This is an optimization exercise on Yosys and OpenROAD, whose aim is small area, a short achievable clock period and few clock cycles, not a production implementation.
The RTL was checked by simulation tests, not by an equivalence proof against the original design.
Not every run is shown, and edits may drop behaviour that the tests do not exercise.

--- flow/design.v: outline only ---
// module Multiplier: 9 lines
// module Adder: 7 lines
// module ReLU: 6 lines
// module Sigmoid_16: 54 lines
// module Neuron_ReLU: 117 lines
// module Neuron_Sigmoid: 119 lines
// module ArchCTRL: 83 lines
// module mul_cs: 225 lines
// module Architecture: 827 lines
module Architecture #(parameter NX = 6, parameter NH = 4, parameter BITS = 16) (
	input								clk,
	input								rst,
	input								TR,
	input								VL,
	input	[NX-1:0][BITS-1:0]			x,
	input	[BITS-1:0]					y,
	input	[BITS-1:0]					lr,
	output	[BITS-1:0]					yhat,
	output	[BITS-1:0]					Error,
	output								S_Train,
	output								S_Error,
	output	[NH-1:0][NX:0][BITS-1:0]	WH,
	output	[NH:0][BITS-1:0]			WO
);
  // ...
==> flow/run.sh <==
#!/bin/bash
# synth_recipe.tcl (not shown) runs the flow's synth.tcl, then flattens the netlist and writes it again
# the make line also repeats each setting of config.mk as NAME=value (left out here)
make -C /OpenROAD-flow-scripts/flow DESIGN_CONFIG=/design/flow/config.mk WORK_HOME=/design/flow/orfs CLKGATE_MAP_FILE= SYNTH_SCRIPT=/design/flow/synth_recipe.tcl finish
==> flow/config.mk <==
export PLATFORM = sky130hd
export DESIGN_NAME = Architecture
export DESIGN_NICKNAME = Architecture
export VERILOG_FILES = /design/flow/design.v
export SDC_FILE = /design/flow/constraint.sdc
export NUM_CORES = 4
export LEC_CHECK = 0
export CAP_MARGIN = 20
export CELL_PAD_IN_SITES_DETAIL_PLACEMENT = 1
export CELL_PAD_IN_SITES_GLOBAL_PLACEMENT = 2
export CORE_MARGIN = 2
export CORE_UTILIZATION = 30
export PLACE_DENSITY = 0.5
export SETUP_SLACK_MARGIN = 5
export SLEW_MARGIN = 20
==> flow/constraint.sdc <==
create_clock -name core_clock -period 12.0 [get_ports {clk}]
set_input_delay 2.4000 -clock core_clock [delete_from_list [all_inputs] [get_ports {clk}]]
set_output_delay 2.4000 -clock core_clock [all_outputs]
set_load 0.01 [all_outputs]
### Floorplan with the power grid, run 1

The bar under the picture is 200 µm long. Pins as bars on the die edge. Tap cells in gray.
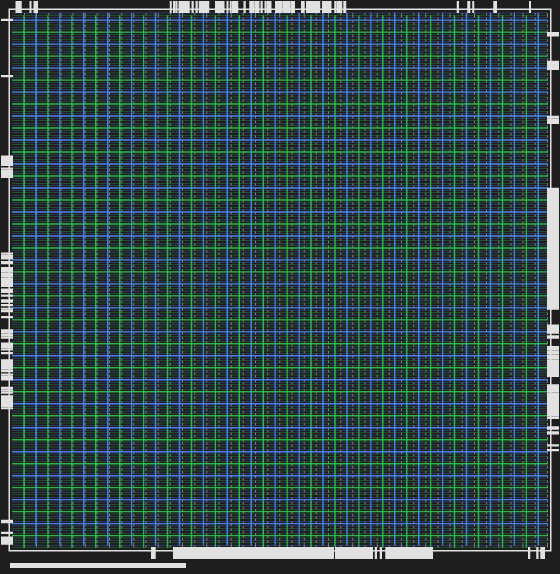
| color | net |
|---|---|
| green | VSS |
| blue | VDD |
met4 straps: 44
met1 rails: 224
overall die height: 613 µm

### Placement by cell class, run 1

The bar under the picture is 200 µm long.
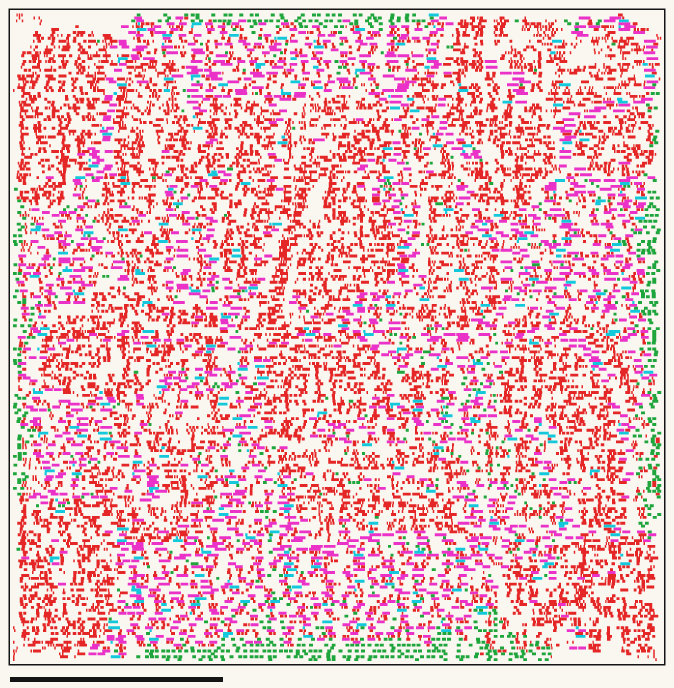
| color | class | cells |
|---|---|---|
| magenta | flip-flops | 1392 |
| red | all other logic | 9102 |
| cyan | clock drivers and dummy loads | 350 |
| green | other buffers and delay cells | 962 |

### Routed clock nets over the placement, run 1

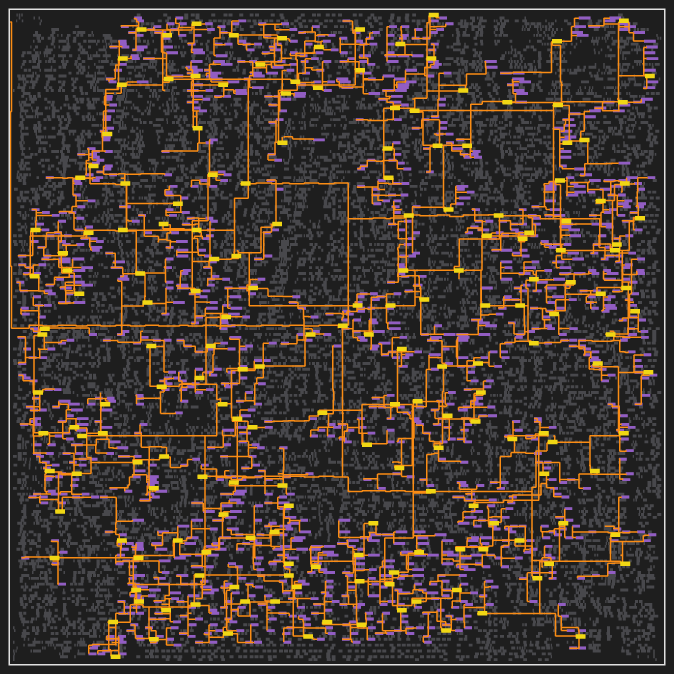
[orange] clock wires | length: 26.8 mm
[yellow] cells driving clock nets | count: 190
[purple] flip-flops | count: 1392
routed clock nets: 191
flops lie: spread over the die
insertion delay to the later sink of the worst-skew pair: 0.93 ns
clock skew: 0.0543 ns

### Routed metal, one color a layer, run 1

Only two layers are drawn.
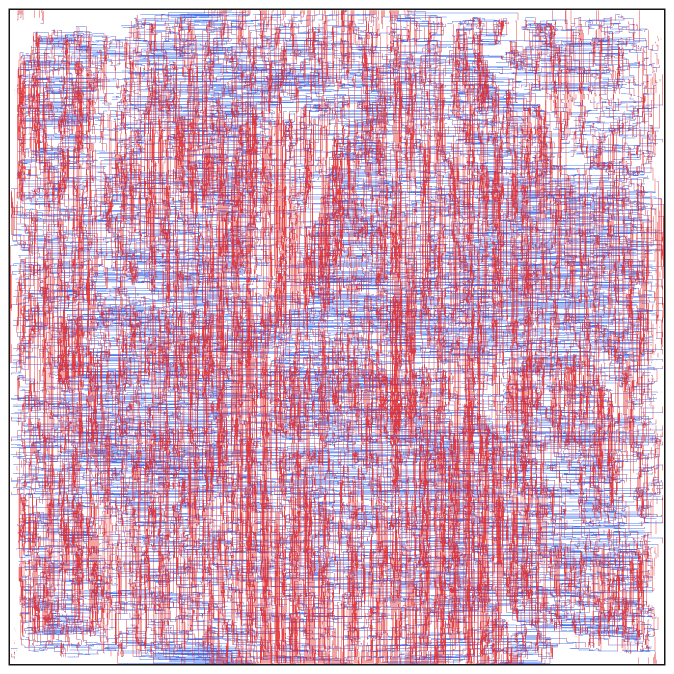
| color | layer | wire length |
|---|---|---|
| blue | met1 | 253 mm |
| red | met2 | 279 mm |
routed wire length: 587000 µm
overall fraction of global-route tracks in use: 30.8%
wire length per cell: 34.9 µm
DR vias: 90716

==> results_tabular.tex, run 1 <==
\begin{tabular}{lr}
\hline
Metric & Value \\
\hline
\multicolumn{2}{l}{\textbf{Run status}} \\
Result of the run & timing/DRC/antenna clean \\
\multicolumn{2}{l}{\textbf{Synth}} \\
Syn avg cell area & a little under 10 µm² \\
Synth area leaders & sky130\_fd\_sc\_hd\_\_fa\_1, sky130\_fd\_sc\_hd\_\_dfxtp\_1, sky130\_fd\_sc\_hd\_\_edfxtp\_1, sky130\_fd\_sc\_hd\_\_a22oi\_1, sky130\_fd\_sc\_hd\_\_xnor2\_1 \\
Yosys warns & 1 \\
Count of flip-flops with a built-in enable after synthesis & 323 \\
Most used flip-flop cell after synthesis & sky130\_fd\_sc\_hd\_\_dfxtp\_1 \\
Proportion of synthesized chip area in sequential cells & around 28\% \\
Post-Synthesis Cells & about 11000 \\
Mapped cell area & between 100000 and 150000 µm² \\
\multicolumn{2}{l}{\textbf{Clock tree}} \\
Clock-pin slew on the worst setup and hold paths & around 0.060 ns \\
CTS Hold Buffers Added & 0 \\
Setup Buffers After CTS & 0 \\
H-tree Lvls & 4 \\
TritonCTS Buffers & 190 \\
CTS sink cnt & around 1400 \\
\multicolumn{2}{l}{\textbf{Routing}} \\
Via density per instance & $\sim$5.4 \\
Met3 routed WL & $\sim$32000 µm \\
Highest layer used for signal routing & met5 \\
\multicolumn{2}{l}{\textbf{Timing}} \\
Sum of negative setup slack & 0 ns \\
Transition time at the pin with the least slew margin & around 1.2 ns \\
Max Slew Vio Count & 0 \\
Worst-case setup margin in the final layout & $\sim$5.6 ns \\
Tightest hold margin & about 0.5 ns \\
Max-slew headroom & between 15 and 20\% \\
Fraction of the cycle the final worst path needs & 53.4\% \\
Shortest period the worst path allows & approximately 6.4 ns \\
\multicolumn{2}{l}{\textbf{Layout}} \\
Max reg flops & 448 \\
Total non-filler cell area in the finished layout & 130000 µm² \\
P\&R area growth vs syn & 16.7\% \\
Layout fillers & 41215 \\
\multicolumn{2}{l}{\textbf{Global routing}} \\
Largest net degree at the start of global routing & about 180 \\
Vias in the first global route & about 95000 \\
\multicolumn{2}{l}{\textbf{Hold path}} \\
Cell count of the worst hold path & 1 \\
Hold Crit Class & reg -> reg \\
\multicolumn{2}{l}{\textbf{Critical path}} \\
Endpoint class of the critical path & flip-flop \\
Critical path start-end classification & reg -> reg \\
Required time at the endpoint of the critical path & approximately 13 ns \\
\multicolumn{2}{l}{\textbf{Floorplanning}} \\
Site row count & 223 \\
Die ar. & between 300000 and 400000 µm² \\
\multicolumn{2}{l}{\textbf{Placement}} \\
Final weighted congestion in routability-driven placement & roughly 0.89 \\
Count of port buffers added during placement & $\sim$660 \\
\multicolumn{2}{l}{\textbf{Flow run}} \\
Number of max-capacitance violations reported & 0 \\
\hline
\end{tabular}
Testbench counts for the RTL of run 1, summed over its fixed seeds: cycles 27,022.
## run 1: cell usage after synthesis (all sizes together) (46+ instances only)
cell and number:
fa 1126, a211oi 46, xor2 515, a222oi 91
a22oi 1187, xnor2 821, nor3 100, nor2b 327
a21o 105, ha 495, mux2 57, inv 1387
nand4 71, dfxtp 1069, nor2 467, clkbuf 619
nand2 546, and2 208, buf 243, edfxtp 323
nand3 101, nand2b 81, o21a 46, a22o 70
a211o 261, a21oi 151, o21ai 240, mux2i 246
## run 1: cells by family after synthesis
logic type / count (synthesis) / share of synthesized area, %
multiplexers: 303 / 2.79
AO/OA/AOI/OAI: 2399 / 16.0
adder cells (fa/ha/maj): 1621 / 25.9
other: 1 / 0.00337
AND/OR/NAND/NOR: 2023 / 8.97
buffers and inverters: 2250 / 7.83
XOR/XNOR: 1337 / 10.6
flip-flops: 1392 / 28.0
## run 1: worst max-delay path, stage by stage (launching register included)
cell and delay [ns]:
sky130_fd_sc_hd__dfxtp_4 0.54, sky130_fd_sc_hd__buf_4 0.55, sky130_fd_sc_hd__buf_4 0.59, sky130_fd_sc_hd__nand2_1 0.16, sky130_fd_sc_hd__fa_1 0.52, sky130_fd_sc_hd__fa_1 0.43
sky130_fd_sc_hd__fa_1 0.55, sky130_fd_sc_hd__inv_1 0.04, sky130_fd_sc_hd__ha_1 0.22, sky130_fd_sc_hd__fa_1 0.48, sky130_fd_sc_hd__a211oi_1 0.24, sky130_fd_sc_hd__nor2_1 0.13
sky130_fd_sc_hd__o31ai_1 0.34, sky130_fd_sc_hd__a211oi_1 0.15, sky130_fd_sc_hd__or2_2 0.39, sky130_fd_sc_hd__o41a_1 0.44, sky130_fd_sc_hd__nand4b_1 0.10, sky130_fd_sc_hd__o21ai_0 0.10
## run 1: area by class of cell
cell class / count / area [µm²] / share of cell area [%]
clock buffer: 283 / 5590 / 4.31
multi-input combinational: 7714 / 71700 / 55.3
tap: 4950 / 6190 / 4.77
sequential: 1392 / 31100 / 24.0
timing repair buffer: 962 / 8980 / 6.92
inverter: 1388 / 5210 / 4.02
clock inverter: 67 / 736 / 0.567
antenna: 62 / 155 / 0.120
==> run 2: too many edits to list; what changed since run 1 <==
flow/design.v: 1455 -> 1493 lines; modules unchanged: 8
  Architecture: edited, 827 -> 865 lines
--- a/flow/config.mk
+++ b/flow/config.mk
@@ -6,5 +6,5 @@
 export NUM_CORES = 4
 export LEC_CHECK = 0
-export CAP_MARGIN = 20
+export CAP_MARGIN = 40
 export CELL_PAD_IN_SITES_DETAIL_PLACEMENT = 1
 export CELL_PAD_IN_SITES_GLOBAL_PLACEMENT = 2
@@ -12,4 +12,3 @@
 export CORE_UTILIZATION = 30
 export PLACE_DENSITY = 0.5
-export SETUP_SLACK_MARGIN = 5
-export SLEW_MARGIN = 20
+export SLEW_MARGIN = 60
### Floorplan with the power grid, run 2

The bar under the picture is 200 µm long. Pins as bars on the die edge. Tap cells in gray.
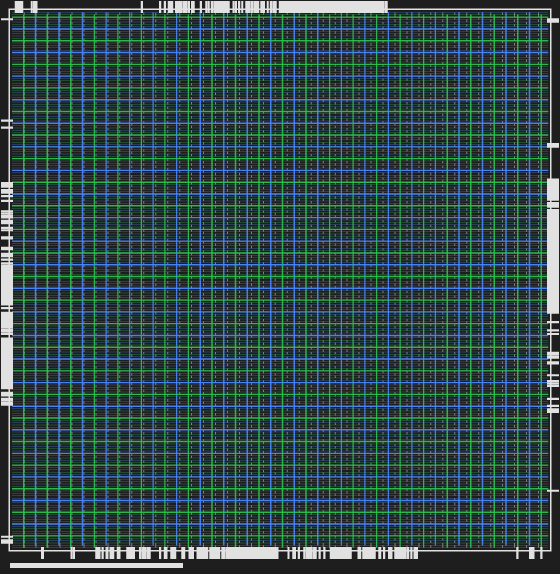
| color | net |
|---|---|
| green | VSS |
| blue | VDD |
met4 straps: 45
met5 straps: 45
rows: 227
overall die height: 623 µm
die boundary width: 623 µm

### Routed metal, one color a layer, run 2

Only two layers are drawn.
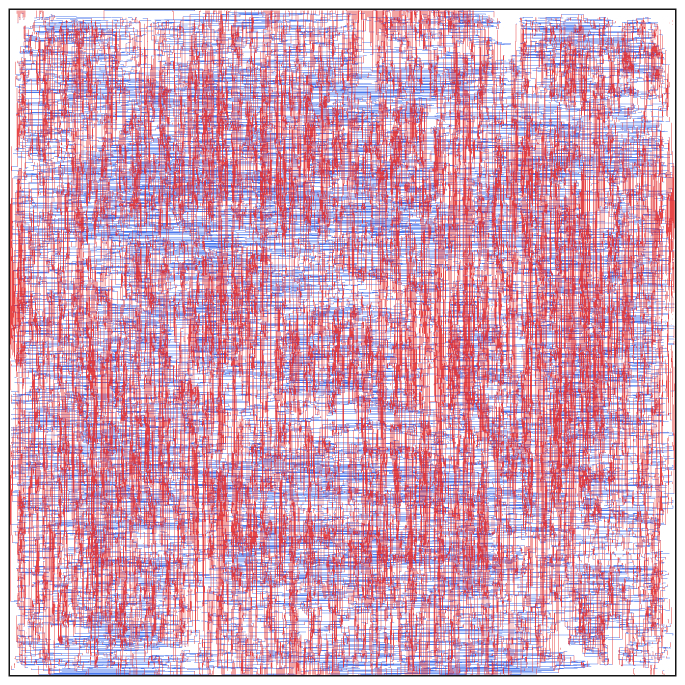
| color | layer | wire length |
|---|---|---|
| red | met2 | 309 mm |
| blue | met1 | 268 mm |
routed wire length: 656000 µm
DR vias: 98311
overall fraction of global-route tracks in use: 33.1%

### Full-chip view from the flow's report step, run 2

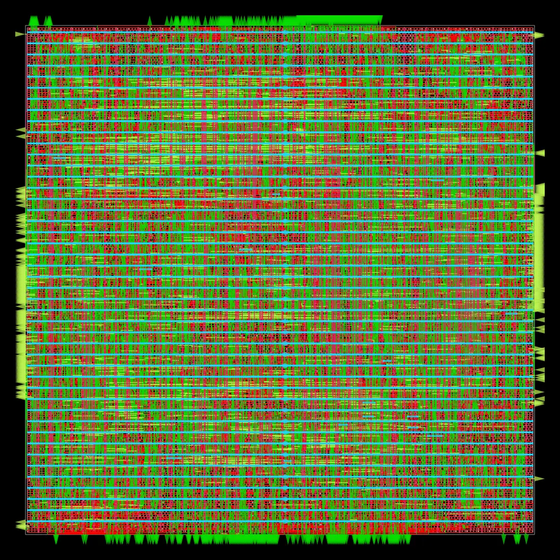
Die ar.: 388000 µm²
utilization of the core after routing: 35.9%
site row count: 227
final non-filler cell total: 17809

### Routed clock nets over the placement, run 2

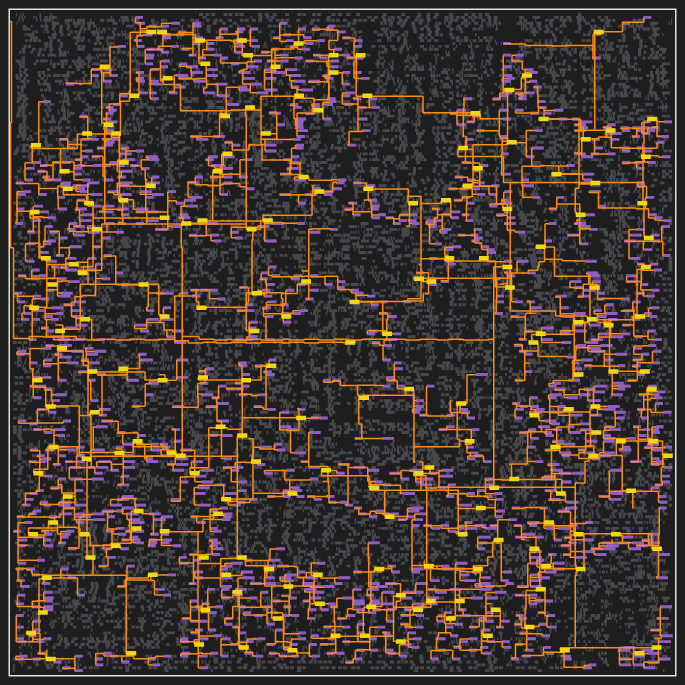
[yellow] cells driving clock nets | count: 203
[orange] clock wires | length: 29.1 mm
[purple] flip-flops | count: 1540
routed clock nets: 204
flops lie: spread over the die

==> run 2 against run 1 <==
Net effect:
- highest routed layer unchanged
- global-route usage rose by 2.3 points
- fmax rose by 16%
- cell count rose by 5.9%
- critical path depth rose by 5
==> results_tabular.tex, run 2 <==
\begin{tabular}{lr}
\hline
Metric & Value \\
\hline
\multicolumn{2}{l}{\textbf{Timing}} \\
Tightest hold margin & 0.424 ns (-0.0622 ns) \\
Transition time at the pin with the least slew margin & 0.667 ns (-0.562 ns) \\
Shortest period the worst path allows & 5.50 ns (-0.902 ns) \\
Fraction of the cycle the final worst path needs & 45.9\% (-7.5 points) \\
Sum of negative setup slack & 0 ns (unchanged) \\
Max-slew headroom & 55.5\% (+37 points) \\
\multicolumn{2}{l}{\textbf{Hold path}} \\
Hold Crit Class & reg -> reg \\
Cell count of the worst hold path & 1 (unchanged) \\
\multicolumn{2}{l}{\textbf{Layout}} \\
Register area & 35100 µm² (+13\%) \\
Max reg flops & 512 (+14\%) \\
P\&R area growth vs syn & 19.4\% \\
Multi-input combinational cell area & 73400 µm² (+2.3\%) \\
\multicolumn{2}{l}{\textbf{Clock tree}} \\
Setup Buffers After CTS & 0 (unchanged) \\
Insertion delay to the later sink of the worst-skew pair & 0.96 ns (+0.03 ns) \\
CTS Hold Buffers Added & 0 (unchanged) \\
H-tree Lvls & 4 (unchanged) \\
CTS sink cnt & 1540 (+11\%) \\
\multicolumn{2}{l}{\textbf{Critical path}} \\
Endpoint class of the critical path & flip-flop \\
Required time at the endpoint of the critical path & 12.82 ns (+0.20 ns) \\
Critical path's slowest cell & sky130\_fd\_sc\_hd\_\_mux2\_2 \\
Crit-path cells & ha\_1, a31o\_2, a21oi\_1, nor2b\_1, o21ai\_0, nand2b\_1, a21oi\_1, o21ai\_0, xnor2\_1, fa\_1, inv\_1, ha\_1, inv\_1, fa\_1, nor2b\_1, o21a\_1, o21ai\_1, a21oi\_2, a31oi\_2, mux2\_2, a211o\_1, a221o\_1 \\
Largest delay share family, worst path & compound AO/OA/AOI/OAI gates \\
Critical path start-end classification & reg -> reg \\
\multicolumn{2}{l}{\textbf{Routing}} \\
Met3 routed WL & 39800 µm (+26\%) \\
Via density per instance & 5.52 (+2.3\%) \\
Highest layer used for signal routing & met5 \\
\multicolumn{2}{l}{\textbf{Synth}} \\
Commonest cells in the netlist & sky130\_fd\_sc\_hd\_\_nand2\_1, sky130\_fd\_sc\_hd\_\_inv\_1, sky130\_fd\_sc\_hd\_\_dfxtp\_1, sky130\_fd\_sc\_hd\_\_fa\_1, sky130\_fd\_sc\_hd\_\_a22oi\_1 \\
Library cell with the highest instance count after synthesis & sky130\_fd\_sc\_hd\_\_nand2\_1 \\
Proportion of synthesized chip area in sequential cells & 30.2\% (+2.2 points) \\
Post-Synthesis Cells & 12106 (+6.9\%) \\
Count of flip-flops with a built-in enable after synthesis & 387 (+20\%) \\
Synth area leaders & sky130\_fd\_sc\_hd\_\_dfxtp\_1, sky130\_fd\_sc\_hd\_\_fa\_1, sky130\_fd\_sc\_hd\_\_edfxtp\_1, sky130\_fd\_sc\_hd\_\_a22oi\_1, sky130\_fd\_sc\_hd\_\_xnor2\_1 \\
Mapped cell area & 115000 µm² (+3.4\%) \\
Most used flip-flop cell after synthesis & sky130\_fd\_sc\_hd\_\_dfxtp\_1 \\
\multicolumn{2}{l}{\textbf{Placement}} \\
Final weighted congestion in routability-driven placement & 0.918 (+2.9\%) \\
Count of port buffers added during placement & 663 (unchanged) \\
\multicolumn{2}{l}{\textbf{Global routing}} \\
Vias in the first global route & 101677 (+6.6\%) \\
Largest net degree at the start of global routing & 74 (-58\%) \\
\multicolumn{2}{l}{\textbf{Flow run}} \\
Number of max-capacitance violations reported & 0 (unchanged) \\
\multicolumn{2}{l}{\textbf{Run status}} \\
Result of the run & timing/DRC/antenna clean \\
\hline
\end{tabular}
Testbench counts for the RTL of run 2, summed over its fixed seeds: cycles 25,928.
-- run 2: changes by cell type in the layout (fill, tap and decap cells not counted), sizes merged, moves of 60 or more --
cell,previous run,this run
o21ai,240,304
nor2b,327,84
mux2i,246,90
buf,300,434
a21oi,151,485
edfxtp,323,387
inv,1393,1276
a22oi,1187,953
and2,208,148
nand3,101,299
a211o,261,21
dfxtp,1069,1153
nand2,546,1403
-- run 2: logic make-up after synthesis --
| group | after synthesis | synth area share, % |
|---|---|---|
| muxes | 151 | 1.38 |
| other | 1 | 0.00326 |
| DFF | 1540 | 30.2 |
| xor gates and xnor gates | 1248 | 9.57 |
| and+or+nand+nor | 2773 | 10.7 |
| buffers and inverters | 2169 | 7.22 |
| adders and majority gates | 1645 | 25.2 |
| AOI/OAI and AO/OA | 2579 | 15.7 |
-- run 2: final cells by class --
type | count | area share [%]
sequential | 1540 | 25.6
clock inverter | 78 | 0.549
timing repair buffer | 1101 | 7.82
antenna | 62 | 0.113
tap | 5038 | 4.59
clock buffer | 301 | 4.40
multi-input combinational | 8426 | 53.5
inverter | 1263 | 3.47
-- run 2: layer usage --
layer / global-route usage, % / vias up
met4: 17.3 / 30
li1: - / 41786
met5: 0 / -
met3: 5.25 / 934
met1: 41.8 / 52019
met2: 54.4 / 3542
-- run 2: metrics by stage --
step                std cells  area [µm²]  worst slack, ns  utilization [%]
detailed placement      17364      130000             6.19             34.1
CTS                     17743      137000             6.22             35.8
global placement        17270      127000             5.60             33.4
finish                  17809      137000             6.50             35.9
global route            17765      137000             6.21             35.9
floorplan               12135      115000             6.85                -
--- run 3 (diff from run 2) ---
--- a/flow/config.mk
+++ b/flow/config.mk
@@ -11,4 +11,4 @@
 export CORE_MARGIN = 2
-export CORE_UTILIZATION = 30
-export PLACE_DENSITY = 0.5
+export CORE_UTILIZATION = 50
+export PLACE_DENSITY = 0.65
 export SLEW_MARGIN = 60
### Full-chip view from the flow's report step, run 3

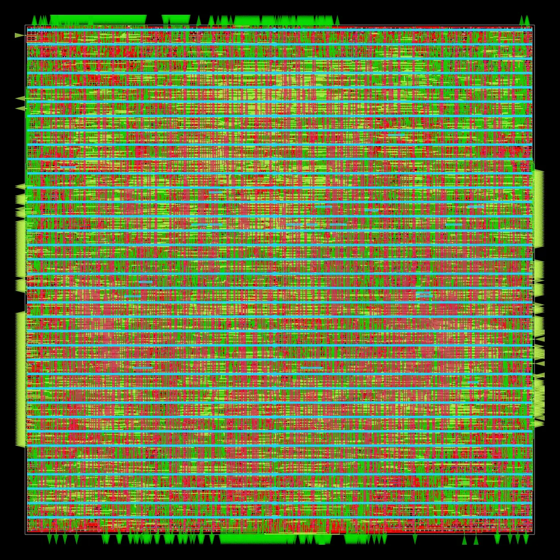
top-level I/O count: 694
die boundary width: 483 µm
final non-filler cell total: 15630
total non-filler cell area in the finished layout: 133000 µm²
site row count: 176

### Routed metal, one color a layer, run 3

Only two layers are drawn.
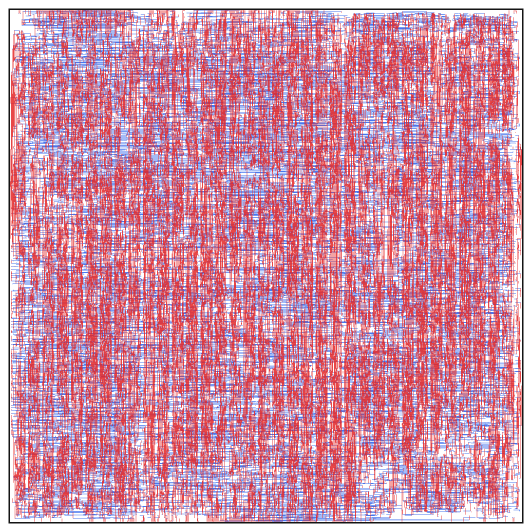
DR vias: 103647
wire length per cell: 35.9 µm
routed wire length: 561000 µm
overall fraction of global-route tracks in use: 46.9%

### Floorplan with the power grid, run 3

The bar under the picture is 100 µm long. Pins as bars on the die edge. Tap cells in gray.
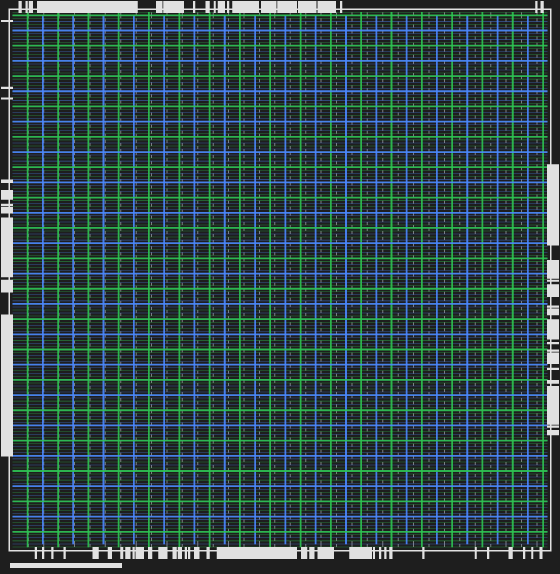
| color | net |
|---|---|
| green | VSS |
| blue | VDD |
met5 straps: 35
signal pins: 694
met4 straps: 35
tap cells: 3026
overall die height: 483 µm
core outline area: 229000 µm²

### Placement by cell class, run 3

The bar under the picture is 100 µm long.
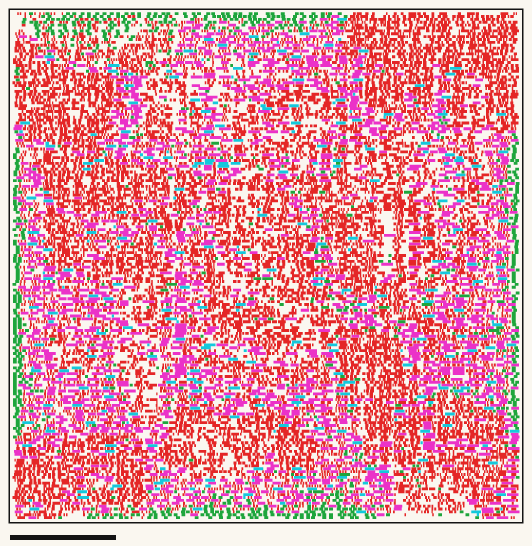
| color | class | cells |
|---|---|---|
| red | all other logic | 9689 |
| cyan | clock drivers and dummy loads | 332 |
| green | other buffers and delay cells | 962 |
| magenta | flip-flops | 1540 |

==> run 3 against run 2 <==
Net effect:
- critical path depth fell by 8
- design area shrank 3.4%
- register-to-register slack got worse by 0.07 ns
- via count grew 5.4%
- core utilization up 22 points
- critical path type unchanged
==> results_tabular.tex, run 3 <==
\begin{tabular}{lr}
\hline
Metric & Value \\
\hline
\multicolumn{2}{l}{\textbf{Critical path}} \\
Signal arrival time at the worst endpoint & between 6 and 7 ns \\
Critical path start-end classification & reg -> reg \\
Maximum fanout encountered on the critical timing path & 35 \\
Largest delay share family, worst path & compound AO/OA/AOI/OAI gates \\
Type of element launching the critical path & flip-flop \\
Endpoint class of the critical path & flip-flop \\
Required time at the endpoint of the critical path & 12.76 ns (-0.06 ns) \\
FF-to-FF path depth & 14 \\
Most frequent cell on the critical path & sky130\_fd\_sc\_hd\_\_fa\_1 \\
Crit-path cells & buf\_12, buf\_6, mux2\_2, fa\_1, fa\_1, fa\_1, a21o\_1, a221o\_1, o211ai\_1, and2\_1, o21ai\_1, a31oi\_1, mux2\_2, o2111ai\_1 \\
Critical path's slowest cell & sky130\_fd\_sc\_hd\_\_mux2\_2 \\
Flop2flop setup slack & 6.43 ns \\
CP Buf/Inv Count & 2 \\
Delay contributed by the slowest stage of the critical path & 0.56 ns \\
Crit path depth & 14 \\
\multicolumn{2}{l}{\textbf{Synth}} \\
Cell taking the most area after synthesis & sky130\_fd\_sc\_hd\_\_dfxtp\_1 \\
Yosys warns & 1 \\
Most used flip-flop cell after synthesis & sky130\_fd\_sc\_hd\_\_dfxtp\_1 \\
Post-synthesis cell type count & 95 \\
Portion of synthesized cell area occupied by the leading cell type & 20.1\% \\
Count of flip-flops with a built-in enable after synthesis & 387 (unchanged) \\
Async set-or-reset flop fraction in the synthesized netlist & 0\% \\
Mapped cell area & 115000 µm² (unchanged) \\
Syn avg cell area & 9.50 µm² \\
Commonest cells in the netlist & sky130\_fd\_sc\_hd\_\_nand2\_1, sky130\_fd\_sc\_hd\_\_inv\_1, sky130\_fd\_sc\_hd\_\_dfxtp\_1, sky130\_fd\_sc\_hd\_\_fa\_1, sky130\_fd\_sc\_hd\_\_a22oi\_1 \\
Library cell with the highest instance count after synthesis & sky130\_fd\_sc\_hd\_\_nand2\_1 \\
Post-Synthesis Cells & 12106 (unchanged) \\
Proportion of synthesized chip area in sequential cells & 30.2\% (unchanged) \\
Synth area leaders & sky130\_fd\_sc\_hd\_\_dfxtp\_1, sky130\_fd\_sc\_hd\_\_fa\_1, sky130\_fd\_sc\_hd\_\_edfxtp\_1, sky130\_fd\_sc\_hd\_\_a22oi\_1, sky130\_fd\_sc\_hd\_\_xnor2\_1 \\
Count of state elements after synthesis & $\sim$1500 \\
\multicolumn{2}{l}{\textbf{Timing}} \\
Total count of hold-check failures in the final report & 0 \\
Transition time at the pin with the least slew margin & 0.706 ns (+0.0387 ns) \\
Setup repair after global routing missed its margin & no \\
Worst-case setup margin in the final layout & 6.43 ns (-0.0708 ns) \\
Clock skew & roughly 0.039 ns \\
Max Freq & 179 MHz \\
Max Slew Vio Count & 0 \\
Tightest hold margin & 0.470 ns (+0.0457 ns) \\
Max-slew headroom & 53.0\% (-2.6 points) \\
Setup-violating endpoint count in the final report & 0 \\
Sum of negative setup slack & 0 ns (unchanged) \\
Fraction of the cycle the final worst path needs & 46.5\% (+0.59 points) \\
Shortest period the worst path allows & 5.57 ns (+0.0708 ns) \\
\multicolumn{2}{l}{\textbf{Routing}} \\
Violation count after the first detailed-route iteration & roughly 14000 \\
Via density per instance & 6.63 (+20\%) \\
DR DRC count & 0 \\
Number of antenna-violating nets in the routed design & 0 \\
Length of the first detailed-routing pass in iterations & 14 \\
\multicolumn{2}{l}{\textbf{Clock tree}} \\
H-tree Lvls & 4 (unchanged) \\
Insertion delay to the later sink of the worst-skew pair & 0.86 ns (-0.10 ns) \\
Cell at the root of the clock tree & sky130\_fd\_sc\_hd\_\_clkbuf\_16 \\
TritonCTS Buffers & 178 \\
CTS Hold Buffers Added & 0 (unchanged) \\
CTS sink cnt & 1540 (unchanged) \\
Clock tree from TritonCTS & yes \\
Clock-pin slew on the worst setup and hold paths & roughly 0.060 ns \\
Setup Buffers After CTS & 0 (unchanged) \\
Post-CTS sizing & 0 \\
Worst-case clock buffer depth & 3 \\
\multicolumn{2}{l}{\textbf{Floorplanning}} \\
Effective utilization at floorplan & between 50\% and 60\% \\
Die ar. & 234000 µm² (-40\%) \\
\multicolumn{2}{l}{\textbf{Flow run}} \\
Number of max-capacitance violations reported & 0 (unchanged) \\
\multicolumn{2}{l}{\textbf{Layout}} \\
Max reg flops & 512 (unchanged) \\
Register area & 35100 µm² (-0.11\%) \\
Final net count & roughly 14000 \\
Layout fillers & between 20000 and 30000 \\
Multi-input combinational cell area & 73300 µm² (-0.17\%) \\
Utilization of the core after routing & 57.8\% (+22 points) \\
Most common cell after layout, fill and taps aside & sky130\_fd\_sc\_hd\_\_nand2\_1 \\
P\&R area growth vs syn & 15.3\% \\
Most frequent cells in the layout & sky130\_fd\_sc\_hd\_\_nand2\_1, sky130\_fd\_sc\_hd\_\_inv\_1, sky130\_fd\_sc\_hd\_\_fa\_1, sky130\_fd\_sc\_hd\_\_a22oi\_1, sky130\_fd\_sc\_hd\_\_dfxtp\_1 \\
Share of layout cells above drive strength 1 & 9.23\% \\
\multicolumn{2}{l}{\textbf{Global routing}} \\
Largest net degree at the start of global routing & 83 (+12\%) \\
Antenna violations before repair & 75 \\
Global-route wire length before repair & 786000 µm \\
Vias in the first global route & 104675 (+2.9\%) \\
Total global routing overflow & 0 \\
\multicolumn{2}{l}{\textbf{Placement}} \\
Worst setup slack after placement & 6.46 ns (+0.269 ns) \\
Dpl cells & 15206 (-12\%) \\
Placed wire-length estimate & between 400000 and 500000 µm \\
Count of port buffers added during placement & 663 (unchanged) \\
Final weighted congestion in routability-driven placement & 1.04 (+13\%) \\
Area post-placement & 126000 µm² (-3.3\%) \\
\multicolumn{2}{l}{\textbf{Run status}} \\
Result of the run & timing/DRC/antenna clean \\
\multicolumn{2}{l}{\textbf{Hold path}} \\
Cell count of the worst hold path & 2 (+1) \\
Hold Crit Class & reg -> reg \\
\hline
\end{tabular}
## run 3: routing by layer
| metal | global-route usage (%) | part of all wire, % |
|---|---|---|
| met1 | 57.1 | 36 |
| met2 | 68.7 | 43 |
| met3 | 13.1 | 11 |
| met4 | 39.6 | 10 |
| met5 | 0 | 0.043 |
## run 3: worst reg2reg max path, stage by stage, from the launching register on
cell	delay, ns
sky130_fd_sc_hd__dfxtp_4	0.53
sky130_fd_sc_hd__buf_12	0.24
sky130_fd_sc_hd__buf_6	0.40
sky130_fd_sc_hd__mux2_2	0.54
sky130_fd_sc_hd__fa_1	0.50
sky130_fd_sc_hd__fa_1	0.55
sky130_fd_sc_hd__fa_1	0.43
sky130_fd_sc_hd__a21o_1	0.22
sky130_fd_sc_hd__a221o_1	0.35
sky130_fd_sc_hd__o211ai_1	0.17
sky130_fd_sc_hd__and2_1	0.21
sky130_fd_sc_hd__o21ai_1	0.13
sky130_fd_sc_hd__a31oi_1	0.41
sky130_fd_sc_hd__mux2_2	0.56
sky130_fd_sc_hd__o2111ai_1	0.26
## run 3: area by class of cell
cell class              count  share of cell area, %
repair buffers            962                   7.07
inverters                1263                   3.59
well taps                3026                   2.86
multi-input cells        8426                   55.2
clock buffers             246                   3.89
diodes                     81                  0.153
flip-flops and latches   1540                   26.5
clock inverters            86                  0.728
## run 3: cells by family after synthesis
| group | Yosys count | synth area share (%) |
|---|---|---|
| flip-flops | 1540 | 30.2 |
| adder cells (fa/ha/maj) | 1645 | 25.2 |
| multiplexers | 151 | 1.38 |
| AND/OR/NAND/NOR | 2773 | 10.7 |
| buffers and inverters | 2169 | 7.22 |
| AO/OA/AOI/OAI | 2579 | 15.7 |
| other | 1 | 0.00326 |
| XOR/XNOR | 1248 | 9.57 |
--- run 4 (diff from run 3) ---
--- a/flow/design.v
+++ b/flow/design.v
@@ -697,11 +697,24 @@
 assign S_Error = s[7] && !mode_tr;
+reg xs0, xs1, xs2;
+always @(posedge clk) begin
+	if (rst) begin
+		xs0 <= 1'b1;
+		xs1 <= 1'b0;
+		xs2 <= 1'b0;
+	end
+	else begin
+		xs0 <= (!start && (s[0] || s[19] || (s[7] && !mode_tr))) || (!start && s[9]);
+		xs1 <= start || (!start && s[10]);
+		xs2 <= !start && (s[1] || s[12]);
+	end
+end
 wire [BITS-1:0] x_ma_next =
-	({BITS{s[0] | s[10]}} & x[0]) |
-	({BITS{s[1] | s[11]}} & x[2]) |
-	({BITS{s[2] | s[13]}} & x[4]);
+	({BITS{xs0}} & x[0]) |
+	({BITS{xs1}} & x[2]) |
+	({BITS{xs2}} & x[4]);
 wire [BITS-1:0] x_mb_next =
-	({BITS{s[0] | s[10]}} & x[1]) |
-	({BITS{s[1] | s[11]}} & x[3]) |
-	({BITS{s[2] | s[13]}} & x[5]);
-wire x_sel = s[0] | s[1] | s[2] | s[10] | s[11] | s[13];
+	({BITS{xs0}} & x[1]) |
+	({BITS{xs1}} & x[3]) |
+	({BITS{xs2}} & x[5]);
+wire x_sel = xs0 | xs1 | xs2;
 wire [23:0] enc_xa = benc(x_ma_next);
@@ -712,3 +725,3 @@
 reg [BITS-1:0] WO0;
-reg [BITS-1:0] zo, d;
+reg [BITS-1:0] xor_z, d;		 
 reg            yneg, err;
@@ -948,3 +961,3 @@
 	if (s[6]) begin
-		zo <= zsum;
+		xor_z <= zsum ^ {16{zsum[BITS-1]}};
 		yneg <= zsum[BITS-1];
@@ -955,4 +968,4 @@
 assign Error = {15'd0, err};
-wire        zneg = zo[BITS-1];
-wire [15:0] xo = zo ^ {16{zneg}};
+wire        zneg = yneg;
+wire [15:0] xo = xor_z;
 wire        c7 = zneg & (&xo[6:0]);			 
@@ -964,17 +977,15 @@
 	begin
-		case (k)
-		5'd0:    segtab = {6'h3f, 9'h080};
-		5'd1:    segtab = {6'h38, 9'h084};
-		5'd2:    segtab = {6'h2c, 9'h08f};
-		5'd3:    segtab = {6'h20, 9'h0a1};
-		5'd4:    segtab = {6'h16, 9'h0b5};
-		5'd5:    segtab = {6'h0f, 9'h0c8};
-		5'd6:    segtab = {6'h09, 9'h0d8};
-		5'd7:    segtab = {6'h06, 9'h0e4};
-		5'd8:    segtab = {6'h04, 9'h0ed};
-		5'd9:    segtab = {6'h02, 9'h0f3};
-		5'd10:   segtab = {6'h01, 9'h0f8};
-		5'd11:   segtab = {6'h01, 9'h0fa};
-		default: segtab = {6'h00, 9'h100};
-		endcase
+		if (k == 5'd0) segtab = {6'h3f, 9'h080};
+		else if (k == 5'd1) segtab = {6'h38, 9'h084};
+		else if (k == 5'd2) segtab = {6'h2c, 9'h08f};
+		else if (k == 5'd3) segtab = {6'h20, 9'h0a1};
+		else if (k == 5'd4) segtab = {6'h16, 9'h0b5};
+		else if (k == 5'd5) segtab = {6'h0f, 9'h0c8};
+		else if (k == 5'd6) segtab = {6'h09, 9'h0d8};
+		else if (k == 5'd7) segtab = {6'h06, 9'h0e4};
+		else if (k == 5'd8) segtab = {6'h04, 9'h0ed};
+		else if (k == 5'd9) segtab = {6'h02, 9'h0f3};
+		else if (k == 5'd10) segtab = {6'h01, 9'h0f8};
+		else if (k == 5'd11) segtab = {6'h01, 9'h0fa};
+		else         segtab = {6'h00, 9'h100};
 	end
@@ -1108,7 +1119,8 @@
 wire [16:0] sg_r1 = {sg_c54, sg_c53, sg_c52, sg_c51, sg_c50, sg_c49, sg_c48, sg_c47, sg_c46, sg_c45, sg_c44, sg_c43, sg_c42, sg_c41, sg_c40, sg_s40, (xs[0] & sm[0])};
+wire [8:0] sg_lo = {1'b0, sg_r0[7:0]} + {1'b0, sg_r1[7:0]};
 reg [16:0] sgr0, sgr1;
-wire [8:0] sg_lo = {1'b0, sgr0[7:0]} + {1'b0, sgr1[7:0]};
+reg        sgc;			 
 wire [15:0] t0n = {16{zneg}} ^ {7'd0, sgr0[16:8]};
 wire [15:0] t1n = {16{zneg}} ^ {7'd0, sgr1[16:8]};
-wire        tcy = sg_lo[8] ^ zneg;
+wire        tcy = sgc ^ zneg;
 wire [15:0] yn = ~yr;
@@ -1117,8 +1129,8 @@
 wire sd_c0 = (yn[0] & kd[0]) | (t0n[0] & (yn[0] ^ kd[0]));
-wire sd_s1 = t1n[0] ^ tcy ^ sd_s0;
-wire sd_c1 = (t1n[0] & tcy) | (sd_s0 & (t1n[0] ^ tcy));
+wire sd_s1 = t1n[0] ^ tcy;
+wire sd_c1 = t1n[0] & tcy;
 wire sd_s2 = yn[1] ^ kd[1] ^ t0n[1];
 wire sd_c2 = (yn[1] & kd[1]) | (t0n[1] & (yn[1] ^ kd[1]));
-wire sd_s3 = t1n[1] ^ sd_c0 ^ sd_s2;
-wire sd_c3 = (t1n[1] & sd_c0) | (sd_s2 & (t1n[1] ^ sd_c0));
+wire sd_s3 = t1n[1] ^ sd_c1 ^ sd_c0;
+wire sd_c3 = (t1n[1] & sd_c1) | (sd_c0 & (t1n[1] ^ sd_c1));
 wire sd_s4 = yn[2] ^ kd[2] ^ t0n[2];
@@ -1179,4 +1191,4 @@
 wire sd_c31 = (t1n[15] & sd_c28) | (sd_s30 & (t1n[15] ^ sd_c28));
-wire [15:0] sd_r0 = {sd_c29, sd_c27, sd_c25, sd_c23, sd_c21, sd_c19, sd_c17, sd_c15, sd_c13, sd_c11, sd_c9, sd_c7, sd_c5, sd_c3, sd_c1, sd_s1};
-wire [15:0] sd_r1 = {sd_s31, sd_s29, sd_s27, sd_s25, sd_s23, sd_s21, sd_s19, sd_s17, sd_s15, sd_s13, sd_s11, sd_s9, sd_s7, sd_s5, sd_s3, 1'b0};
+wire [15:0] sd_r0 = {sd_c29, sd_c27, sd_c25, sd_c23, sd_c21, sd_c19, sd_c17, sd_c15, sd_c13, sd_c11, sd_c9, sd_c7, sd_c5, sd_c3, sd_s2, sd_s0};
+wire [15:0] sd_r1 = {sd_s31, sd_s29, sd_s27, sd_s25, sd_s23, sd_s21, sd_s19, sd_s17, sd_s15, sd_s13, sd_s11, sd_s9, sd_s7, sd_s5, sd_s3, sd_s1};
 wire [15:0] dnew = sd_r0 + sd_r1;
@@ -1186,2 +1198,3 @@
 		sgr1 <= sg_r1;
+		sgc <= sg_lo[8];
 	end
--- a/flow/config.mk
+++ b/flow/config.mk
@@ -11,4 +11,4 @@
 export CORE_MARGIN = 2
-export CORE_UTILIZATION = 50
-export PLACE_DENSITY = 0.65
+export CORE_UTILIZATION = 30
+export PLACE_DENSITY = 0.5
 export SLEW_MARGIN = 60
### Routed clock nets over the placement, run 4

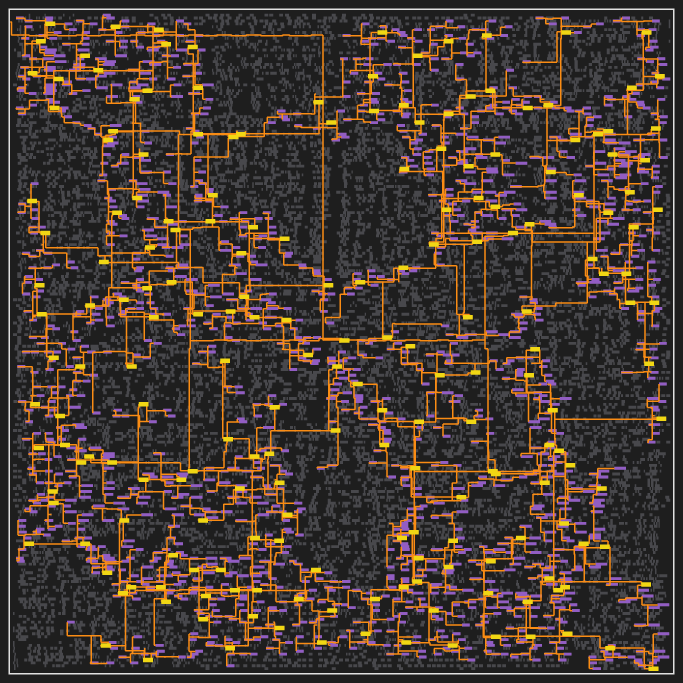
[purple] flip-flops | count: 1528
[yellow] cells driving clock nets | count: 203
[orange] clock wires | length: 28.9 mm
routed clock nets: 204
insertion delay to the later sink of the worst-skew pair: 0.96 ns
clock skew: 0.0741 ns

### Routed metal, one color a layer, run 4

Only two layers are drawn.
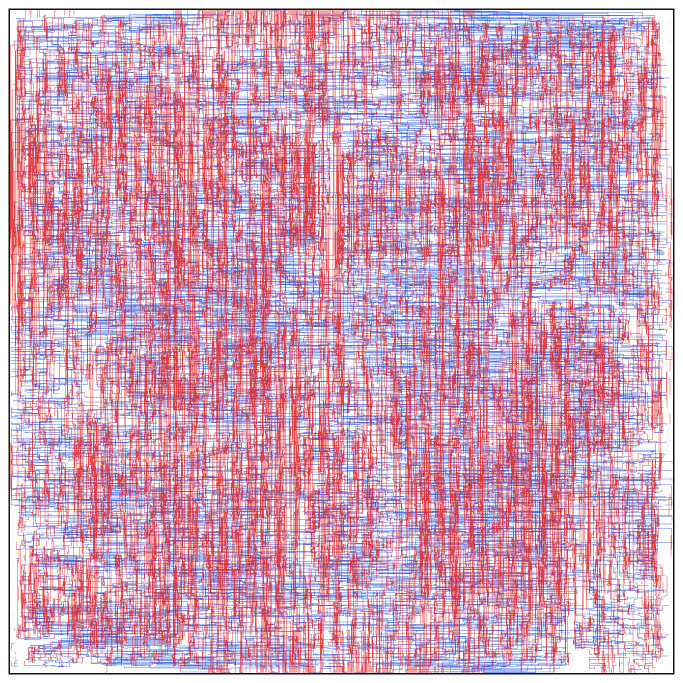
wire length per cell: 36.2 µm
overall fraction of global-route tracks in use: 32.8%
routed wire length: 644000 µm
DR vias: 96828

### Floorplan with the power grid, run 4

The bar under the picture is 200 µm long. Pins as bars on the die edge. Tap cells in gray.
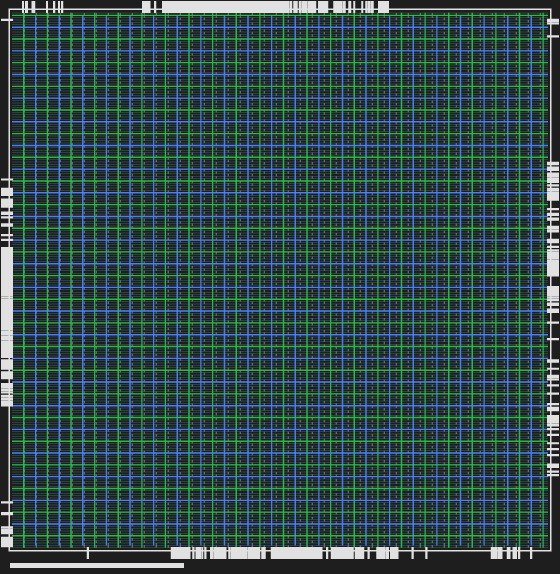
| color | net |
|---|---|
| green | VSS |
| blue | VDD |
met4 straps: 45
met5 straps: 45
overall die height: 621 µm

### Placement by cell class, run 4

The bar under the picture is 200 µm long.
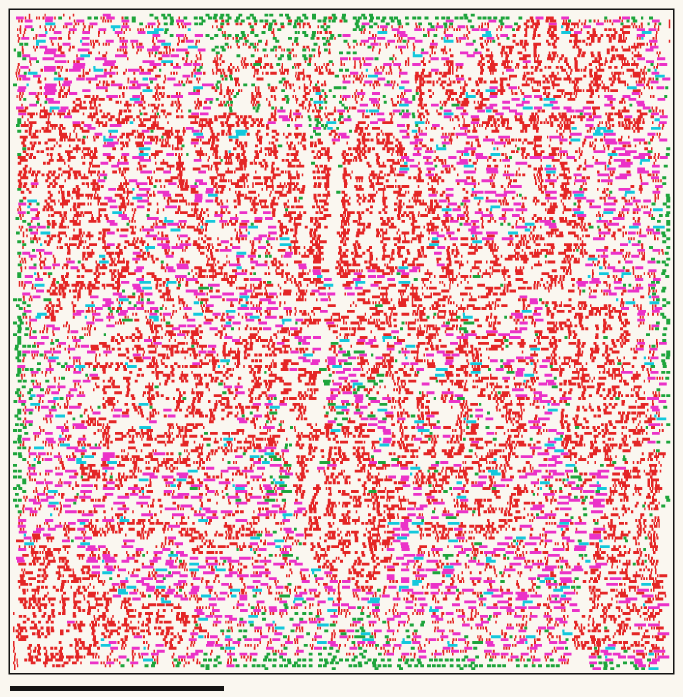
site row count: 226
core outline area: 379000 µm²

==> run 4 against run 3 <==
Net effect:
- worst hold slack got worse by 0.038 ns
- design area increased by 2.7%
- via count decreased by 6.6%
- core utilization decreased by 22 points
- cell count increased by 14%
- sequential share of layout area decreased by 0.95 points
- critical path depth increased by 4
- synthesized cell count increased by 0.39%
- wire length increased by 15%
- critical path type unchanged
==> results_tabular.tex, run 4 <==
\begin{tabular}{lr}
\hline
Metric & Value \\
\hline
\multicolumn{2}{l}{\textbf{Run status}} \\
Result of the run & timing/DRC/antenna clean \\
\multicolumn{2}{l}{\textbf{Layout}} \\
Share of layout cells above drive strength 1 & 9.99\% (+0.76 points) \\
Final net count & 14322 (+1.2\%) \\
Final non-filler cell total & 17793 (+14\%) \\
Utilization of the core after routing & 35.9\% (-22 points) \\
Register area & 34800 µm² (-0.99\%) \\
Most common cell after layout, fill and taps aside & sky130\_fd\_sc\_hd\_\_nand2\_1 \\
Total non-filler cell area in the finished layout & 136000 µm² (+2.7\%) \\
Multi-input combinational cell area & 72300 µm² (-1.3\%) \\
\multicolumn{2}{l}{\textbf{Synth}} \\
Cell taking the most area after synthesis & sky130\_fd\_sc\_hd\_\_dfxtp\_1 \\
Post-Synthesis Cells & 12153 (+0.39\%) \\
Post-synthesis cell type count & 76 (-20\%) \\
Commonest cells in the netlist & sky130\_fd\_sc\_hd\_\_nand2\_1, sky130\_fd\_sc\_hd\_\_inv\_1, sky130\_fd\_sc\_hd\_\_dfxtp\_1, sky130\_fd\_sc\_hd\_\_fa\_1, sky130\_fd\_sc\_hd\_\_a22oi\_1 \\
Most used flip-flop cell after synthesis & sky130\_fd\_sc\_hd\_\_dfxtp\_1 \\
Syn avg cell area & 9.39 µm² (-1.1\%) \\
Synth area leaders & sky130\_fd\_sc\_hd\_\_dfxtp\_1, sky130\_fd\_sc\_hd\_\_fa\_1, sky130\_fd\_sc\_hd\_\_edfxtp\_1, sky130\_fd\_sc\_hd\_\_a22oi\_1, sky130\_fd\_sc\_hd\_\_xnor2\_1 \\
Portion of synthesized cell area occupied by the leading cell type & 20.3\% (+0.19 points) \\
Library cell with the highest instance count after synthesis & sky130\_fd\_sc\_hd\_\_nand2\_1 \\
Yosys warns & 1 (unchanged) \\
Proportion of synthesized chip area in sequential cells & 30.1\% (-0.13 points) \\
\multicolumn{2}{l}{\textbf{Routing}} \\
DR DRC count & 0 (unchanged) \\
Length of the first detailed-routing pass in iterations & 9 (-5) \\
Number of antenna-violating nets in the routed design & 0 (unchanged) \\
Via density per instance & 5.44 (-18\%) \\
Violation count after the first detailed-route iteration & 9377 (-33\%) \\
\multicolumn{2}{l}{\textbf{Timing}} \\
Transition time at the pin with the least slew margin & 0.677 ns (-0.0291 ns) \\
Tightest hold margin & 0.431 ns (-0.0381 ns) \\
Setup-violating endpoint count in the final report & 0 (unchanged) \\
Total count of hold-check failures in the final report & 0 (unchanged) \\
Max Freq & 170 MHz (-5.2\%) \\
Max Slew Vio Count & 0 (unchanged) \\
Sum of negative setup slack & 0 ns (unchanged) \\
Fraction of the cycle the final worst path needs & 49.0\% (+2.5 points) \\
\multicolumn{2}{l}{\textbf{Floorplanning}} \\
Die boundary width & 621 µm (+28\%) \\
\multicolumn{2}{l}{\textbf{Clock tree}} \\
CTS Hold Buffers Added & 0 (unchanged) \\
CTS sink cnt & 1528 (-0.78\%) \\
Clock-pin slew on the worst setup and hold paths & 0.06 ns (about the same) \\
Cell at the root of the clock tree & sky130\_fd\_sc\_hd\_\_clkbuf\_16 \\
H-tree Lvls & 4 (unchanged) \\
\multicolumn{2}{l}{\textbf{Flow run}} \\
Number of max-capacitance violations reported & 0 (unchanged) \\
\multicolumn{2}{l}{\textbf{Critical path}} \\
Critical path's slowest cell & sky130\_fd\_sc\_hd\_\_fa\_1 \\
Delay contributed by the slowest stage of the critical path & 0.56 ns (about the same) \\
Crit-path cells & inv\_1, fa\_1, fa\_1, inv\_1, fa\_1, fa\_1, ha\_1, a21oi\_1, o22ai\_1, or4\_4, a31oi\_2, o21ai\_2, a211o\_1, a21oi\_4, xor2\_4, buf\_6, buf\_4, xnor2\_1 \\
Critical path start-end classification & reg -> reg \\
Endpoint class of the critical path & flip-flop \\
Signal arrival time at the worst endpoint & 6.55 ns (+0.21 ns) \\
Required time at the endpoint of the critical path & 12.67 ns (-0.09 ns) \\
Maximum fanout encountered on the critical timing path & 10 (-71\%) \\
\multicolumn{2}{l}{\textbf{Placement}} \\
Dpl cells & 17358 (+14\%) \\
Worst setup slack after placement & 6.13 ns (-0.330 ns) \\
Final weighted congestion in routability-driven placement & 0.913 (-12\%) \\
Placed wire-length estimate & 496000 µm (+18\%) \\
Area post-placement & 129000 µm² (+2.4\%) \\
\multicolumn{2}{l}{\textbf{Hold path}} \\
Cell count of the worst hold path & 2 (unchanged) \\
\multicolumn{2}{l}{\textbf{Global routing}} \\
Antenna violations before repair & 91 (+21\%) \\
Largest net degree at the start of global routing & 81 (-2.4\%) \\
\hline
\end{tabular}
Testbench counts for the RTL of run 4, summed over its fixed seeds: cycles 25,928.
## run 4: area by class of cell
class	instances	area share, %
Inverter	1409	3.90
Clock buffer	290	4.29
Clock inverter	89	0.809
Multi-Input combinational cell	8343	53.1
Antenna cell	49	0.0900
Tap cell	5016	4.61
Sequential cell	1528	25.5
Timing Repair Buffer	1069	7.69
## run 4: per-layer routing
| metal | up-vias | GRT usage (%) | wire [µm] |
|---|---|---|---|
| met4 | 12 | 13.9 | 30200 |
| li1 | 41442 | - | - |
| met1 | 51412 | 44.1 | 280000 |
| met2 | 3266 | 52.8 | 296000 |
| met3 | 696 | 4.52 | 36900 |
| met5 | - | 0 | 82 |
## run 4: cells by family after synthesis
kind of cell	after synthesis	share of synthesized area, %
AND/OR/NAND/NOR	2747	10.7
AO/OA/AOI/OAI	2499	15.1
XOR/XNOR	1280	9.89
adder cells (fa/ha/maj)	1636	25.2
buffers and inverters	2314	7.73
multiplexers	147	1.30
flip-flops	1528	30.1
other	2	0.00658
## run 4: worst register-to-register path, stage by stage (launching register included)
cell and delay, ns:
sky130_fd_sc_hd__dfxtp_1 0.42, sky130_fd_sc_hd__inv_1 0.13, sky130_fd_sc_hd__fa_1 0.49, sky130_fd_sc_hd__fa_1 0.56, sky130_fd_sc_hd__inv_1 0.06, sky130_fd_sc_hd__fa_1 0.50, sky130_fd_sc_hd__fa_1 0.50, sky130_fd_sc_hd__ha_1 0.37
sky130_fd_sc_hd__a21oi_1 0.18, sky130_fd_sc_hd__o22ai_1 0.15, sky130_fd_sc_hd__or4_4 0.46, sky130_fd_sc_hd__a31oi_2 0.34, sky130_fd_sc_hd__o21ai_2 0.15, sky130_fd_sc_hd__a211o_1 0.31, sky130_fd_sc_hd__a21oi_4 0.24, sky130_fd_sc_hd__xor2_4 0.23
sky130_fd_sc_hd__buf_6 0.19, sky130_fd_sc_hd__buf_4 0.23, sky130_fd_sc_hd__xnor2_1 0.10
--- run 5 (diff from run 4) ---
==> flow/flow/run.sh (new file) <==
#!/bin/bash
# The standard layout, with timing repair asked for 7 ns of setup slack
# (the clock and the constraints are the design's; only the repair effort differs).
set -euo pipefail
bash standard.sh SETUP_SLACK_MARGIN=7.0 finish > standard_flow.log 2>&1
==> flow/standard.sh (new file) <==
#!/bin/bash
# synth_recipe.tcl (not shown) runs the flow's synth.tcl, then flattens the netlist and writes it again
# the make line also repeats each setting of config.mk as NAME=value (left out here)
make -C /OpenROAD-flow-scripts/flow DESIGN_CONFIG=/design/flow/config.mk WORK_HOME=/design/flow/orfs CLKGATE_MAP_FILE= SYNTH_SCRIPT=/design/flow/synth_recipe.tcl "${@:-finish}"
removed: flow/run.sh
### Routed clock nets over the placement, run 5

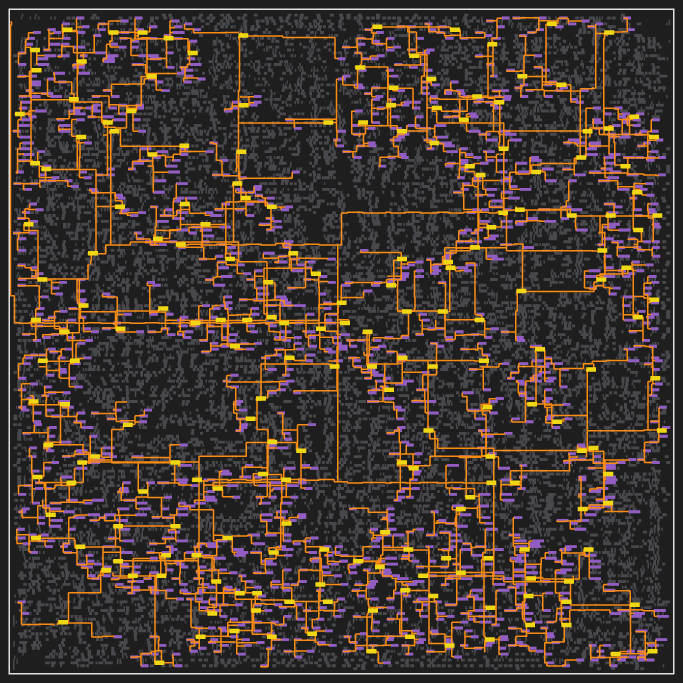
clock skew: 0.0628 ns
insertion delay to the later sink of the worst-skew pair: 0.98 ns

### Placement by cell class, run 5

The bar under the picture is 200 µm long.
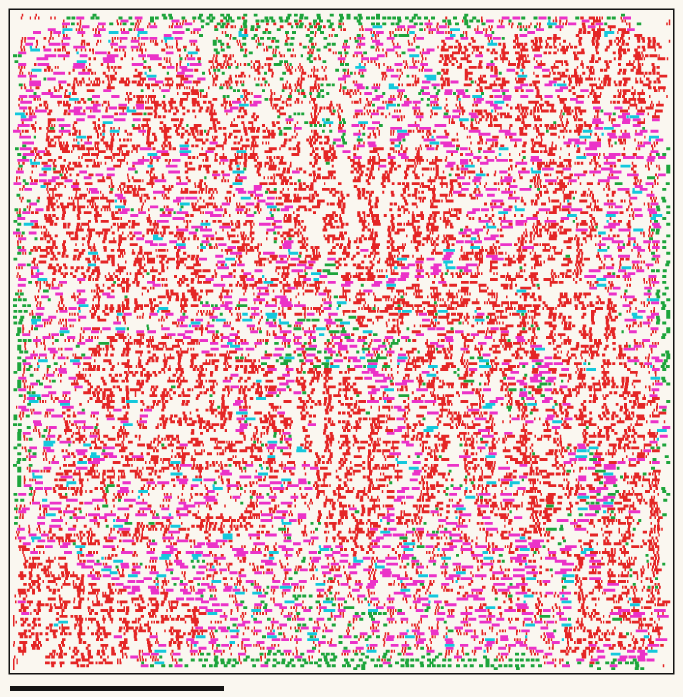
| color | class | cells |
|---|---|---|
| magenta | flip-flops | 1528 |
| cyan | clock drivers and dummy loads | 387 |
| green | other buffers and delay cells | 1116 |
| red | all other logic | 9752 |

### Full-chip view from the flow's report step, run 5

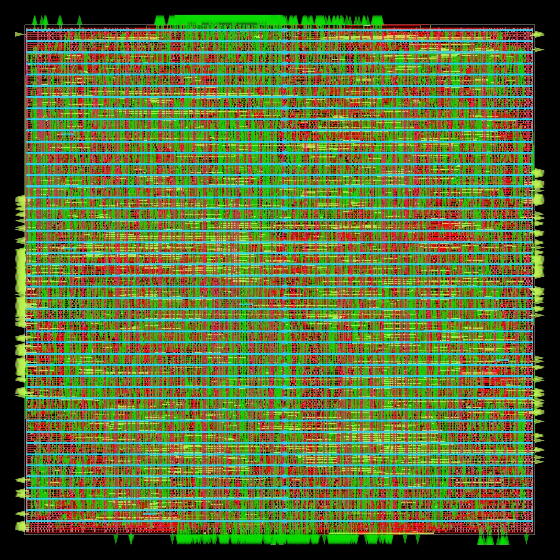
routed wire length: 633000 µm
utilization of the core after routing: 36.1%
final non-filler cell total: 17836
Die ar.: 385000 µm²

### Routed metal, one color a layer, run 5

Only two layers are drawn.
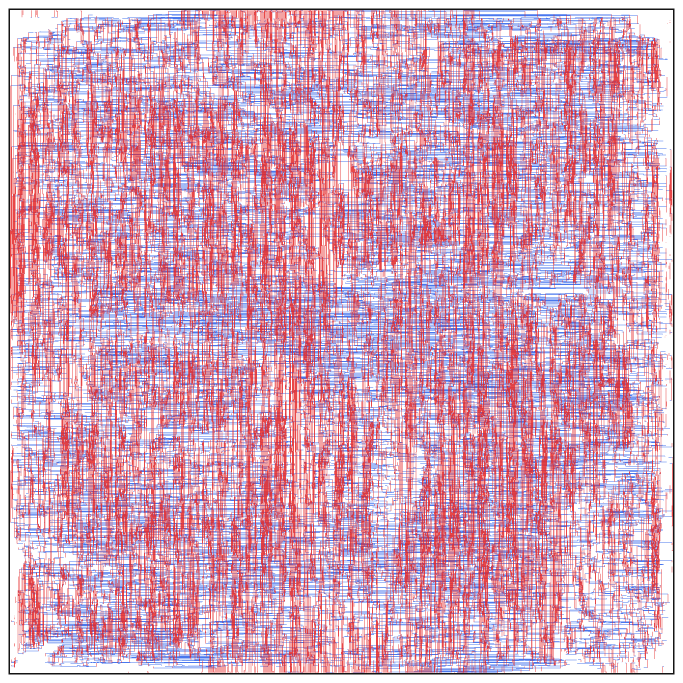
DR vias: 97070
overall fraction of global-route tracks in use: 32.4%
wire length per cell: 35.5 µm

==> run 5 against run 4 <==
Net effect:
- flip-flop and latch count unchanged
- worst hold slack better by 0.023 ns
- synthesized area unchanged
- critical path depth down 4
- sequential share of layout area down 0.10 points
- wire length down 1.6%
- register-to-register slack better by 0.70 ns
- core utilization up 0.19 points
==> results_tabular.tex, run 5 <==
\begin{tabular}{lr}
\hline
Metric & Value \\
\hline
\multicolumn{2}{l}{\textbf{Run status}} \\
Result of the run & timing/DRC/antenna clean \\
\multicolumn{2}{l}{\textbf{Placement}} \\
Count of port buffers added during placement & 663 \\
Dpl cells & 17368 (+0.058\%) \\
Final weighted congestion in routability-driven placement & 0.897 (-1.7\%) \\
Area post-placement & 129000 µm² (-0.20\%) \\
Placed wire-length estimate & 488000 µm (-1.6\%) \\
\multicolumn{2}{l}{\textbf{Synth}} \\
Commonest cells in the netlist & sky130\_fd\_sc\_hd\_\_nand2\_1, sky130\_fd\_sc\_hd\_\_inv\_1, sky130\_fd\_sc\_hd\_\_dfxtp\_1, sky130\_fd\_sc\_hd\_\_fa\_1, sky130\_fd\_sc\_hd\_\_a22oi\_1 \\
Largest family of logic cells by synthesized area & adder cells \\
Adder-cell share of the synthesized area & 25.2\% (unchanged) \\
Syn avg cell area & 9.39 µm² (unchanged) \\
Yosys warns & 1 (unchanged) \\
Async set-or-reset flop fraction in the synthesized netlist & 0\% \\
Mapped cell area & $\sim$110000 µm² \\
Cell taking the most area after synthesis & sky130\_fd\_sc\_hd\_\_dfxtp\_1 \\
Post-synthesis cell type count & 76 (unchanged) \\
Count of state elements after synthesis & 1528 \\
Synth area leaders & sky130\_fd\_sc\_hd\_\_dfxtp\_1, sky130\_fd\_sc\_hd\_\_fa\_1, sky130\_fd\_sc\_hd\_\_edfxtp\_1, sky130\_fd\_sc\_hd\_\_a22oi\_1, sky130\_fd\_sc\_hd\_\_xnor2\_1 \\
Mux share of post-synthesis cell area & 1.30\% (unchanged) \\
Post-synthesis compound-gate area fraction & 15.1\% (unchanged) \\
Count of flip-flops with a built-in enable after synthesis & between 300 and 400 \\
Area share of xor/xnor cells in the synthesized design & 9.89\% (unchanged) \\
Portion of synthesized cell area occupied by the leading cell type & 20.3\% (unchanged) \\
Synthesized-area fraction occupied by and/or/nand/nor cells & 10.7\% (unchanged) \\
Proportion of synthesized chip area in sequential cells & 30.1\% (unchanged) \\
Post-Synthesis Cells & 12153 (unchanged) \\
Library cell with the highest instance count after synthesis & sky130\_fd\_sc\_hd\_\_nand2\_1 \\
Most used flip-flop cell after synthesis & sky130\_fd\_sc\_hd\_\_dfxtp\_1 \\
\multicolumn{2}{l}{\textbf{Global routing}} \\
Met3 Use GR & 4.77\% (+0.25 points) \\
Antenna violations before repair & 67 (-26\%) \\
GR met2 Demand/Resource & 52.9\% (+0.093 points) \\
Global-route wire length before repair & slightly below 900000 µm \\
Layer carrying the most global-route usage & met2 \\
Largest net degree at the start of global routing & 83 (+2.5\%) \\
Vias in the first global route & 101235 \\
GR Util met1 & 42.4\% (-1.7 points) \\
Total global routing overflow & 0 \\
\multicolumn{2}{l}{\textbf{Clock tree}} \\
TritonCTS Buffers & just over 200 \\
Clock-pin slew on the worst setup and hold paths & 0.06 ns (about the same) \\
H-tree Lvls & 4 (unchanged) \\
CTS Hold Buffers Added & 0 (unchanged) \\
CTS sink cnt & 1528 (unchanged) \\
Cell at the root of the clock tree & sky130\_fd\_sc\_hd\_\_clkbuf\_16 \\
Clock tree from TritonCTS & yes \\
Worst-case clock buffer depth & 4 \\
\multicolumn{2}{l}{\textbf{Floorplanning}} \\
Effective utilization at floorplan & a little under a third \\
Site row count & 226 (unchanged) \\
Top-level I/O count & 694 \\
Overall die height & 621 µm (unchanged) \\
Die boundary width & 621 µm (unchanged) \\
Core outline area & 379000 µm² (unchanged) \\
\multicolumn{2}{l}{\textbf{Critical path}} \\
Crit path depth & 14 \\
CP Buf/Inv Count & 2 \\
Flop2flop setup slack & around 7 ns \\
Crit-path cells & fa\_1, inv\_1, fa\_1, inv\_1, fa\_1, fa\_1, ha\_4, or4\_4, a31oi\_4, o21ai\_2, a211o\_1, a21oi\_4, xnor3\_2, nand4\_1 \\
Largest delay share family, worst path & adder cells \\
FF-to-FF path depth & 14 \\
Required time at the endpoint of the critical path & 12.64 ns (-0.03 ns) \\
Type of element launching the critical path & flip-flop \\
Most frequent cell on the critical path & sky130\_fd\_sc\_hd\_\_fa\_1 \\
Endpoint class of the critical path & flip-flop \\
Critical path start-end classification & reg -> reg \\
Critical path's slowest cell & sky130\_fd\_sc\_hd\_\_fa\_1 \\
Maximum fanout encountered on the critical timing path & 4 (-6) \\
Delay contributed by the slowest stage of the critical path & 0.56 ns (about the same) \\
Signal arrival time at the worst endpoint & 5.82 ns (-0.73 ns) \\
\multicolumn{2}{l}{\textbf{Timing}} \\
Setup-violating endpoint count in the final report & 0 (unchanged) \\
Total count of hold-check failures in the final report & 0 (unchanged) \\
Max Freq & 193 MHz (+13\%) \\
Setup repair after global routing missed its margin & yes \\
Transition time at the pin with the least slew margin & 0.641 ns (-0.0352 ns) \\
Shortest period the worst path allows & 5.18 ns \\
Max-slew headroom & a little under three fifths \\
Fraction of the cycle the final worst path needs & 43.2\% (-5.8 points) \\
Sum of negative setup slack & 0 ns (unchanged) \\
Max Slew Vio Count & 0 (unchanged) \\
\multicolumn{2}{l}{\textbf{Hold path}} \\
Cell count of the worst hold path & 1 (-1) \\
Hold Crit Class & reg -> reg \\
\multicolumn{2}{l}{\textbf{Layout}} \\
Final net count & 14373 (+0.36\%) \\
Share of layout cells above drive strength 1 & 10.9\% (+0.90 points) \\
P\&R area growth vs syn & 19.9\% \\
Total non-filler cell area in the finished layout & 137000 µm² (+0.52\%) \\
Max reg flops & 512 \\
Most frequent cells in the layout & sky130\_fd\_sc\_hd\_\_nand2\_1, sky130\_fd\_sc\_hd\_\_inv\_1, sky130\_fd\_sc\_hd\_\_fa\_1, sky130\_fd\_sc\_hd\_\_a22oi\_1, sky130\_fd\_sc\_hd\_\_dfxtp\_1 \\
Most common cell after layout, fill and taps aside & sky130\_fd\_sc\_hd\_\_nand2\_1 \\
Layout fillers & between 40000 and 50000 \\
\multicolumn{2}{l}{\textbf{Routing}} \\
Via density per instance & 5.44 (about the same) \\
DR DRC count & 0 (unchanged) \\
Number of antenna-violating nets in the routed design & 0 (unchanged) \\
Violation count after the first detailed-route iteration & 9097 (-3.0\%) \\
Length of the first detailed-routing pass in iterations & 9 (unchanged) \\
\multicolumn{2}{l}{\textbf{Flow run}} \\
Number of max-capacitance violations reported & 0 (unchanged) \\
\hline
\end{tabular}
==> run 5: cell counts after synthesis <==
No cell type changed its count.
==> run 5: per-layer routing <==
metal | vias to the layer above | routed length, µm
met5 | - | 67
met4 | 10 | 31000
met3 | 758 | 37800
met2 | 3351 | 296000
met1 | 51403 | 269000
li1 | 41548 | -
==> run 5: timing repair <==
item                                    4_1_cts  5_1_grt
pin swaps                                    32       25
buffers inserted                             21       17
endpoints found under the setup margin      105       85
cloned                                        1        1
gates resized for setup                     117       57
==> run 5: cell type report <==
cell class              count  area [µm²]  area share, %
clock buffers             292        5940           4.34
repair buffers           1116       10800           7.87
diodes                     37        92.6         0.0676
clock inverters            95        1120          0.816
inverters                1409        5320           3.88
flip-flops and latches   1528       34800           25.4
well taps                5016        6280           4.58
multi-input cells        8343       72600           53.0
==> run 5: logic make-up (layout without fill, tap and decap cells) <==
family,after synthesis,in the layout
compound gates,2499,2499
other cells,2,71
buf+inv,2314,2912
flops,1528,1528
simple gates,2747,2747
xor+xnor,1280,1280
mux,147,147
fa+ha+maj,1636,1636
==> run 5: through the flow <==
step | hold slack, ns | setup WS (ns)
after CTS | 0.453 | 6.65
after global routing | 0.469 | 6.73
after floorplan | 0.406 | 7.01
after global placement | 0.418 | 5.66
final | 0.454 | 6.82
after detailed placement | 0.439 | 6.03
## Run 6: large edit since run 5, in outline
flow/design.v: 1506 -> 1502 lines; modules unchanged: 8
  Architecture: edited, 878 -> 874 lines
### Full-chip view from the flow's report step, run 6

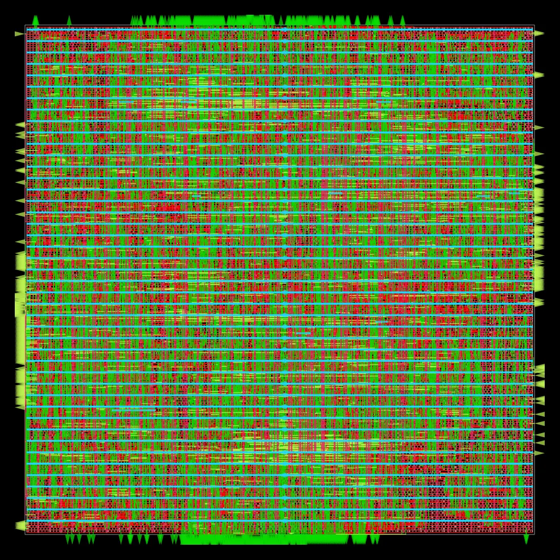
overall die height: 607 µm
site row count: 221
total non-filler cell area in the finished layout: 131000 µm²
final non-filler cell total: 17437
utilization of the core after routing: 36.1%

### Routed metal, one color a layer, run 6

Only two layers are drawn.
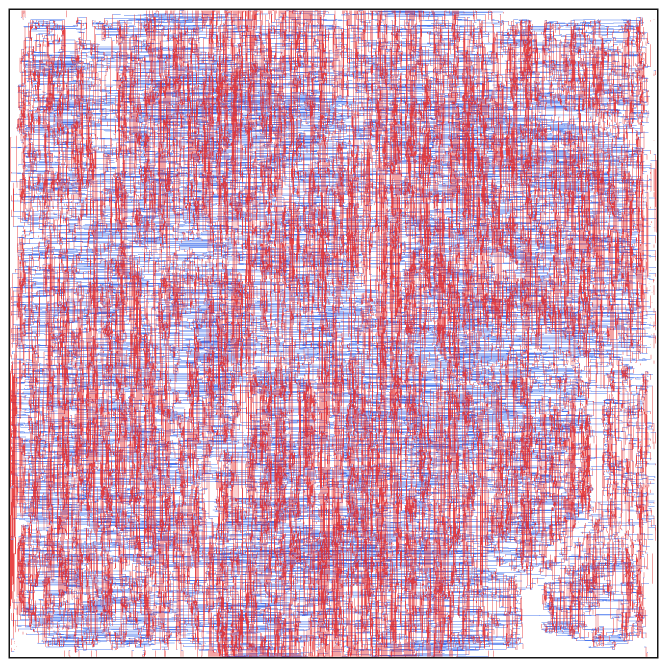
DR vias: 95106
overall fraction of global-route tracks in use: 32.4%
wire length per cell: 34.8 µm
routed wire length: 606000 µm

### Placement by cell class, run 6

The bar under the picture is 200 µm long.
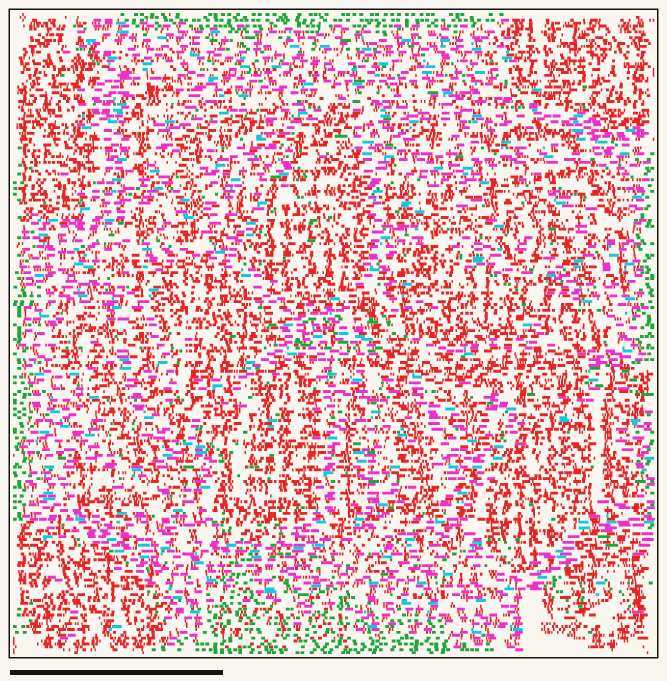
fraction of area in registers: 22.5%
core outline area: 362000 µm²

### Floorplan with the power grid, run 6

The bar under the picture is 200 µm long. Pins as bars on the die edge. Tap cells in gray.
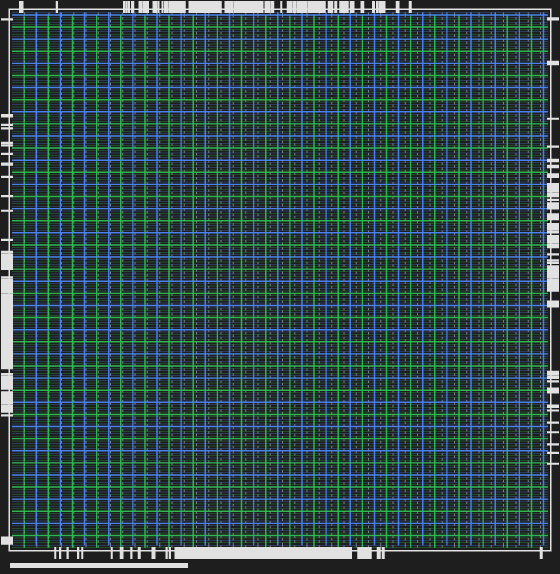
| color | net |
|---|---|
| blue | VDD |
| green | VSS |
met1 rails: 222
met5 straps: 44
tap cells: 4794
rows: 221
signal pins: 694

==> run 6 against run 5 <==
Net effect:
- register-to-register slack better by 0.18 ns
- via count down 2.0%
- die area down 4.5%
- first-iteration DRC count down 1.3%
- design area down 4.6%
- synthesized area down 4.6%
- non-clock buffer count down 18
- core utilization about the same
- global-route usage about the same
- fmax up 3.7%
- highest routed layer unchanged
==> results_tabular.tex, run 6 <==
\begin{tabular}{lr}
\hline
Metric & Value \\
\hline
\multicolumn{2}{l}{\textbf{Run status}} \\
Result of the run & timing/DRC/antenna clean \\
\multicolumn{2}{l}{\textbf{Global routing}} \\
Vias in the first global route & 98647 (-2.6\%) \\
Global-route wire length before repair & 832000 µm (-4.1\%) \\
Antenna violations before repair & 79 (+18\%) \\
\multicolumn{2}{l}{\textbf{Synth}} \\
Cell taking the most area after synthesis & sky130\_fd\_sc\_hd\_\_fa\_1 \\
Count of state elements after synthesis & 1335 (-13\%) \\
Synthesized-area fraction occupied by and/or/nand/nor cells & 11.7\% (+0.95 points) \\
Area share of xor/xnor cells in the synthesized design & 10.1\% (+0.16 points) \\
Library cell with the highest instance count after synthesis & sky130\_fd\_sc\_hd\_\_inv\_1 \\
Mux share of post-synthesis cell area & 0.873\% (-0.43 points) \\
Post-synthesis cell type count & 94 (+24\%) \\
Synth area leaders & sky130\_fd\_sc\_hd\_\_fa\_1, sky130\_fd\_sc\_hd\_\_dfxtp\_1, sky130\_fd\_sc\_hd\_\_edfxtp\_1, sky130\_fd\_sc\_hd\_\_xnor2\_1, sky130\_fd\_sc\_hd\_\_ha\_1 \\
Proportion of synthesized chip area in sequential cells & 26.8\% (-3.3 points) \\
\multicolumn{2}{l}{\textbf{Floorplanning}} \\
Top-level I/O count & 694 (unchanged) \\
Die boundary width & 607 µm (-2.3\%) \\
\multicolumn{2}{l}{\textbf{Layout}} \\
P\&R area growth vs syn & 19.9\% (about the same) \\
Final net count & 14175 (-1.4\%) \\
Multi-input combinational cell area & 72900 µm² (+0.51\%) \\
Register area & 29400 µm² (-15\%) \\
Layout fillers & 40951 (-3.3\%) \\
\multicolumn{2}{l}{\textbf{Timing}} \\
Max Slew Vio Count & 0 (unchanged) \\
Setup-violating endpoint count in the final report & 0 (unchanged) \\
Clock skew & 0.0552 ns (-0.00763 ns) \\
Setup repair after global routing missed its margin & yes \\
Sum of negative setup slack & 0 ns (unchanged) \\
Max Freq & 200 MHz (+3.7\%) \\
Max-slew headroom & 48.3\% (-8.5 points) \\
Fraction of the cycle the final worst path needs & 41.7\% (-1.5 points) \\
Shortest period the worst path allows & 5.00 ns (-0.185 ns) \\
\multicolumn{2}{l}{\textbf{Clock tree}} \\
Clock-pin slew on the worst setup and hold paths & 0.07 ns (about the same) \\
Insertion delay to the later sink of the worst-skew pair & 0.91 ns (-0.07 ns) \\
Clock tree from TritonCTS & yes \\
\multicolumn{2}{l}{\textbf{Critical path}} \\
Signal arrival time at the worst endpoint & 5.67 ns (-0.15 ns) \\
Maximum fanout encountered on the critical timing path & 11 (+7) \\
Required time at the endpoint of the critical path & 12.67 ns (+0.03 ns) \\
\multicolumn{2}{l}{\textbf{Placement}} \\
Placed wire-length estimate & 469000 µm (-3.9\%) \\
Final weighted congestion in routability-driven placement & 0.902 (+0.56\%) \\
Count of port buffers added during placement & 663 (unchanged) \\
Area post-placement & 124000 µm² (-3.9\%) \\
\multicolumn{2}{l}{\textbf{Flow run}} \\
Number of max-capacitance violations reported & 0 (unchanged) \\
\multicolumn{2}{l}{\textbf{Hold path}} \\
Hold Crit Class & reg -> reg \\
\hline
\end{tabular}
Testbench counts for the RTL of run 6, summed over its fixed seeds: cycles 25,928.
## run 6: timing repair
| action | CTS | global route |
|---|---|---|
| hold buffers | 0 | 0 |
| gates resized for setup | 50 | 54 |
| buffers inserted | 18 | 8 |
| setup endpoints to repair | 85 | 65 |
| pin swaps | 8 | 16 |
| gates cloned | 4 | 0 |
## run 6: worst max-delay path: stages (launching register included)
cell and delay (ns):
sky130_fd_sc_hd__edfxtp_1 0.40, sky130_fd_sc_hd__buf_12 0.13, sky130_fd_sc_hd__buf_16 0.14, sky130_fd_sc_hd__or4b_4 0.52, sky130_fd_sc_hd__nor2_4 0.16, sky130_fd_sc_hd__buf_4 0.23, sky130_fd_sc_hd__nand2_1 0.09, sky130_fd_sc_hd__a21oi_1 0.16
sky130_fd_sc_hd__o21ai_1 0.09, sky130_fd_sc_hd__buf_6 0.15, sky130_fd_sc_hd__buf_4 0.13, sky130_fd_sc_hd__or2_1 0.24, sky130_fd_sc_hd__fa_1 0.54, sky130_fd_sc_hd__inv_2 0.04, sky130_fd_sc_hd__fa_1 0.55, sky130_fd_sc_hd__fa_1 0.44
sky130_fd_sc_hd__ha_2 0.23, sky130_fd_sc_hd__a2111oi_4 0.27, sky130_fd_sc_hd__o21ai_1 0.10, sky130_fd_sc_hd__o21a_1 0.12
## run 6: cell type report
type	count	share of cell area [%]
Tap cell	4794	4.59
Antenna cell	67	0.128
Clock inverter	76	0.632
Multi-Input combinational cell	8378	55.8
Inverter	1434	4.14
Sequential cell	1335	22.5
Clock buffer	255	3.90
Timing Repair Buffer	1098	8.23
## run 6: metrics by stage
step / hold slack, ns / utilization [%] / setup slack, ns / std cells
after floorplan: 0.406 / - / 7.06 / 12030
after global placement: 0.413 / 33.4 / 5.31 / 16885
after detailed placement: 0.417 / 34.1 / 5.64 / 17000
after CTS: 0.432 / 35.9 / 6.85 / 17353
after global routing: 0.449 / 36.1 / 6.78 / 17400
final: 0.430 / 36.1 / 7.00 / 17437
## run 6: metal layers
| layer | wire (µm) | track usage (%) | vias up |
|---|---|---|---|
| li1 | - | - | 40887 |
| met1 | 261000 | 42.5 | 50403 |
| met2 | 287000 | 53.6 | 3109 |
| met3 | 31200 | 4.14 | 687 |
| met4 | 26900 | 13.2 | 20 |
| met5 | 172 | 0 | - |
--- run 7 (diff from run 6) ---
==> flow/flow/run.sh (replaced) <==
#!/bin/bash
# The standard layout, with timing repair asked for 7.5 ns of setup slack
# (the clock and the constraints are the design's; only the repair effort differs).
set -euo pipefail
bash standard.sh SETUP_SLACK_MARGIN=7.5 finish > standard_flow.log 2>&1
### Floorplan with the power grid, run 7

The bar under the picture is 200 µm long. Pins as bars on the die edge. Tap cells in gray.
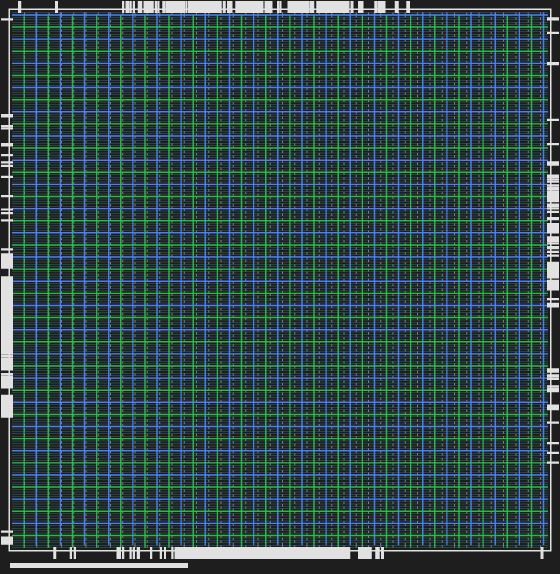
| color | net |
|---|---|
| green | VSS |
| blue | VDD |
met5 straps: 44
signal pins: 694
met4 straps: 44
rows: 221
met1 rails: 222

### Routed metal, one color a layer, run 7

Only two layers are drawn.
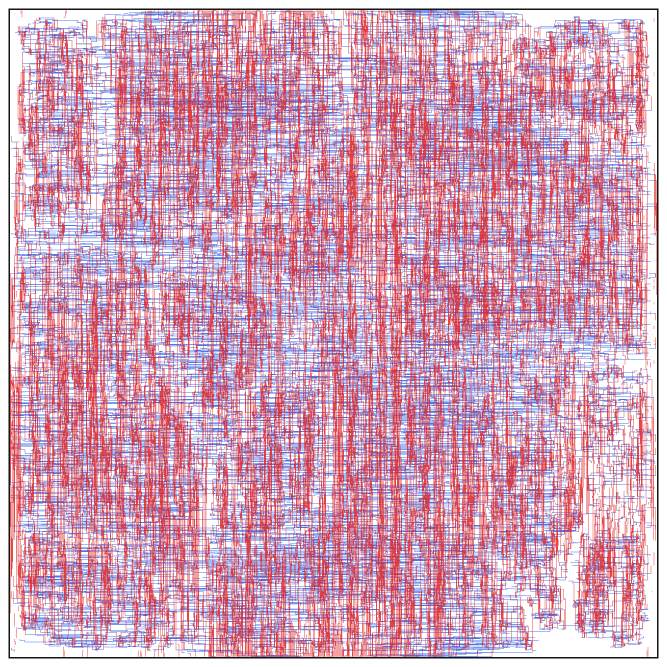
| color | layer | wire length |
|---|---|---|
| blue | met1 | 262 mm |
| red | met2 | 286 mm |

### Routed clock nets over the placement, run 7

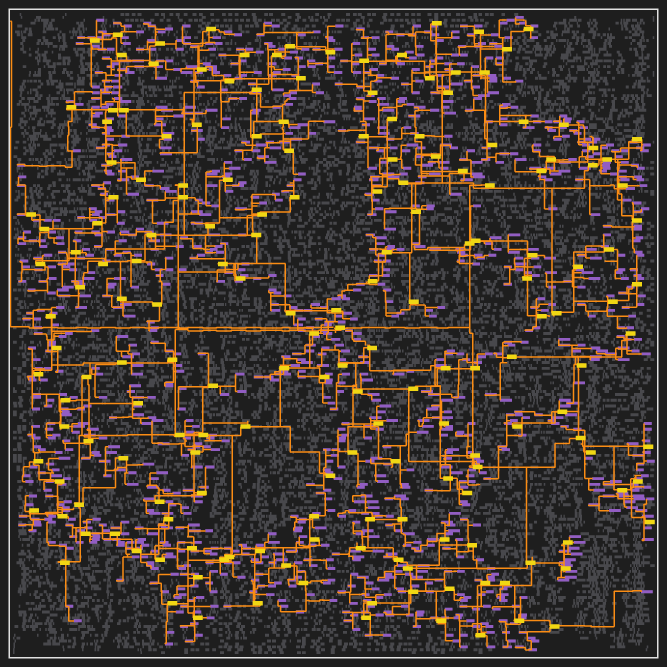
[yellow] cells driving clock nets | count: 184
[purple] flip-flops | count: 1335
[orange] clock wires | length: 25.9 mm
flops lie: spread over the die
routed clock nets: 185
clock skew: 0.0599 ns
insertion delay to the later sink of the worst-skew pair: 0.93 ns

### Full-chip view from the flow's report step, run 7

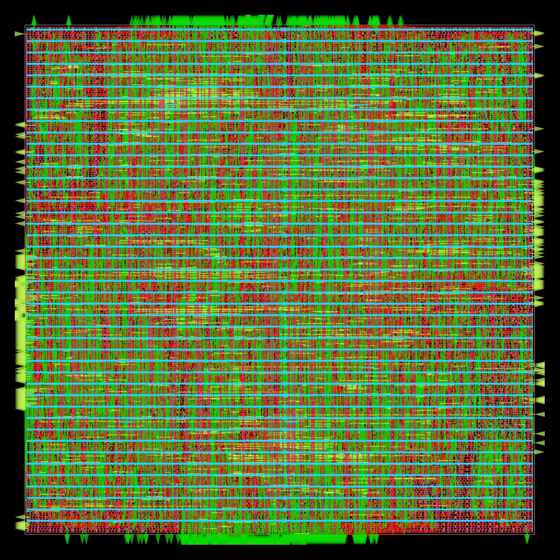
total non-filler cell area in the finished layout: 133000 µm²
final non-filler cell total: 17535
Die ar.: 368000 µm²
routed wire length: 607000 µm
die boundary width: 607 µm

==> run 7 against run 6 <==
Net effect:
- still clean
- flip-flop and latch count unchanged
- die area unchanged
- worst hold slack improved by 0.015 ns
- highest routed layer unchanged
- synthesized area unchanged
- global-route usage about the same
==> results_tabular.tex, run 7 <==
\begin{tabular}{lr}
\hline
Metric & Value \\
\hline
\multicolumn{2}{l}{\textbf{Run status}} \\
Result of the run & timing/DRC/antenna clean \\
\multicolumn{2}{l}{\textbf{Clock tree}} \\
Cell at the root of the clock tree & sky130\_fd\_sc\_hd\_\_clkbuf\_16 \\
H-tree Lvls & 4 \\
CTS sink cnt & around 1300 \\
Clock tree from TritonCTS & yes \\
TritonCTS Buffers & 184 \\
Worst-case clock buffer depth & 4 \\
Clock-pin slew on the worst setup and hold paths & 0.07 ns (about the same) \\
\multicolumn{2}{l}{\textbf{Flow run}} \\
Number of max-capacitance violations reported & 0 (unchanged) \\
\multicolumn{2}{l}{\textbf{Floorplanning}} \\
Core outline area & 362000 µm² (unchanged) \\
Effective utilization at floorplan & between 30\% and 40\% \\
Site row count & 221 (unchanged) \\
Top-level I/O count & 694 (unchanged) \\
\multicolumn{2}{l}{\textbf{Placement}} \\
Count of port buffers added during placement & 663 (unchanged) \\
Placed wire-length estimate & 468000 µm (-0.22\%) \\
Final weighted congestion in routability-driven placement & 0.908 (+0.62\%) \\
Dpl cells & 16999 (-0.0059\%) \\
\multicolumn{2}{l}{\textbf{Global routing}} \\
Global-route wire length before repair & 832000 µm (about the same) \\
Layer carrying the most global-route usage & met2 \\
Vias in the first global route & 98685 (+0.039\%) \\
GR Util met1 & 42.6\% (+0.094 points) \\
Total global routing overflow & 0 \\
Met3 Use GR & 3.81\% (-0.33 points) \\
GR met2 Demand/Resource & 53.4\% (-0.25 points) \\
Overall fraction of global-route tracks in use & 32.3\% (-0.043 points) \\
Largest net degree at the start of global routing & 94 \\
Antenna violations before repair & 80 (+1.3\%) \\
\multicolumn{2}{l}{\textbf{Synth}} \\
Syn avg cell area & between 9 and 10 µm² \\
Synth area leaders & sky130\_fd\_sc\_hd\_\_fa\_1, sky130\_fd\_sc\_hd\_\_dfxtp\_1, sky130\_fd\_sc\_hd\_\_edfxtp\_1, sky130\_fd\_sc\_hd\_\_xnor2\_1, sky130\_fd\_sc\_hd\_\_ha\_1 \\
Library cell with the highest instance count after synthesis & sky130\_fd\_sc\_hd\_\_inv\_1 \\
Async set-or-reset flop fraction in the synthesized netlist & 0\% \\
Post-synthesis cell type count & 94 (unchanged) \\
Cell taking the most area after synthesis & sky130\_fd\_sc\_hd\_\_fa\_1 \\
Commonest cells in the netlist & sky130\_fd\_sc\_hd\_\_inv\_1, sky130\_fd\_sc\_hd\_\_nand2\_1, sky130\_fd\_sc\_hd\_\_fa\_1, sky130\_fd\_sc\_hd\_\_dfxtp\_1, sky130\_fd\_sc\_hd\_\_a22oi\_1 \\
Yosys warns & 1 \\
Proportion of synthesized chip area in sequential cells & 26.8\% (unchanged) \\
Count of state elements after synthesis & 1335 (unchanged) \\
Post-Synthesis Cells & roughly 12000 \\
Mapped cell area & $\sim$110000 µm² \\
Count of flip-flops with a built-in enable after synthesis & around 240 \\
Most used flip-flop cell after synthesis & sky130\_fd\_sc\_hd\_\_dfxtp\_1 \\
Portion of synthesized cell area occupied by the leading cell type & $\sim$20\% \\
\multicolumn{2}{l}{\textbf{Timing}} \\
Setup-violating endpoint count in the final report & 0 (unchanged) \\
Max Freq & 211 MHz (+5.4\%) \\
Shortest period the worst path allows & 4.74 ns (-0.258 ns) \\
Transition time at the pin with the least slew margin & 0.658 ns \\
Setup repair after global routing missed its margin & yes \\
Max-slew headroom & 56.1\% (+7.9 points) \\
Fraction of the cycle the final worst path needs & 39.5\% (-2.1 points) \\
Sum of negative setup slack & 0 ns (unchanged) \\
Max Slew Vio Count & 0 (unchanged) \\
Total count of hold-check failures in the final report & 0 \\
\multicolumn{2}{l}{\textbf{Critical path}} \\
CP Buf/Inv Count & 5 (-1) \\
Signal arrival time at the worst endpoint & 5.39 ns (-0.28 ns) \\
Type of element launching the critical path & flip-flop \\
Critical path's slowest cell & sky130\_fd\_sc\_hd\_\_fa\_1 \\
Delay contributed by the slowest stage of the critical path & 0.52 ns (-0.03 ns) \\
Largest delay share family, worst path & adder cells \\
Endpoint class of the critical path & flip-flop \\
FF-to-FF path depth & 18 \\
Crit-path cells & buf\_12, buf\_16, or4b\_4, nor2\_4, buf\_6, o311a\_1, o21ai\_0, nand3\_4, nor2\_1, fa\_1, fa\_1, inv\_2, fa\_1, inv\_2, ha\_4, a2111oi\_2, o21ai\_1, o21a\_1 \\
Most frequent cell on the critical path & sky130\_fd\_sc\_hd\_\_fa\_1 \\
Maximum fanout encountered on the critical timing path & 5 (-6) \\
Crit path depth & 18 (-1) \\
Flop2flop setup slack & 7.26 ns \\
Required time at the endpoint of the critical path & 12.65 ns (-0.02 ns) \\
Critical path start-end classification & reg -> reg \\
\multicolumn{2}{l}{\textbf{Routing}} \\
DR DRC count & 0 \\
Violation count after the first detailed-route iteration & 8879 \\
Length of the first detailed-routing pass in iterations & 9 \\
DR vias & 95405 (+0.31\%) \\
Via density per instance & 5.44 \\
Wire length per cell & 34.6 µm (-0.42\%) \\
Number of antenna-violating nets in the routed design & 0 \\
\multicolumn{2}{l}{\textbf{Layout}} \\
Most frequent cells in the layout & sky130\_fd\_sc\_hd\_\_inv\_1, sky130\_fd\_sc\_hd\_\_nand2\_1, sky130\_fd\_sc\_hd\_\_fa\_1, sky130\_fd\_sc\_hd\_\_a22oi\_1, sky130\_fd\_sc\_hd\_\_xnor2\_1 \\
Layout fillers & 40725 (-0.55\%) \\
P\&R area growth vs syn & 21.8\% \\
Most common cell after layout, fill and taps aside & sky130\_fd\_sc\_hd\_\_inv\_1 \\
Max reg flops & $\sim$510 \\
Final net count & 14254 (+0.56\%) \\
Share of layout cells above drive strength 1 & between 10\% and 20\% \\
\multicolumn{2}{l}{\textbf{Hold path}} \\
Cell count of the worst hold path & 1 \\
Hold Crit Class & reg -> reg \\
\hline
\end{tabular}
[run 7: cell counts after synthesis]
Identical to the previous run, type by type.
[run 7: cell type report]
class | count | area [µm²] | share of cell area, %
inverter | 1434 | 5400 | 4.07
clock buffer | 274 | 5490 | 4.14
timing repair buffer | 1173 | 11400 | 8.60
antenna | 86 | 215 | 0.162
tap | 4794 | 6000 | 4.52
multi-input combinational | 8379 | 73600 | 55.4
sequential | 1335 | 29900 | 22.5
clock inverter | 60 | 682 | 0.514
[run 7: logic make-up after synthesis]
| family | count (synthesis) | share of synthesized area [%] |
|---|---|---|
| fa+ha+maj | 1615 | 26.2 |
| buf+inv | 2317 | 8.12 |
| mux | 92 | 0.873 |
| compound gates | 2588 | 16.3 |
| flops | 1335 | 26.8 |
| other cells | 2 | 0.00689 |
| xor+xnor | 1247 | 10.1 |
| simple gates | 2802 | 11.7 |
[run 7: through the flow]
step | worst slack (ns) | util [%] | hold slack, ns | instance area (µm²)
detailed placement | 6.37 | 34.1 | 0.422 | 124000
global route | 6.99 | 36.6 | 0.471 | 133000
CTS | 7.25 | 36.3 | 0.436 | 131000
global placement | 5.90 | 33.4 | 0.412 | 121000
finish | 7.26 | 36.7 | 0.445 | 133000
floorplan | 7.43 | - | 0.406 | 109000
[run 7: routing by layer]
layer,vias to the layer above,part of all wire (%),wire (µm)
li1,41037,-,-
met1,50532,43,262000
met2,3139,47,286000
met3,687,5.1,30700
met4,10,4.6,28100
met5,-,0.012,75
[run 7: timing repair]
item | CTS | global route
pin swaps | 49 | 67
endpoints found under the setup margin | 408 | 121
cloned | 3 | 3
gates resized for setup | 444 | 144
buffers inserted | 60 | 45
hold buffers | 0 | 0
--- run 8 (diff from run 7) ---
==> flow/flow/run.sh (replaced) <==
#!/bin/bash
# The standard layout, with timing repair asked for 8.0 ns of setup slack
# (the clock and the constraints are the design's; only the repair effort differs).
set -euo pipefail
bash standard.sh SETUP_SLACK_MARGIN=8.0 finish > standard_flow.log 2>&1
### Routed metal, one color a layer, run 8

Only two layers are drawn.
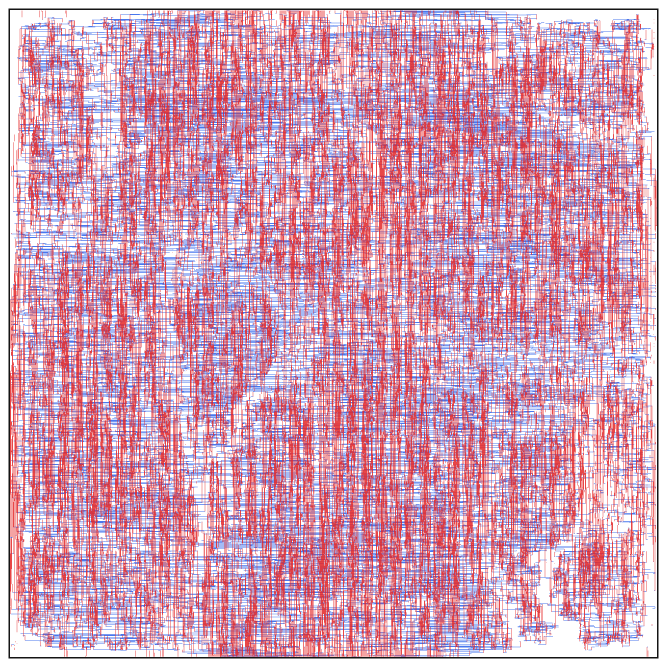
| color | layer | wire length |
|---|---|---|
| red | met2 | 298 mm |
| blue | met1 | 267 mm |

### Routed clock nets over the placement, run 8

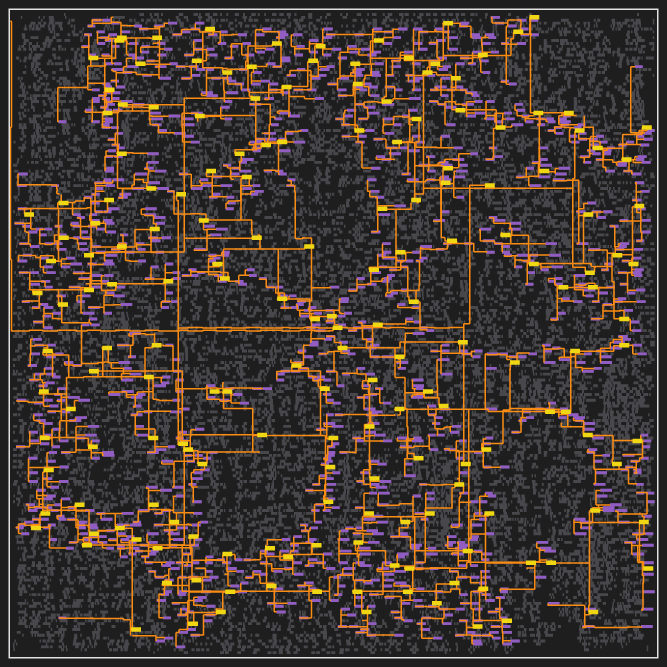
[purple] flip-flops | count: 1335
[orange] clock wires | length: 26.0 mm
[yellow] cells driving clock nets | count: 182
routed clock nets: 183
flops lie: spread over the die
clock skew: 0.0657 ns

### Floorplan with the power grid, run 8

The bar under the picture is 200 µm long. Pins as bars on the die edge. Tap cells in gray.
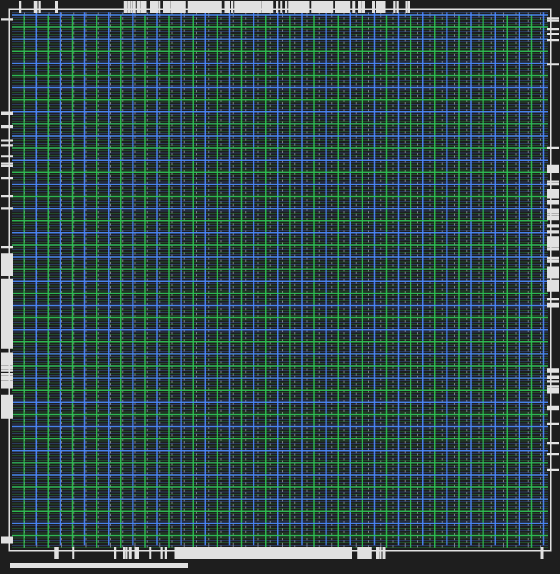

### Placement by cell class, run 8

The bar under the picture is 200 µm long.
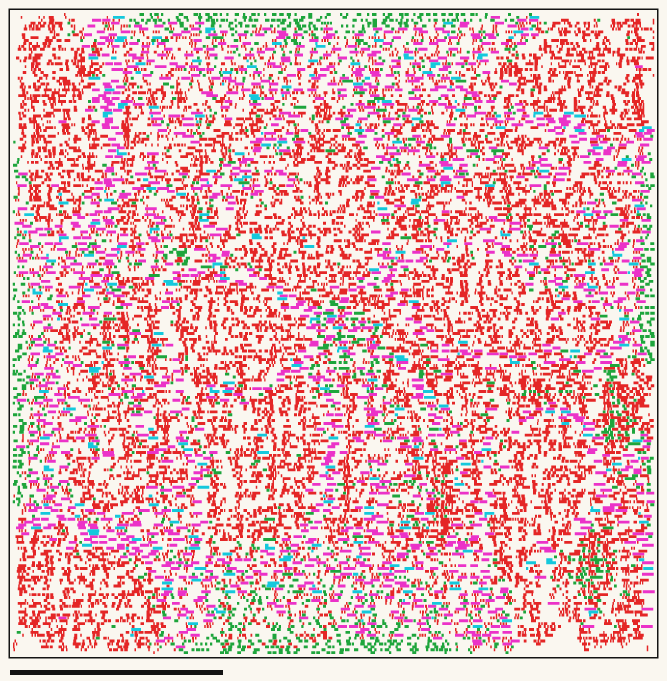
| color | class | cells |
|---|---|---|
| red | all other logic | 9813 |
| magenta | flip-flops | 1335 |
| cyan | clock drivers and dummy loads | 331 |
| green | other buffers and delay cells | 1714 |
utilization of the core after routing: 38.9%
fraction of area in registers: 22.2%
total non-filler cell area in the finished layout: 141000 µm²

==> run 8 against run 7 <==
Net effect:
- still clean on timing, DRC and antenna
- clock-buffer cell count down 28
- global-route usage increased by 1.3 points
- register-to-register slack got worse by 0.03 ns
- die area is the same
- critical path depth grew 2
- flip-flop and latch count stayed put
- critical endpoint unchanged
==> results_tabular.tex, run 8 <==
\begin{tabular}{lr}
\hline
Metric & Value \\
\hline
\multicolumn{2}{l}{\textbf{Critical path}} \\
Critical path start-end classification & reg -> reg \\
Endpoint class of the critical path & flip-flop \\
Crit path depth & 20 (+2) \\
FF-to-FF path depth & 20 (+2) \\
CP Buf/Inv Count & 9 (+4) \\
Critical path's slowest cell & sky130\_fd\_sc\_hd\_\_edfxtp\_1 \\
Largest delay share family, worst path & adder cells \\
Most frequent cell on the critical path & sky130\_fd\_sc\_hd\_\_buf\_6 \\
\multicolumn{2}{l}{\textbf{Hold path}} \\
Cell count of the worst hold path & 1 (unchanged) \\
\multicolumn{2}{l}{\textbf{Run status}} \\
Result of the run & timing/DRC/antenna clean \\
\multicolumn{2}{l}{\textbf{Placement}} \\
Area post-placement & 124000 µm² (+0.17\%) \\
Placed wire-length estimate & 472000 µm (+0.90\%) \\
Dpl cells & 16999 (unchanged) \\
Count of port buffers added during placement & 663 (unchanged) \\
\multicolumn{2}{l}{\textbf{Global routing}} \\
Antenna violations before repair & 89 (+11\%) \\
Total global routing overflow & 0 (unchanged) \\
\multicolumn{2}{l}{\textbf{Clock tree}} \\
TritonCTS Buffers & 182 (-1.1\%) \\
Cell at the root of the clock tree & sky130\_fd\_sc\_hd\_\_clkbuf\_16 \\
Clock-pin slew on the worst setup and hold paths & 0.06 ns (about the same) \\
Worst-case clock buffer depth & 4 (unchanged) \\
\multicolumn{2}{l}{\textbf{Synth}} \\
Portion of synthesized cell area occupied by the leading cell type & 20.4\% (unchanged) \\
Area share of xor/xnor cells in the synthesized design & 10.1\% (unchanged) \\
Cell taking the most area after synthesis & sky130\_fd\_sc\_hd\_\_fa\_1 \\
Count of state elements after synthesis & 1335 (unchanged) \\
Async set-or-reset flop fraction in the synthesized netlist & 0\% (unchanged) \\
Synth area leaders & sky130\_fd\_sc\_hd\_\_fa\_1, sky130\_fd\_sc\_hd\_\_dfxtp\_1, sky130\_fd\_sc\_hd\_\_edfxtp\_1, sky130\_fd\_sc\_hd\_\_xnor2\_1, sky130\_fd\_sc\_hd\_\_ha\_1 \\
Post-synthesis cell type count & 94 (unchanged) \\
Mux share of post-synthesis cell area & 0.873\% (unchanged) \\
Post-synthesis compound-gate area fraction & 16.3\% (unchanged) \\
\multicolumn{2}{l}{\textbf{Layout}} \\
Share of layout cells above drive strength 1 & 25.8\% (+12 points) \\
P\&R area growth vs syn & 29.2\% \\
Layout fillers & 40451 (-0.67\%) \\
Final net count & 14793 (+3.8\%) \\
\multicolumn{2}{l}{\textbf{Timing}} \\
Tightest hold margin & 0.438 ns (-0.00630 ns) \\
Fraction of the cycle the final worst path needs & 39.7\% (+0.23 points) \\
Setup repair after global routing missed its margin & yes \\
Max-slew headroom & 53.9\% (-2.2 points) \\
Max Freq & 210 MHz (-0.57\%) \\
\multicolumn{2}{l}{\textbf{Floorplanning}} \\
Top-level I/O count & 694 (unchanged) \\
Die boundary width & 607 µm (unchanged) \\
Die ar. & 368000 µm² (unchanged) \\
\multicolumn{2}{l}{\textbf{Routing}} \\
Number of antenna-violating nets in the routed design & 0 (unchanged) \\
\multicolumn{2}{l}{\textbf{Flow run}} \\
Number of max-capacitance violations reported & 0 (unchanged) \\
\hline
\end{tabular}
run 8: changes by cell type in the layout (fill, tap and decap cells not counted), sizes merged, moves of 5 or more:
cell	change
clkinv	+13
clkdlybuf4s15	+245
diode	-30
bufbuf	+5
buf	+812
bufinv	+7
clkbuf	-21
clkinvlp	+6
dlygate4sd2	-42
clkdlybuf4s50	-488
run 8: final cells by class:
cell class              count  area [µm²]  area share, %
inverters                1434        5440           3.87
diodes                     56         140         0.0995
repair buffers           1714       15700           11.2
clock buffers             246        5180           3.68
clock inverters            85        1050          0.748
multi-input cells        8379       76000           54.0
well taps                4794        6000           4.26
flip-flops and latches   1335       31200           22.2
run 8: cells by family (layout without fill, tap and decap cells):
logic type,after synthesis,count (layout)
compound gates,2588,2588
xor+xnor,1247,1247
fa+ha+maj,1615,1615
buf+inv,2317,3479
flops,1335,1335
mux,92,92
other cells,2,90
simple gates,2802,2803
run 8: timing repair:
action                      CTS  global route
hold buffers                  0             0
setup endpoints to repair   825           271
setup buffers               525           104
cloned                       11             4
hold endpoints to repair      0             0
resized for setup          3433           334
pin swaps                   207           189
run 8: routing by layer:
| metal | share of wire [%] | wire [µm] | GRT usage [%] | vias to the layer above |
|---|---|---|---|---|
| met3 | 5.3 | 33600 | 3.92 | 769 |
| met5 | 0.015 | 93 | 0 | - |
| met1 | 42 | 267000 | 43.9 | 51920 |
| met2 | 47 | 298000 | 55.5 | 3365 |
| li1 | - | - | - | 42147 |
| met4 | 5.4 | 34400 | 15.7 | 14 |
--- run 9 (diff from run 8) ---
==> flow/flow/run.sh (replaced) <==
#!/bin/bash
# The standard layout, with timing repair asked for 8.5 ns of setup slack
# (the clock and the constraints are the design's; only the repair effort differs).
set -euo pipefail
bash standard.sh SETUP_SLACK_MARGIN=8.5 finish > standard_flow.log 2>&1
### Floorplan with the power grid, run 9

The bar under the picture is 200 µm long. Pins as bars on the die edge. Tap cells in gray.
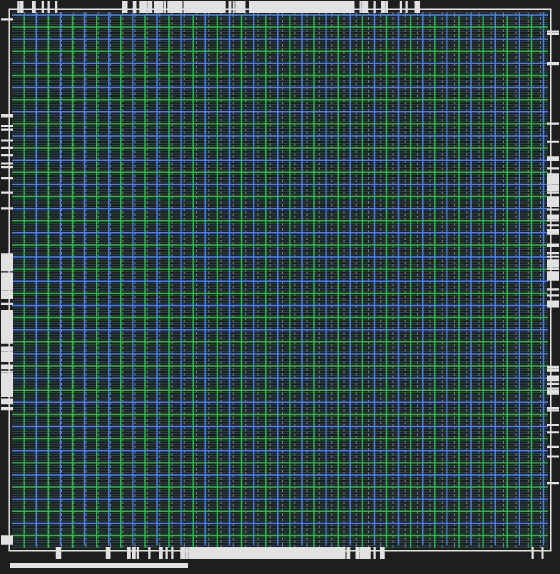
| color | net |
|---|---|
| blue | VDD |
| green | VSS |
rows: 221
met4 straps: 44
tap cells: 4794
met1 rails: 222

### Placement by cell class, run 9

The bar under the picture is 200 µm long.
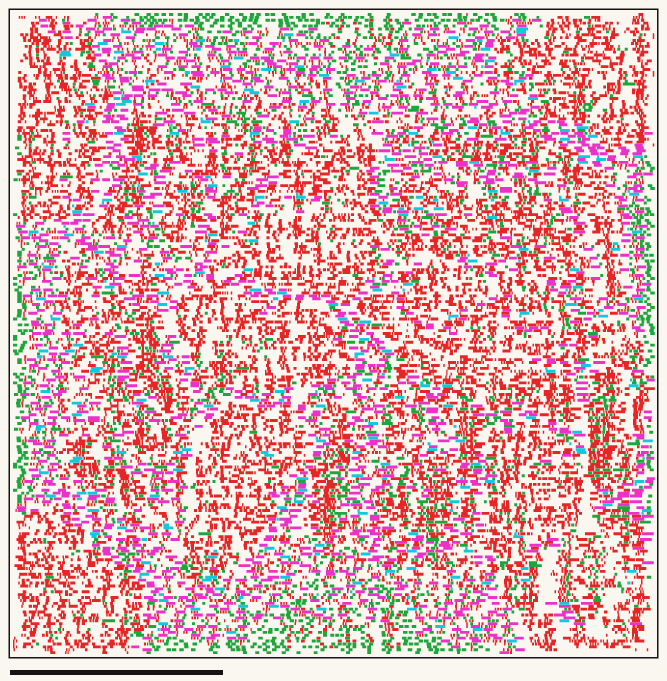
| color | class | cells |
|---|---|---|
| red | all other logic | 9814 |
| magenta | flip-flops | 1335 |
| green | other buffers and delay cells | 2440 |
| cyan | clock drivers and dummy loads | 339 |
utilization of the core after routing: 42.7%
total non-filler cell area in the finished layout: 154000 µm²
fraction of area in registers: 20.5%

### Routed clock nets over the placement, run 9

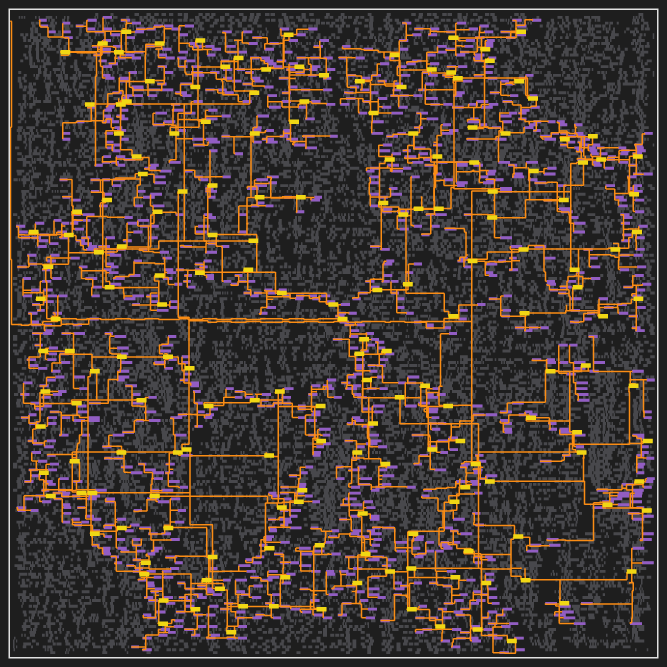
[orange] clock wires | length: 25.9 mm
[purple] flip-flops | count: 1335
[yellow] cells driving clock nets | count: 184
routed clock nets: 185
flops lie: spread over the die
insertion delay to the later sink of the worst-skew pair: 0.94 ns
clock skew: 0.0489 ns

### Routed metal, one color a layer, run 9

Only two layers are drawn.
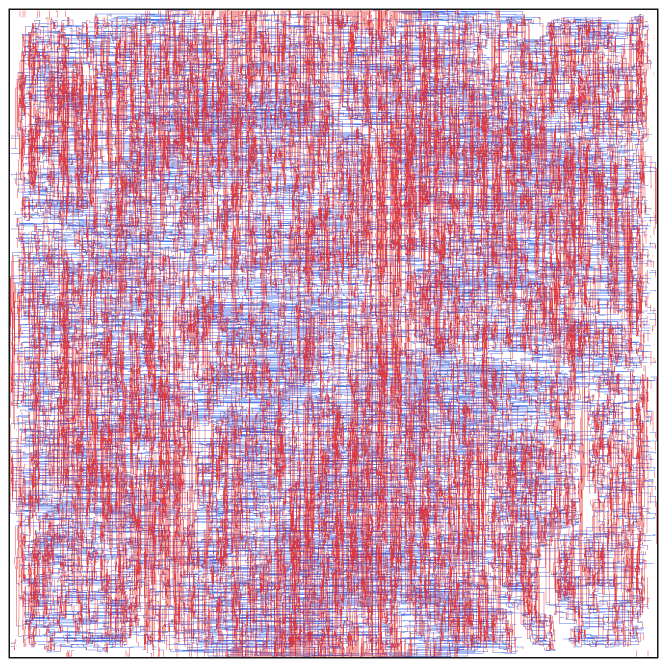
| color | layer | wire length |
|---|---|---|
| red | met2 | 301 mm |
| blue | met1 | 275 mm |

==> run 9 against run 8 <==
Net effect:
- sequential share of layout area is 1.7 points lower
- synthesized cell count stayed put
- highest routed layer unchanged
- die area stayed put
- clock skew is 0.017 ns lower
- synthesized area stayed put
- critical path depth is 1 higher
==> results_tabular.tex, run 9 <==
\begin{tabular}{lr}
\hline
Metric & Value \\
\hline
\multicolumn{2}{l}{\textbf{Run status}} \\
Result of the run & timing/DRC/antenna clean \\
\multicolumn{2}{l}{\textbf{Placement}} \\
Placed wire-length estimate & 467000 µm (-1.1\%) \\
Area post-placement & 124000 µm² (+0.40\%) \\
Count of port buffers added during placement & 663 (unchanged) \\
\multicolumn{2}{l}{\textbf{Clock tree}} \\
Setup Buffers After CTS & 992 (+89\%) \\
TritonCTS Buffers & 184 (+1.1\%) \\
H-tree Lvls & 4 \\
Clock-pin slew on the worst setup and hold paths & 0.06 ns (about the same) \\
Post-CTS sizing & 5173 (+51\%) \\
Worst-case clock buffer depth & 4 (unchanged) \\
Clock tree from TritonCTS & yes \\
Cell at the root of the clock tree & sky130\_fd\_sc\_hd\_\_clkbuf\_16 \\
CTS Hold Buffers Added & 0 (unchanged) \\
\multicolumn{2}{l}{\textbf{Synth}} \\
Post-synthesis cell type count & 94 (unchanged) \\
Count of state elements after synthesis & 1335 (unchanged) \\
Cell taking the most area after synthesis & sky130\_fd\_sc\_hd\_\_fa\_1 \\
Synth area leaders & sky130\_fd\_sc\_hd\_\_fa\_1, sky130\_fd\_sc\_hd\_\_dfxtp\_1, sky130\_fd\_sc\_hd\_\_edfxtp\_1, sky130\_fd\_sc\_hd\_\_xnor2\_1, sky130\_fd\_sc\_hd\_\_ha\_1 \\
Portion of synthesized cell area occupied by the leading cell type & 20.4\% (unchanged) \\
Async set-or-reset flop fraction in the synthesized netlist & 0\% (unchanged) \\
Yosys warns & 1 \\
Post-Synthesis Cells & about 12000 \\
Most used flip-flop cell after synthesis & sky130\_fd\_sc\_hd\_\_dfxtp\_1 \\
\multicolumn{2}{l}{\textbf{Global routing}} \\
Global-route wire length before repair & 885000 µm \\
Total global routing overflow & 0 (unchanged) \\
Antenna violations before repair & 55 (-38\%) \\
Vias in the first global route & 105353 \\
Overall fraction of global-route tracks in use & approximately a third \\
\multicolumn{2}{l}{\textbf{Timing}} \\
Max Slew Vio Count & 0 \\
Max Freq & 205 MHz (-2.2\%) \\
Fraction of the cycle the final worst path needs & 40.6\% (+0.91 points) \\
Setup repair after global routing missed its margin & yes \\
Shortest period the worst path allows & just under 5 ns \\
Worst-case setup margin in the final layout & about 7 ns \\
Max-slew headroom & 47.1\% (-6.8 points) \\
Sum of negative setup slack & 0 ns \\
\multicolumn{2}{l}{\textbf{Layout}} \\
Max reg flops & just over 500 \\
Most frequent cells in the layout & sky130\_fd\_sc\_hd\_\_nand2\_1, sky130\_fd\_sc\_hd\_\_inv\_1, sky130\_fd\_sc\_hd\_\_buf\_4, sky130\_fd\_sc\_hd\_\_fa\_1, sky130\_fd\_sc\_hd\_\_buf\_6 \\
P\&R area growth vs syn & 41.8\% \\
Share of layout cells above drive strength 1 & 35.2\% (+9.4 points) \\
Final net count & 15522 (+4.9\%) \\
\multicolumn{2}{l}{\textbf{Critical path}} \\
Critical path start-end classification & reg -> reg \\
Largest delay share family, worst path & adder cells \\
CP Buf/Inv Count & 6 (-3) \\
Required time at the endpoint of the critical path & 12.65 ns \\
Crit path depth & 21 (+5.0\%) \\
FF-to-FF path depth & 21 (+5.0\%) \\
Critical path's slowest cell & sky130\_fd\_sc\_hd\_\_fa\_1 \\
Endpoint class of the critical path & flip-flop \\
\multicolumn{2}{l}{\textbf{Routing}} \\
Via density per instance & approximately 5.4 \\
DR vias & between 100k and 150k \\
M1 WL & 275000 µm (+3.1\%) \\
Detailed-routed wire length on met2 & 301000 µm (+0.98\%) \\
Number of antenna-violating nets in the routed design & 0 (unchanged) \\
Met3 routed WL & 37200 µm (+11\%) \\
Highest layer used for signal routing & met5 \\
\multicolumn{2}{l}{\textbf{Floorplanning}} \\
Die boundary width & 607 µm (unchanged) \\
Die ar. & 368000 µm² (unchanged) \\
Top-level I/O count & 694 (unchanged) \\
\multicolumn{2}{l}{\textbf{Flow run}} \\
Number of max-capacitance violations reported & 0 (unchanged) \\
\multicolumn{2}{l}{\textbf{Hold path}} \\
Cell count of the worst hold path & 1 (unchanged) \\
\hline
\end{tabular}
==> run 9: cell count changes in the layout (fill, tap and decap cells not counted), moves of 80 or more <==
cell,change
sky130_fd_sc_hd__buf_4,+462
sky130_fd_sc_hd__buf_2,-246
sky130_fd_sc_hd__dfxtp_4,+103
sky130_fd_sc_hd__o21ai_0,-80
sky130_fd_sc_hd__ha_1,-88
sky130_fd_sc_hd__clkdlybuf4s15_2,-222
sky130_fd_sc_hd__buf_6,+664
sky130_fd_sc_hd__ha_4,+101
sky130_fd_sc_hd__dfxtp_1,-114
==> run 9: final cells by class <==
| type | count | area, µm² |
|---|---|---|
| Antenna cell | 20 | 50.0 |
| Tap cell | 4794 | 6000 |
| Inverter | 1434 | 5480 |
| Fill cell | 39869 | 207000 |
| Timing Repair Buffer | 2440 | 24500 |
| Sequential cell | 1335 | 31600 |
| Clock buffer | 270 | 5450 |
| Clock inverter | 69 | 791 |
| Multi-Input combinational cell | 8380 | 80600 |
==> run 9: stage by stage <==
| step | hold slack [ns] | cells |
|---|---|---|
| 3_3_place_gp | 0.416 | 16876 |
| 3_5_place_dp | 0.415 | 16992 |
| 4_1_cts | 0.433 | 18350 |
| 2_1_floorplan | 0.406 | 12030 |
| 6_report | 0.430 | 18742 |
| 5_1_grt | 0.444 | 18725 |
==> run 9: cell families (layout without fill, tap and decap cells) <==
group                    count (synthesis)  after routing  synth area share [%]
XOR/XNOR                              1247           1247                  10.1
flip-flops                            1335           1335                  26.8
AO/OA/AOI/OAI                         2588           2589                  16.3
other                                    2             54               0.00689
buffers and inverters                 2317           4213                  8.12
adder cells (fa/ha/maj)               1615           1615                  26.2
AND/OR/NAND/NOR                       2802           2803                  11.7
multiplexers                            92             92                 0.873
==> run 9: layer usage <==
metal	vias to the layer above	track usage [%]
met4	16	16.3
met5	-	0
met3	977	4.80
met2	3452	55.9
met1	53778	45.1
li1	43528	-

==> notes/layouts.md <==
Pictures saved along the way, in no particular order.

Full-chip view from the flow's report step.
(a)
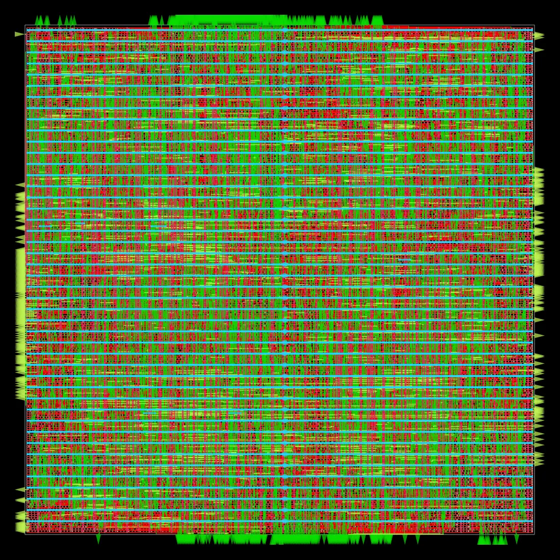
(b)
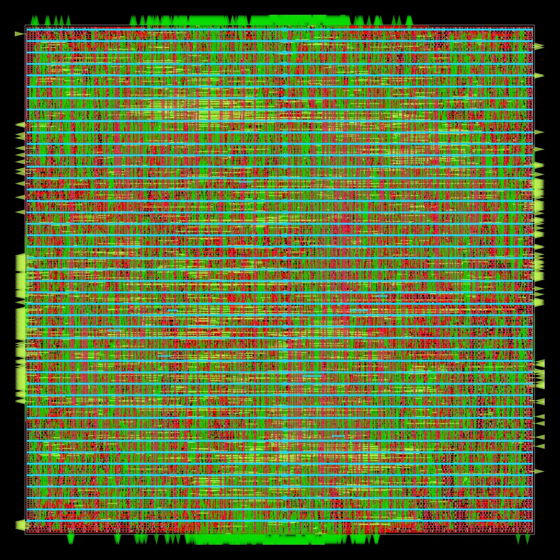
(c)
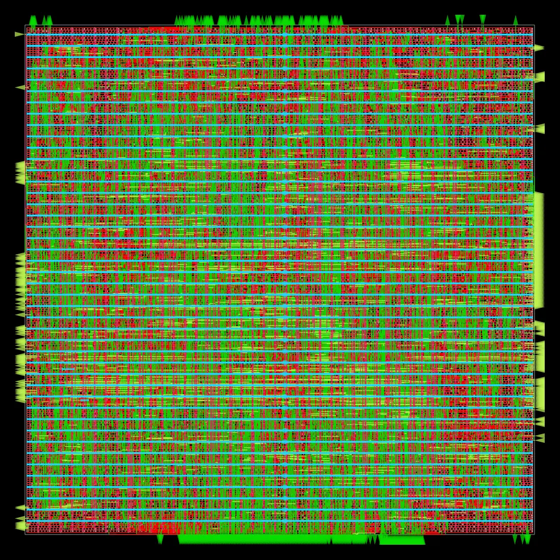
(c) comes from run 1.
(a) comes from run 4.
(b) comes from run 9.
The one with the highest utilization is (b).

==> afterwards: timing with drivers on the ports <==
In the flow no input, the clock included, has a driving cell. The finished layouts below were timed again as built, in two steps. Step 1 assumes that a clkbuf_16 drives the clock port and a buf_2 every other input. Step 2 also shifts input and output timing later by t, the mid clock arrival at the registers, as if the neighbouring blocks saw the same clock. Three values: no drivers, after step 1, after step 2; two values: the first two.
run	shift t [ns]	setup slack, ns	worst setup path after step 2
run 1	1.019	5.594 / 5.594 / 5.594	register to register
run 2	1.050	6.496 / 6.496 / 6.496	register to register
run 3	0.954	6.426 / 6.426 / 6.426	register to register
run 4	1.056	6.120 / 6.120 / 6.120	register to register
run 5	1.074	6.817 / 6.817 / 6.817	register to register
run 6	1.011	7.001 / 7.001 / 7.001	register to register
run 7	1.010	7.259 / 7.259 / 7.259	register to register
run 8	1.035	7.232 / 7.232 / 7.232	register to register
run 9	1.026	7.123 / 7.123 / 7.123	register to register
After both steps setup and hold are still met in every run listed.
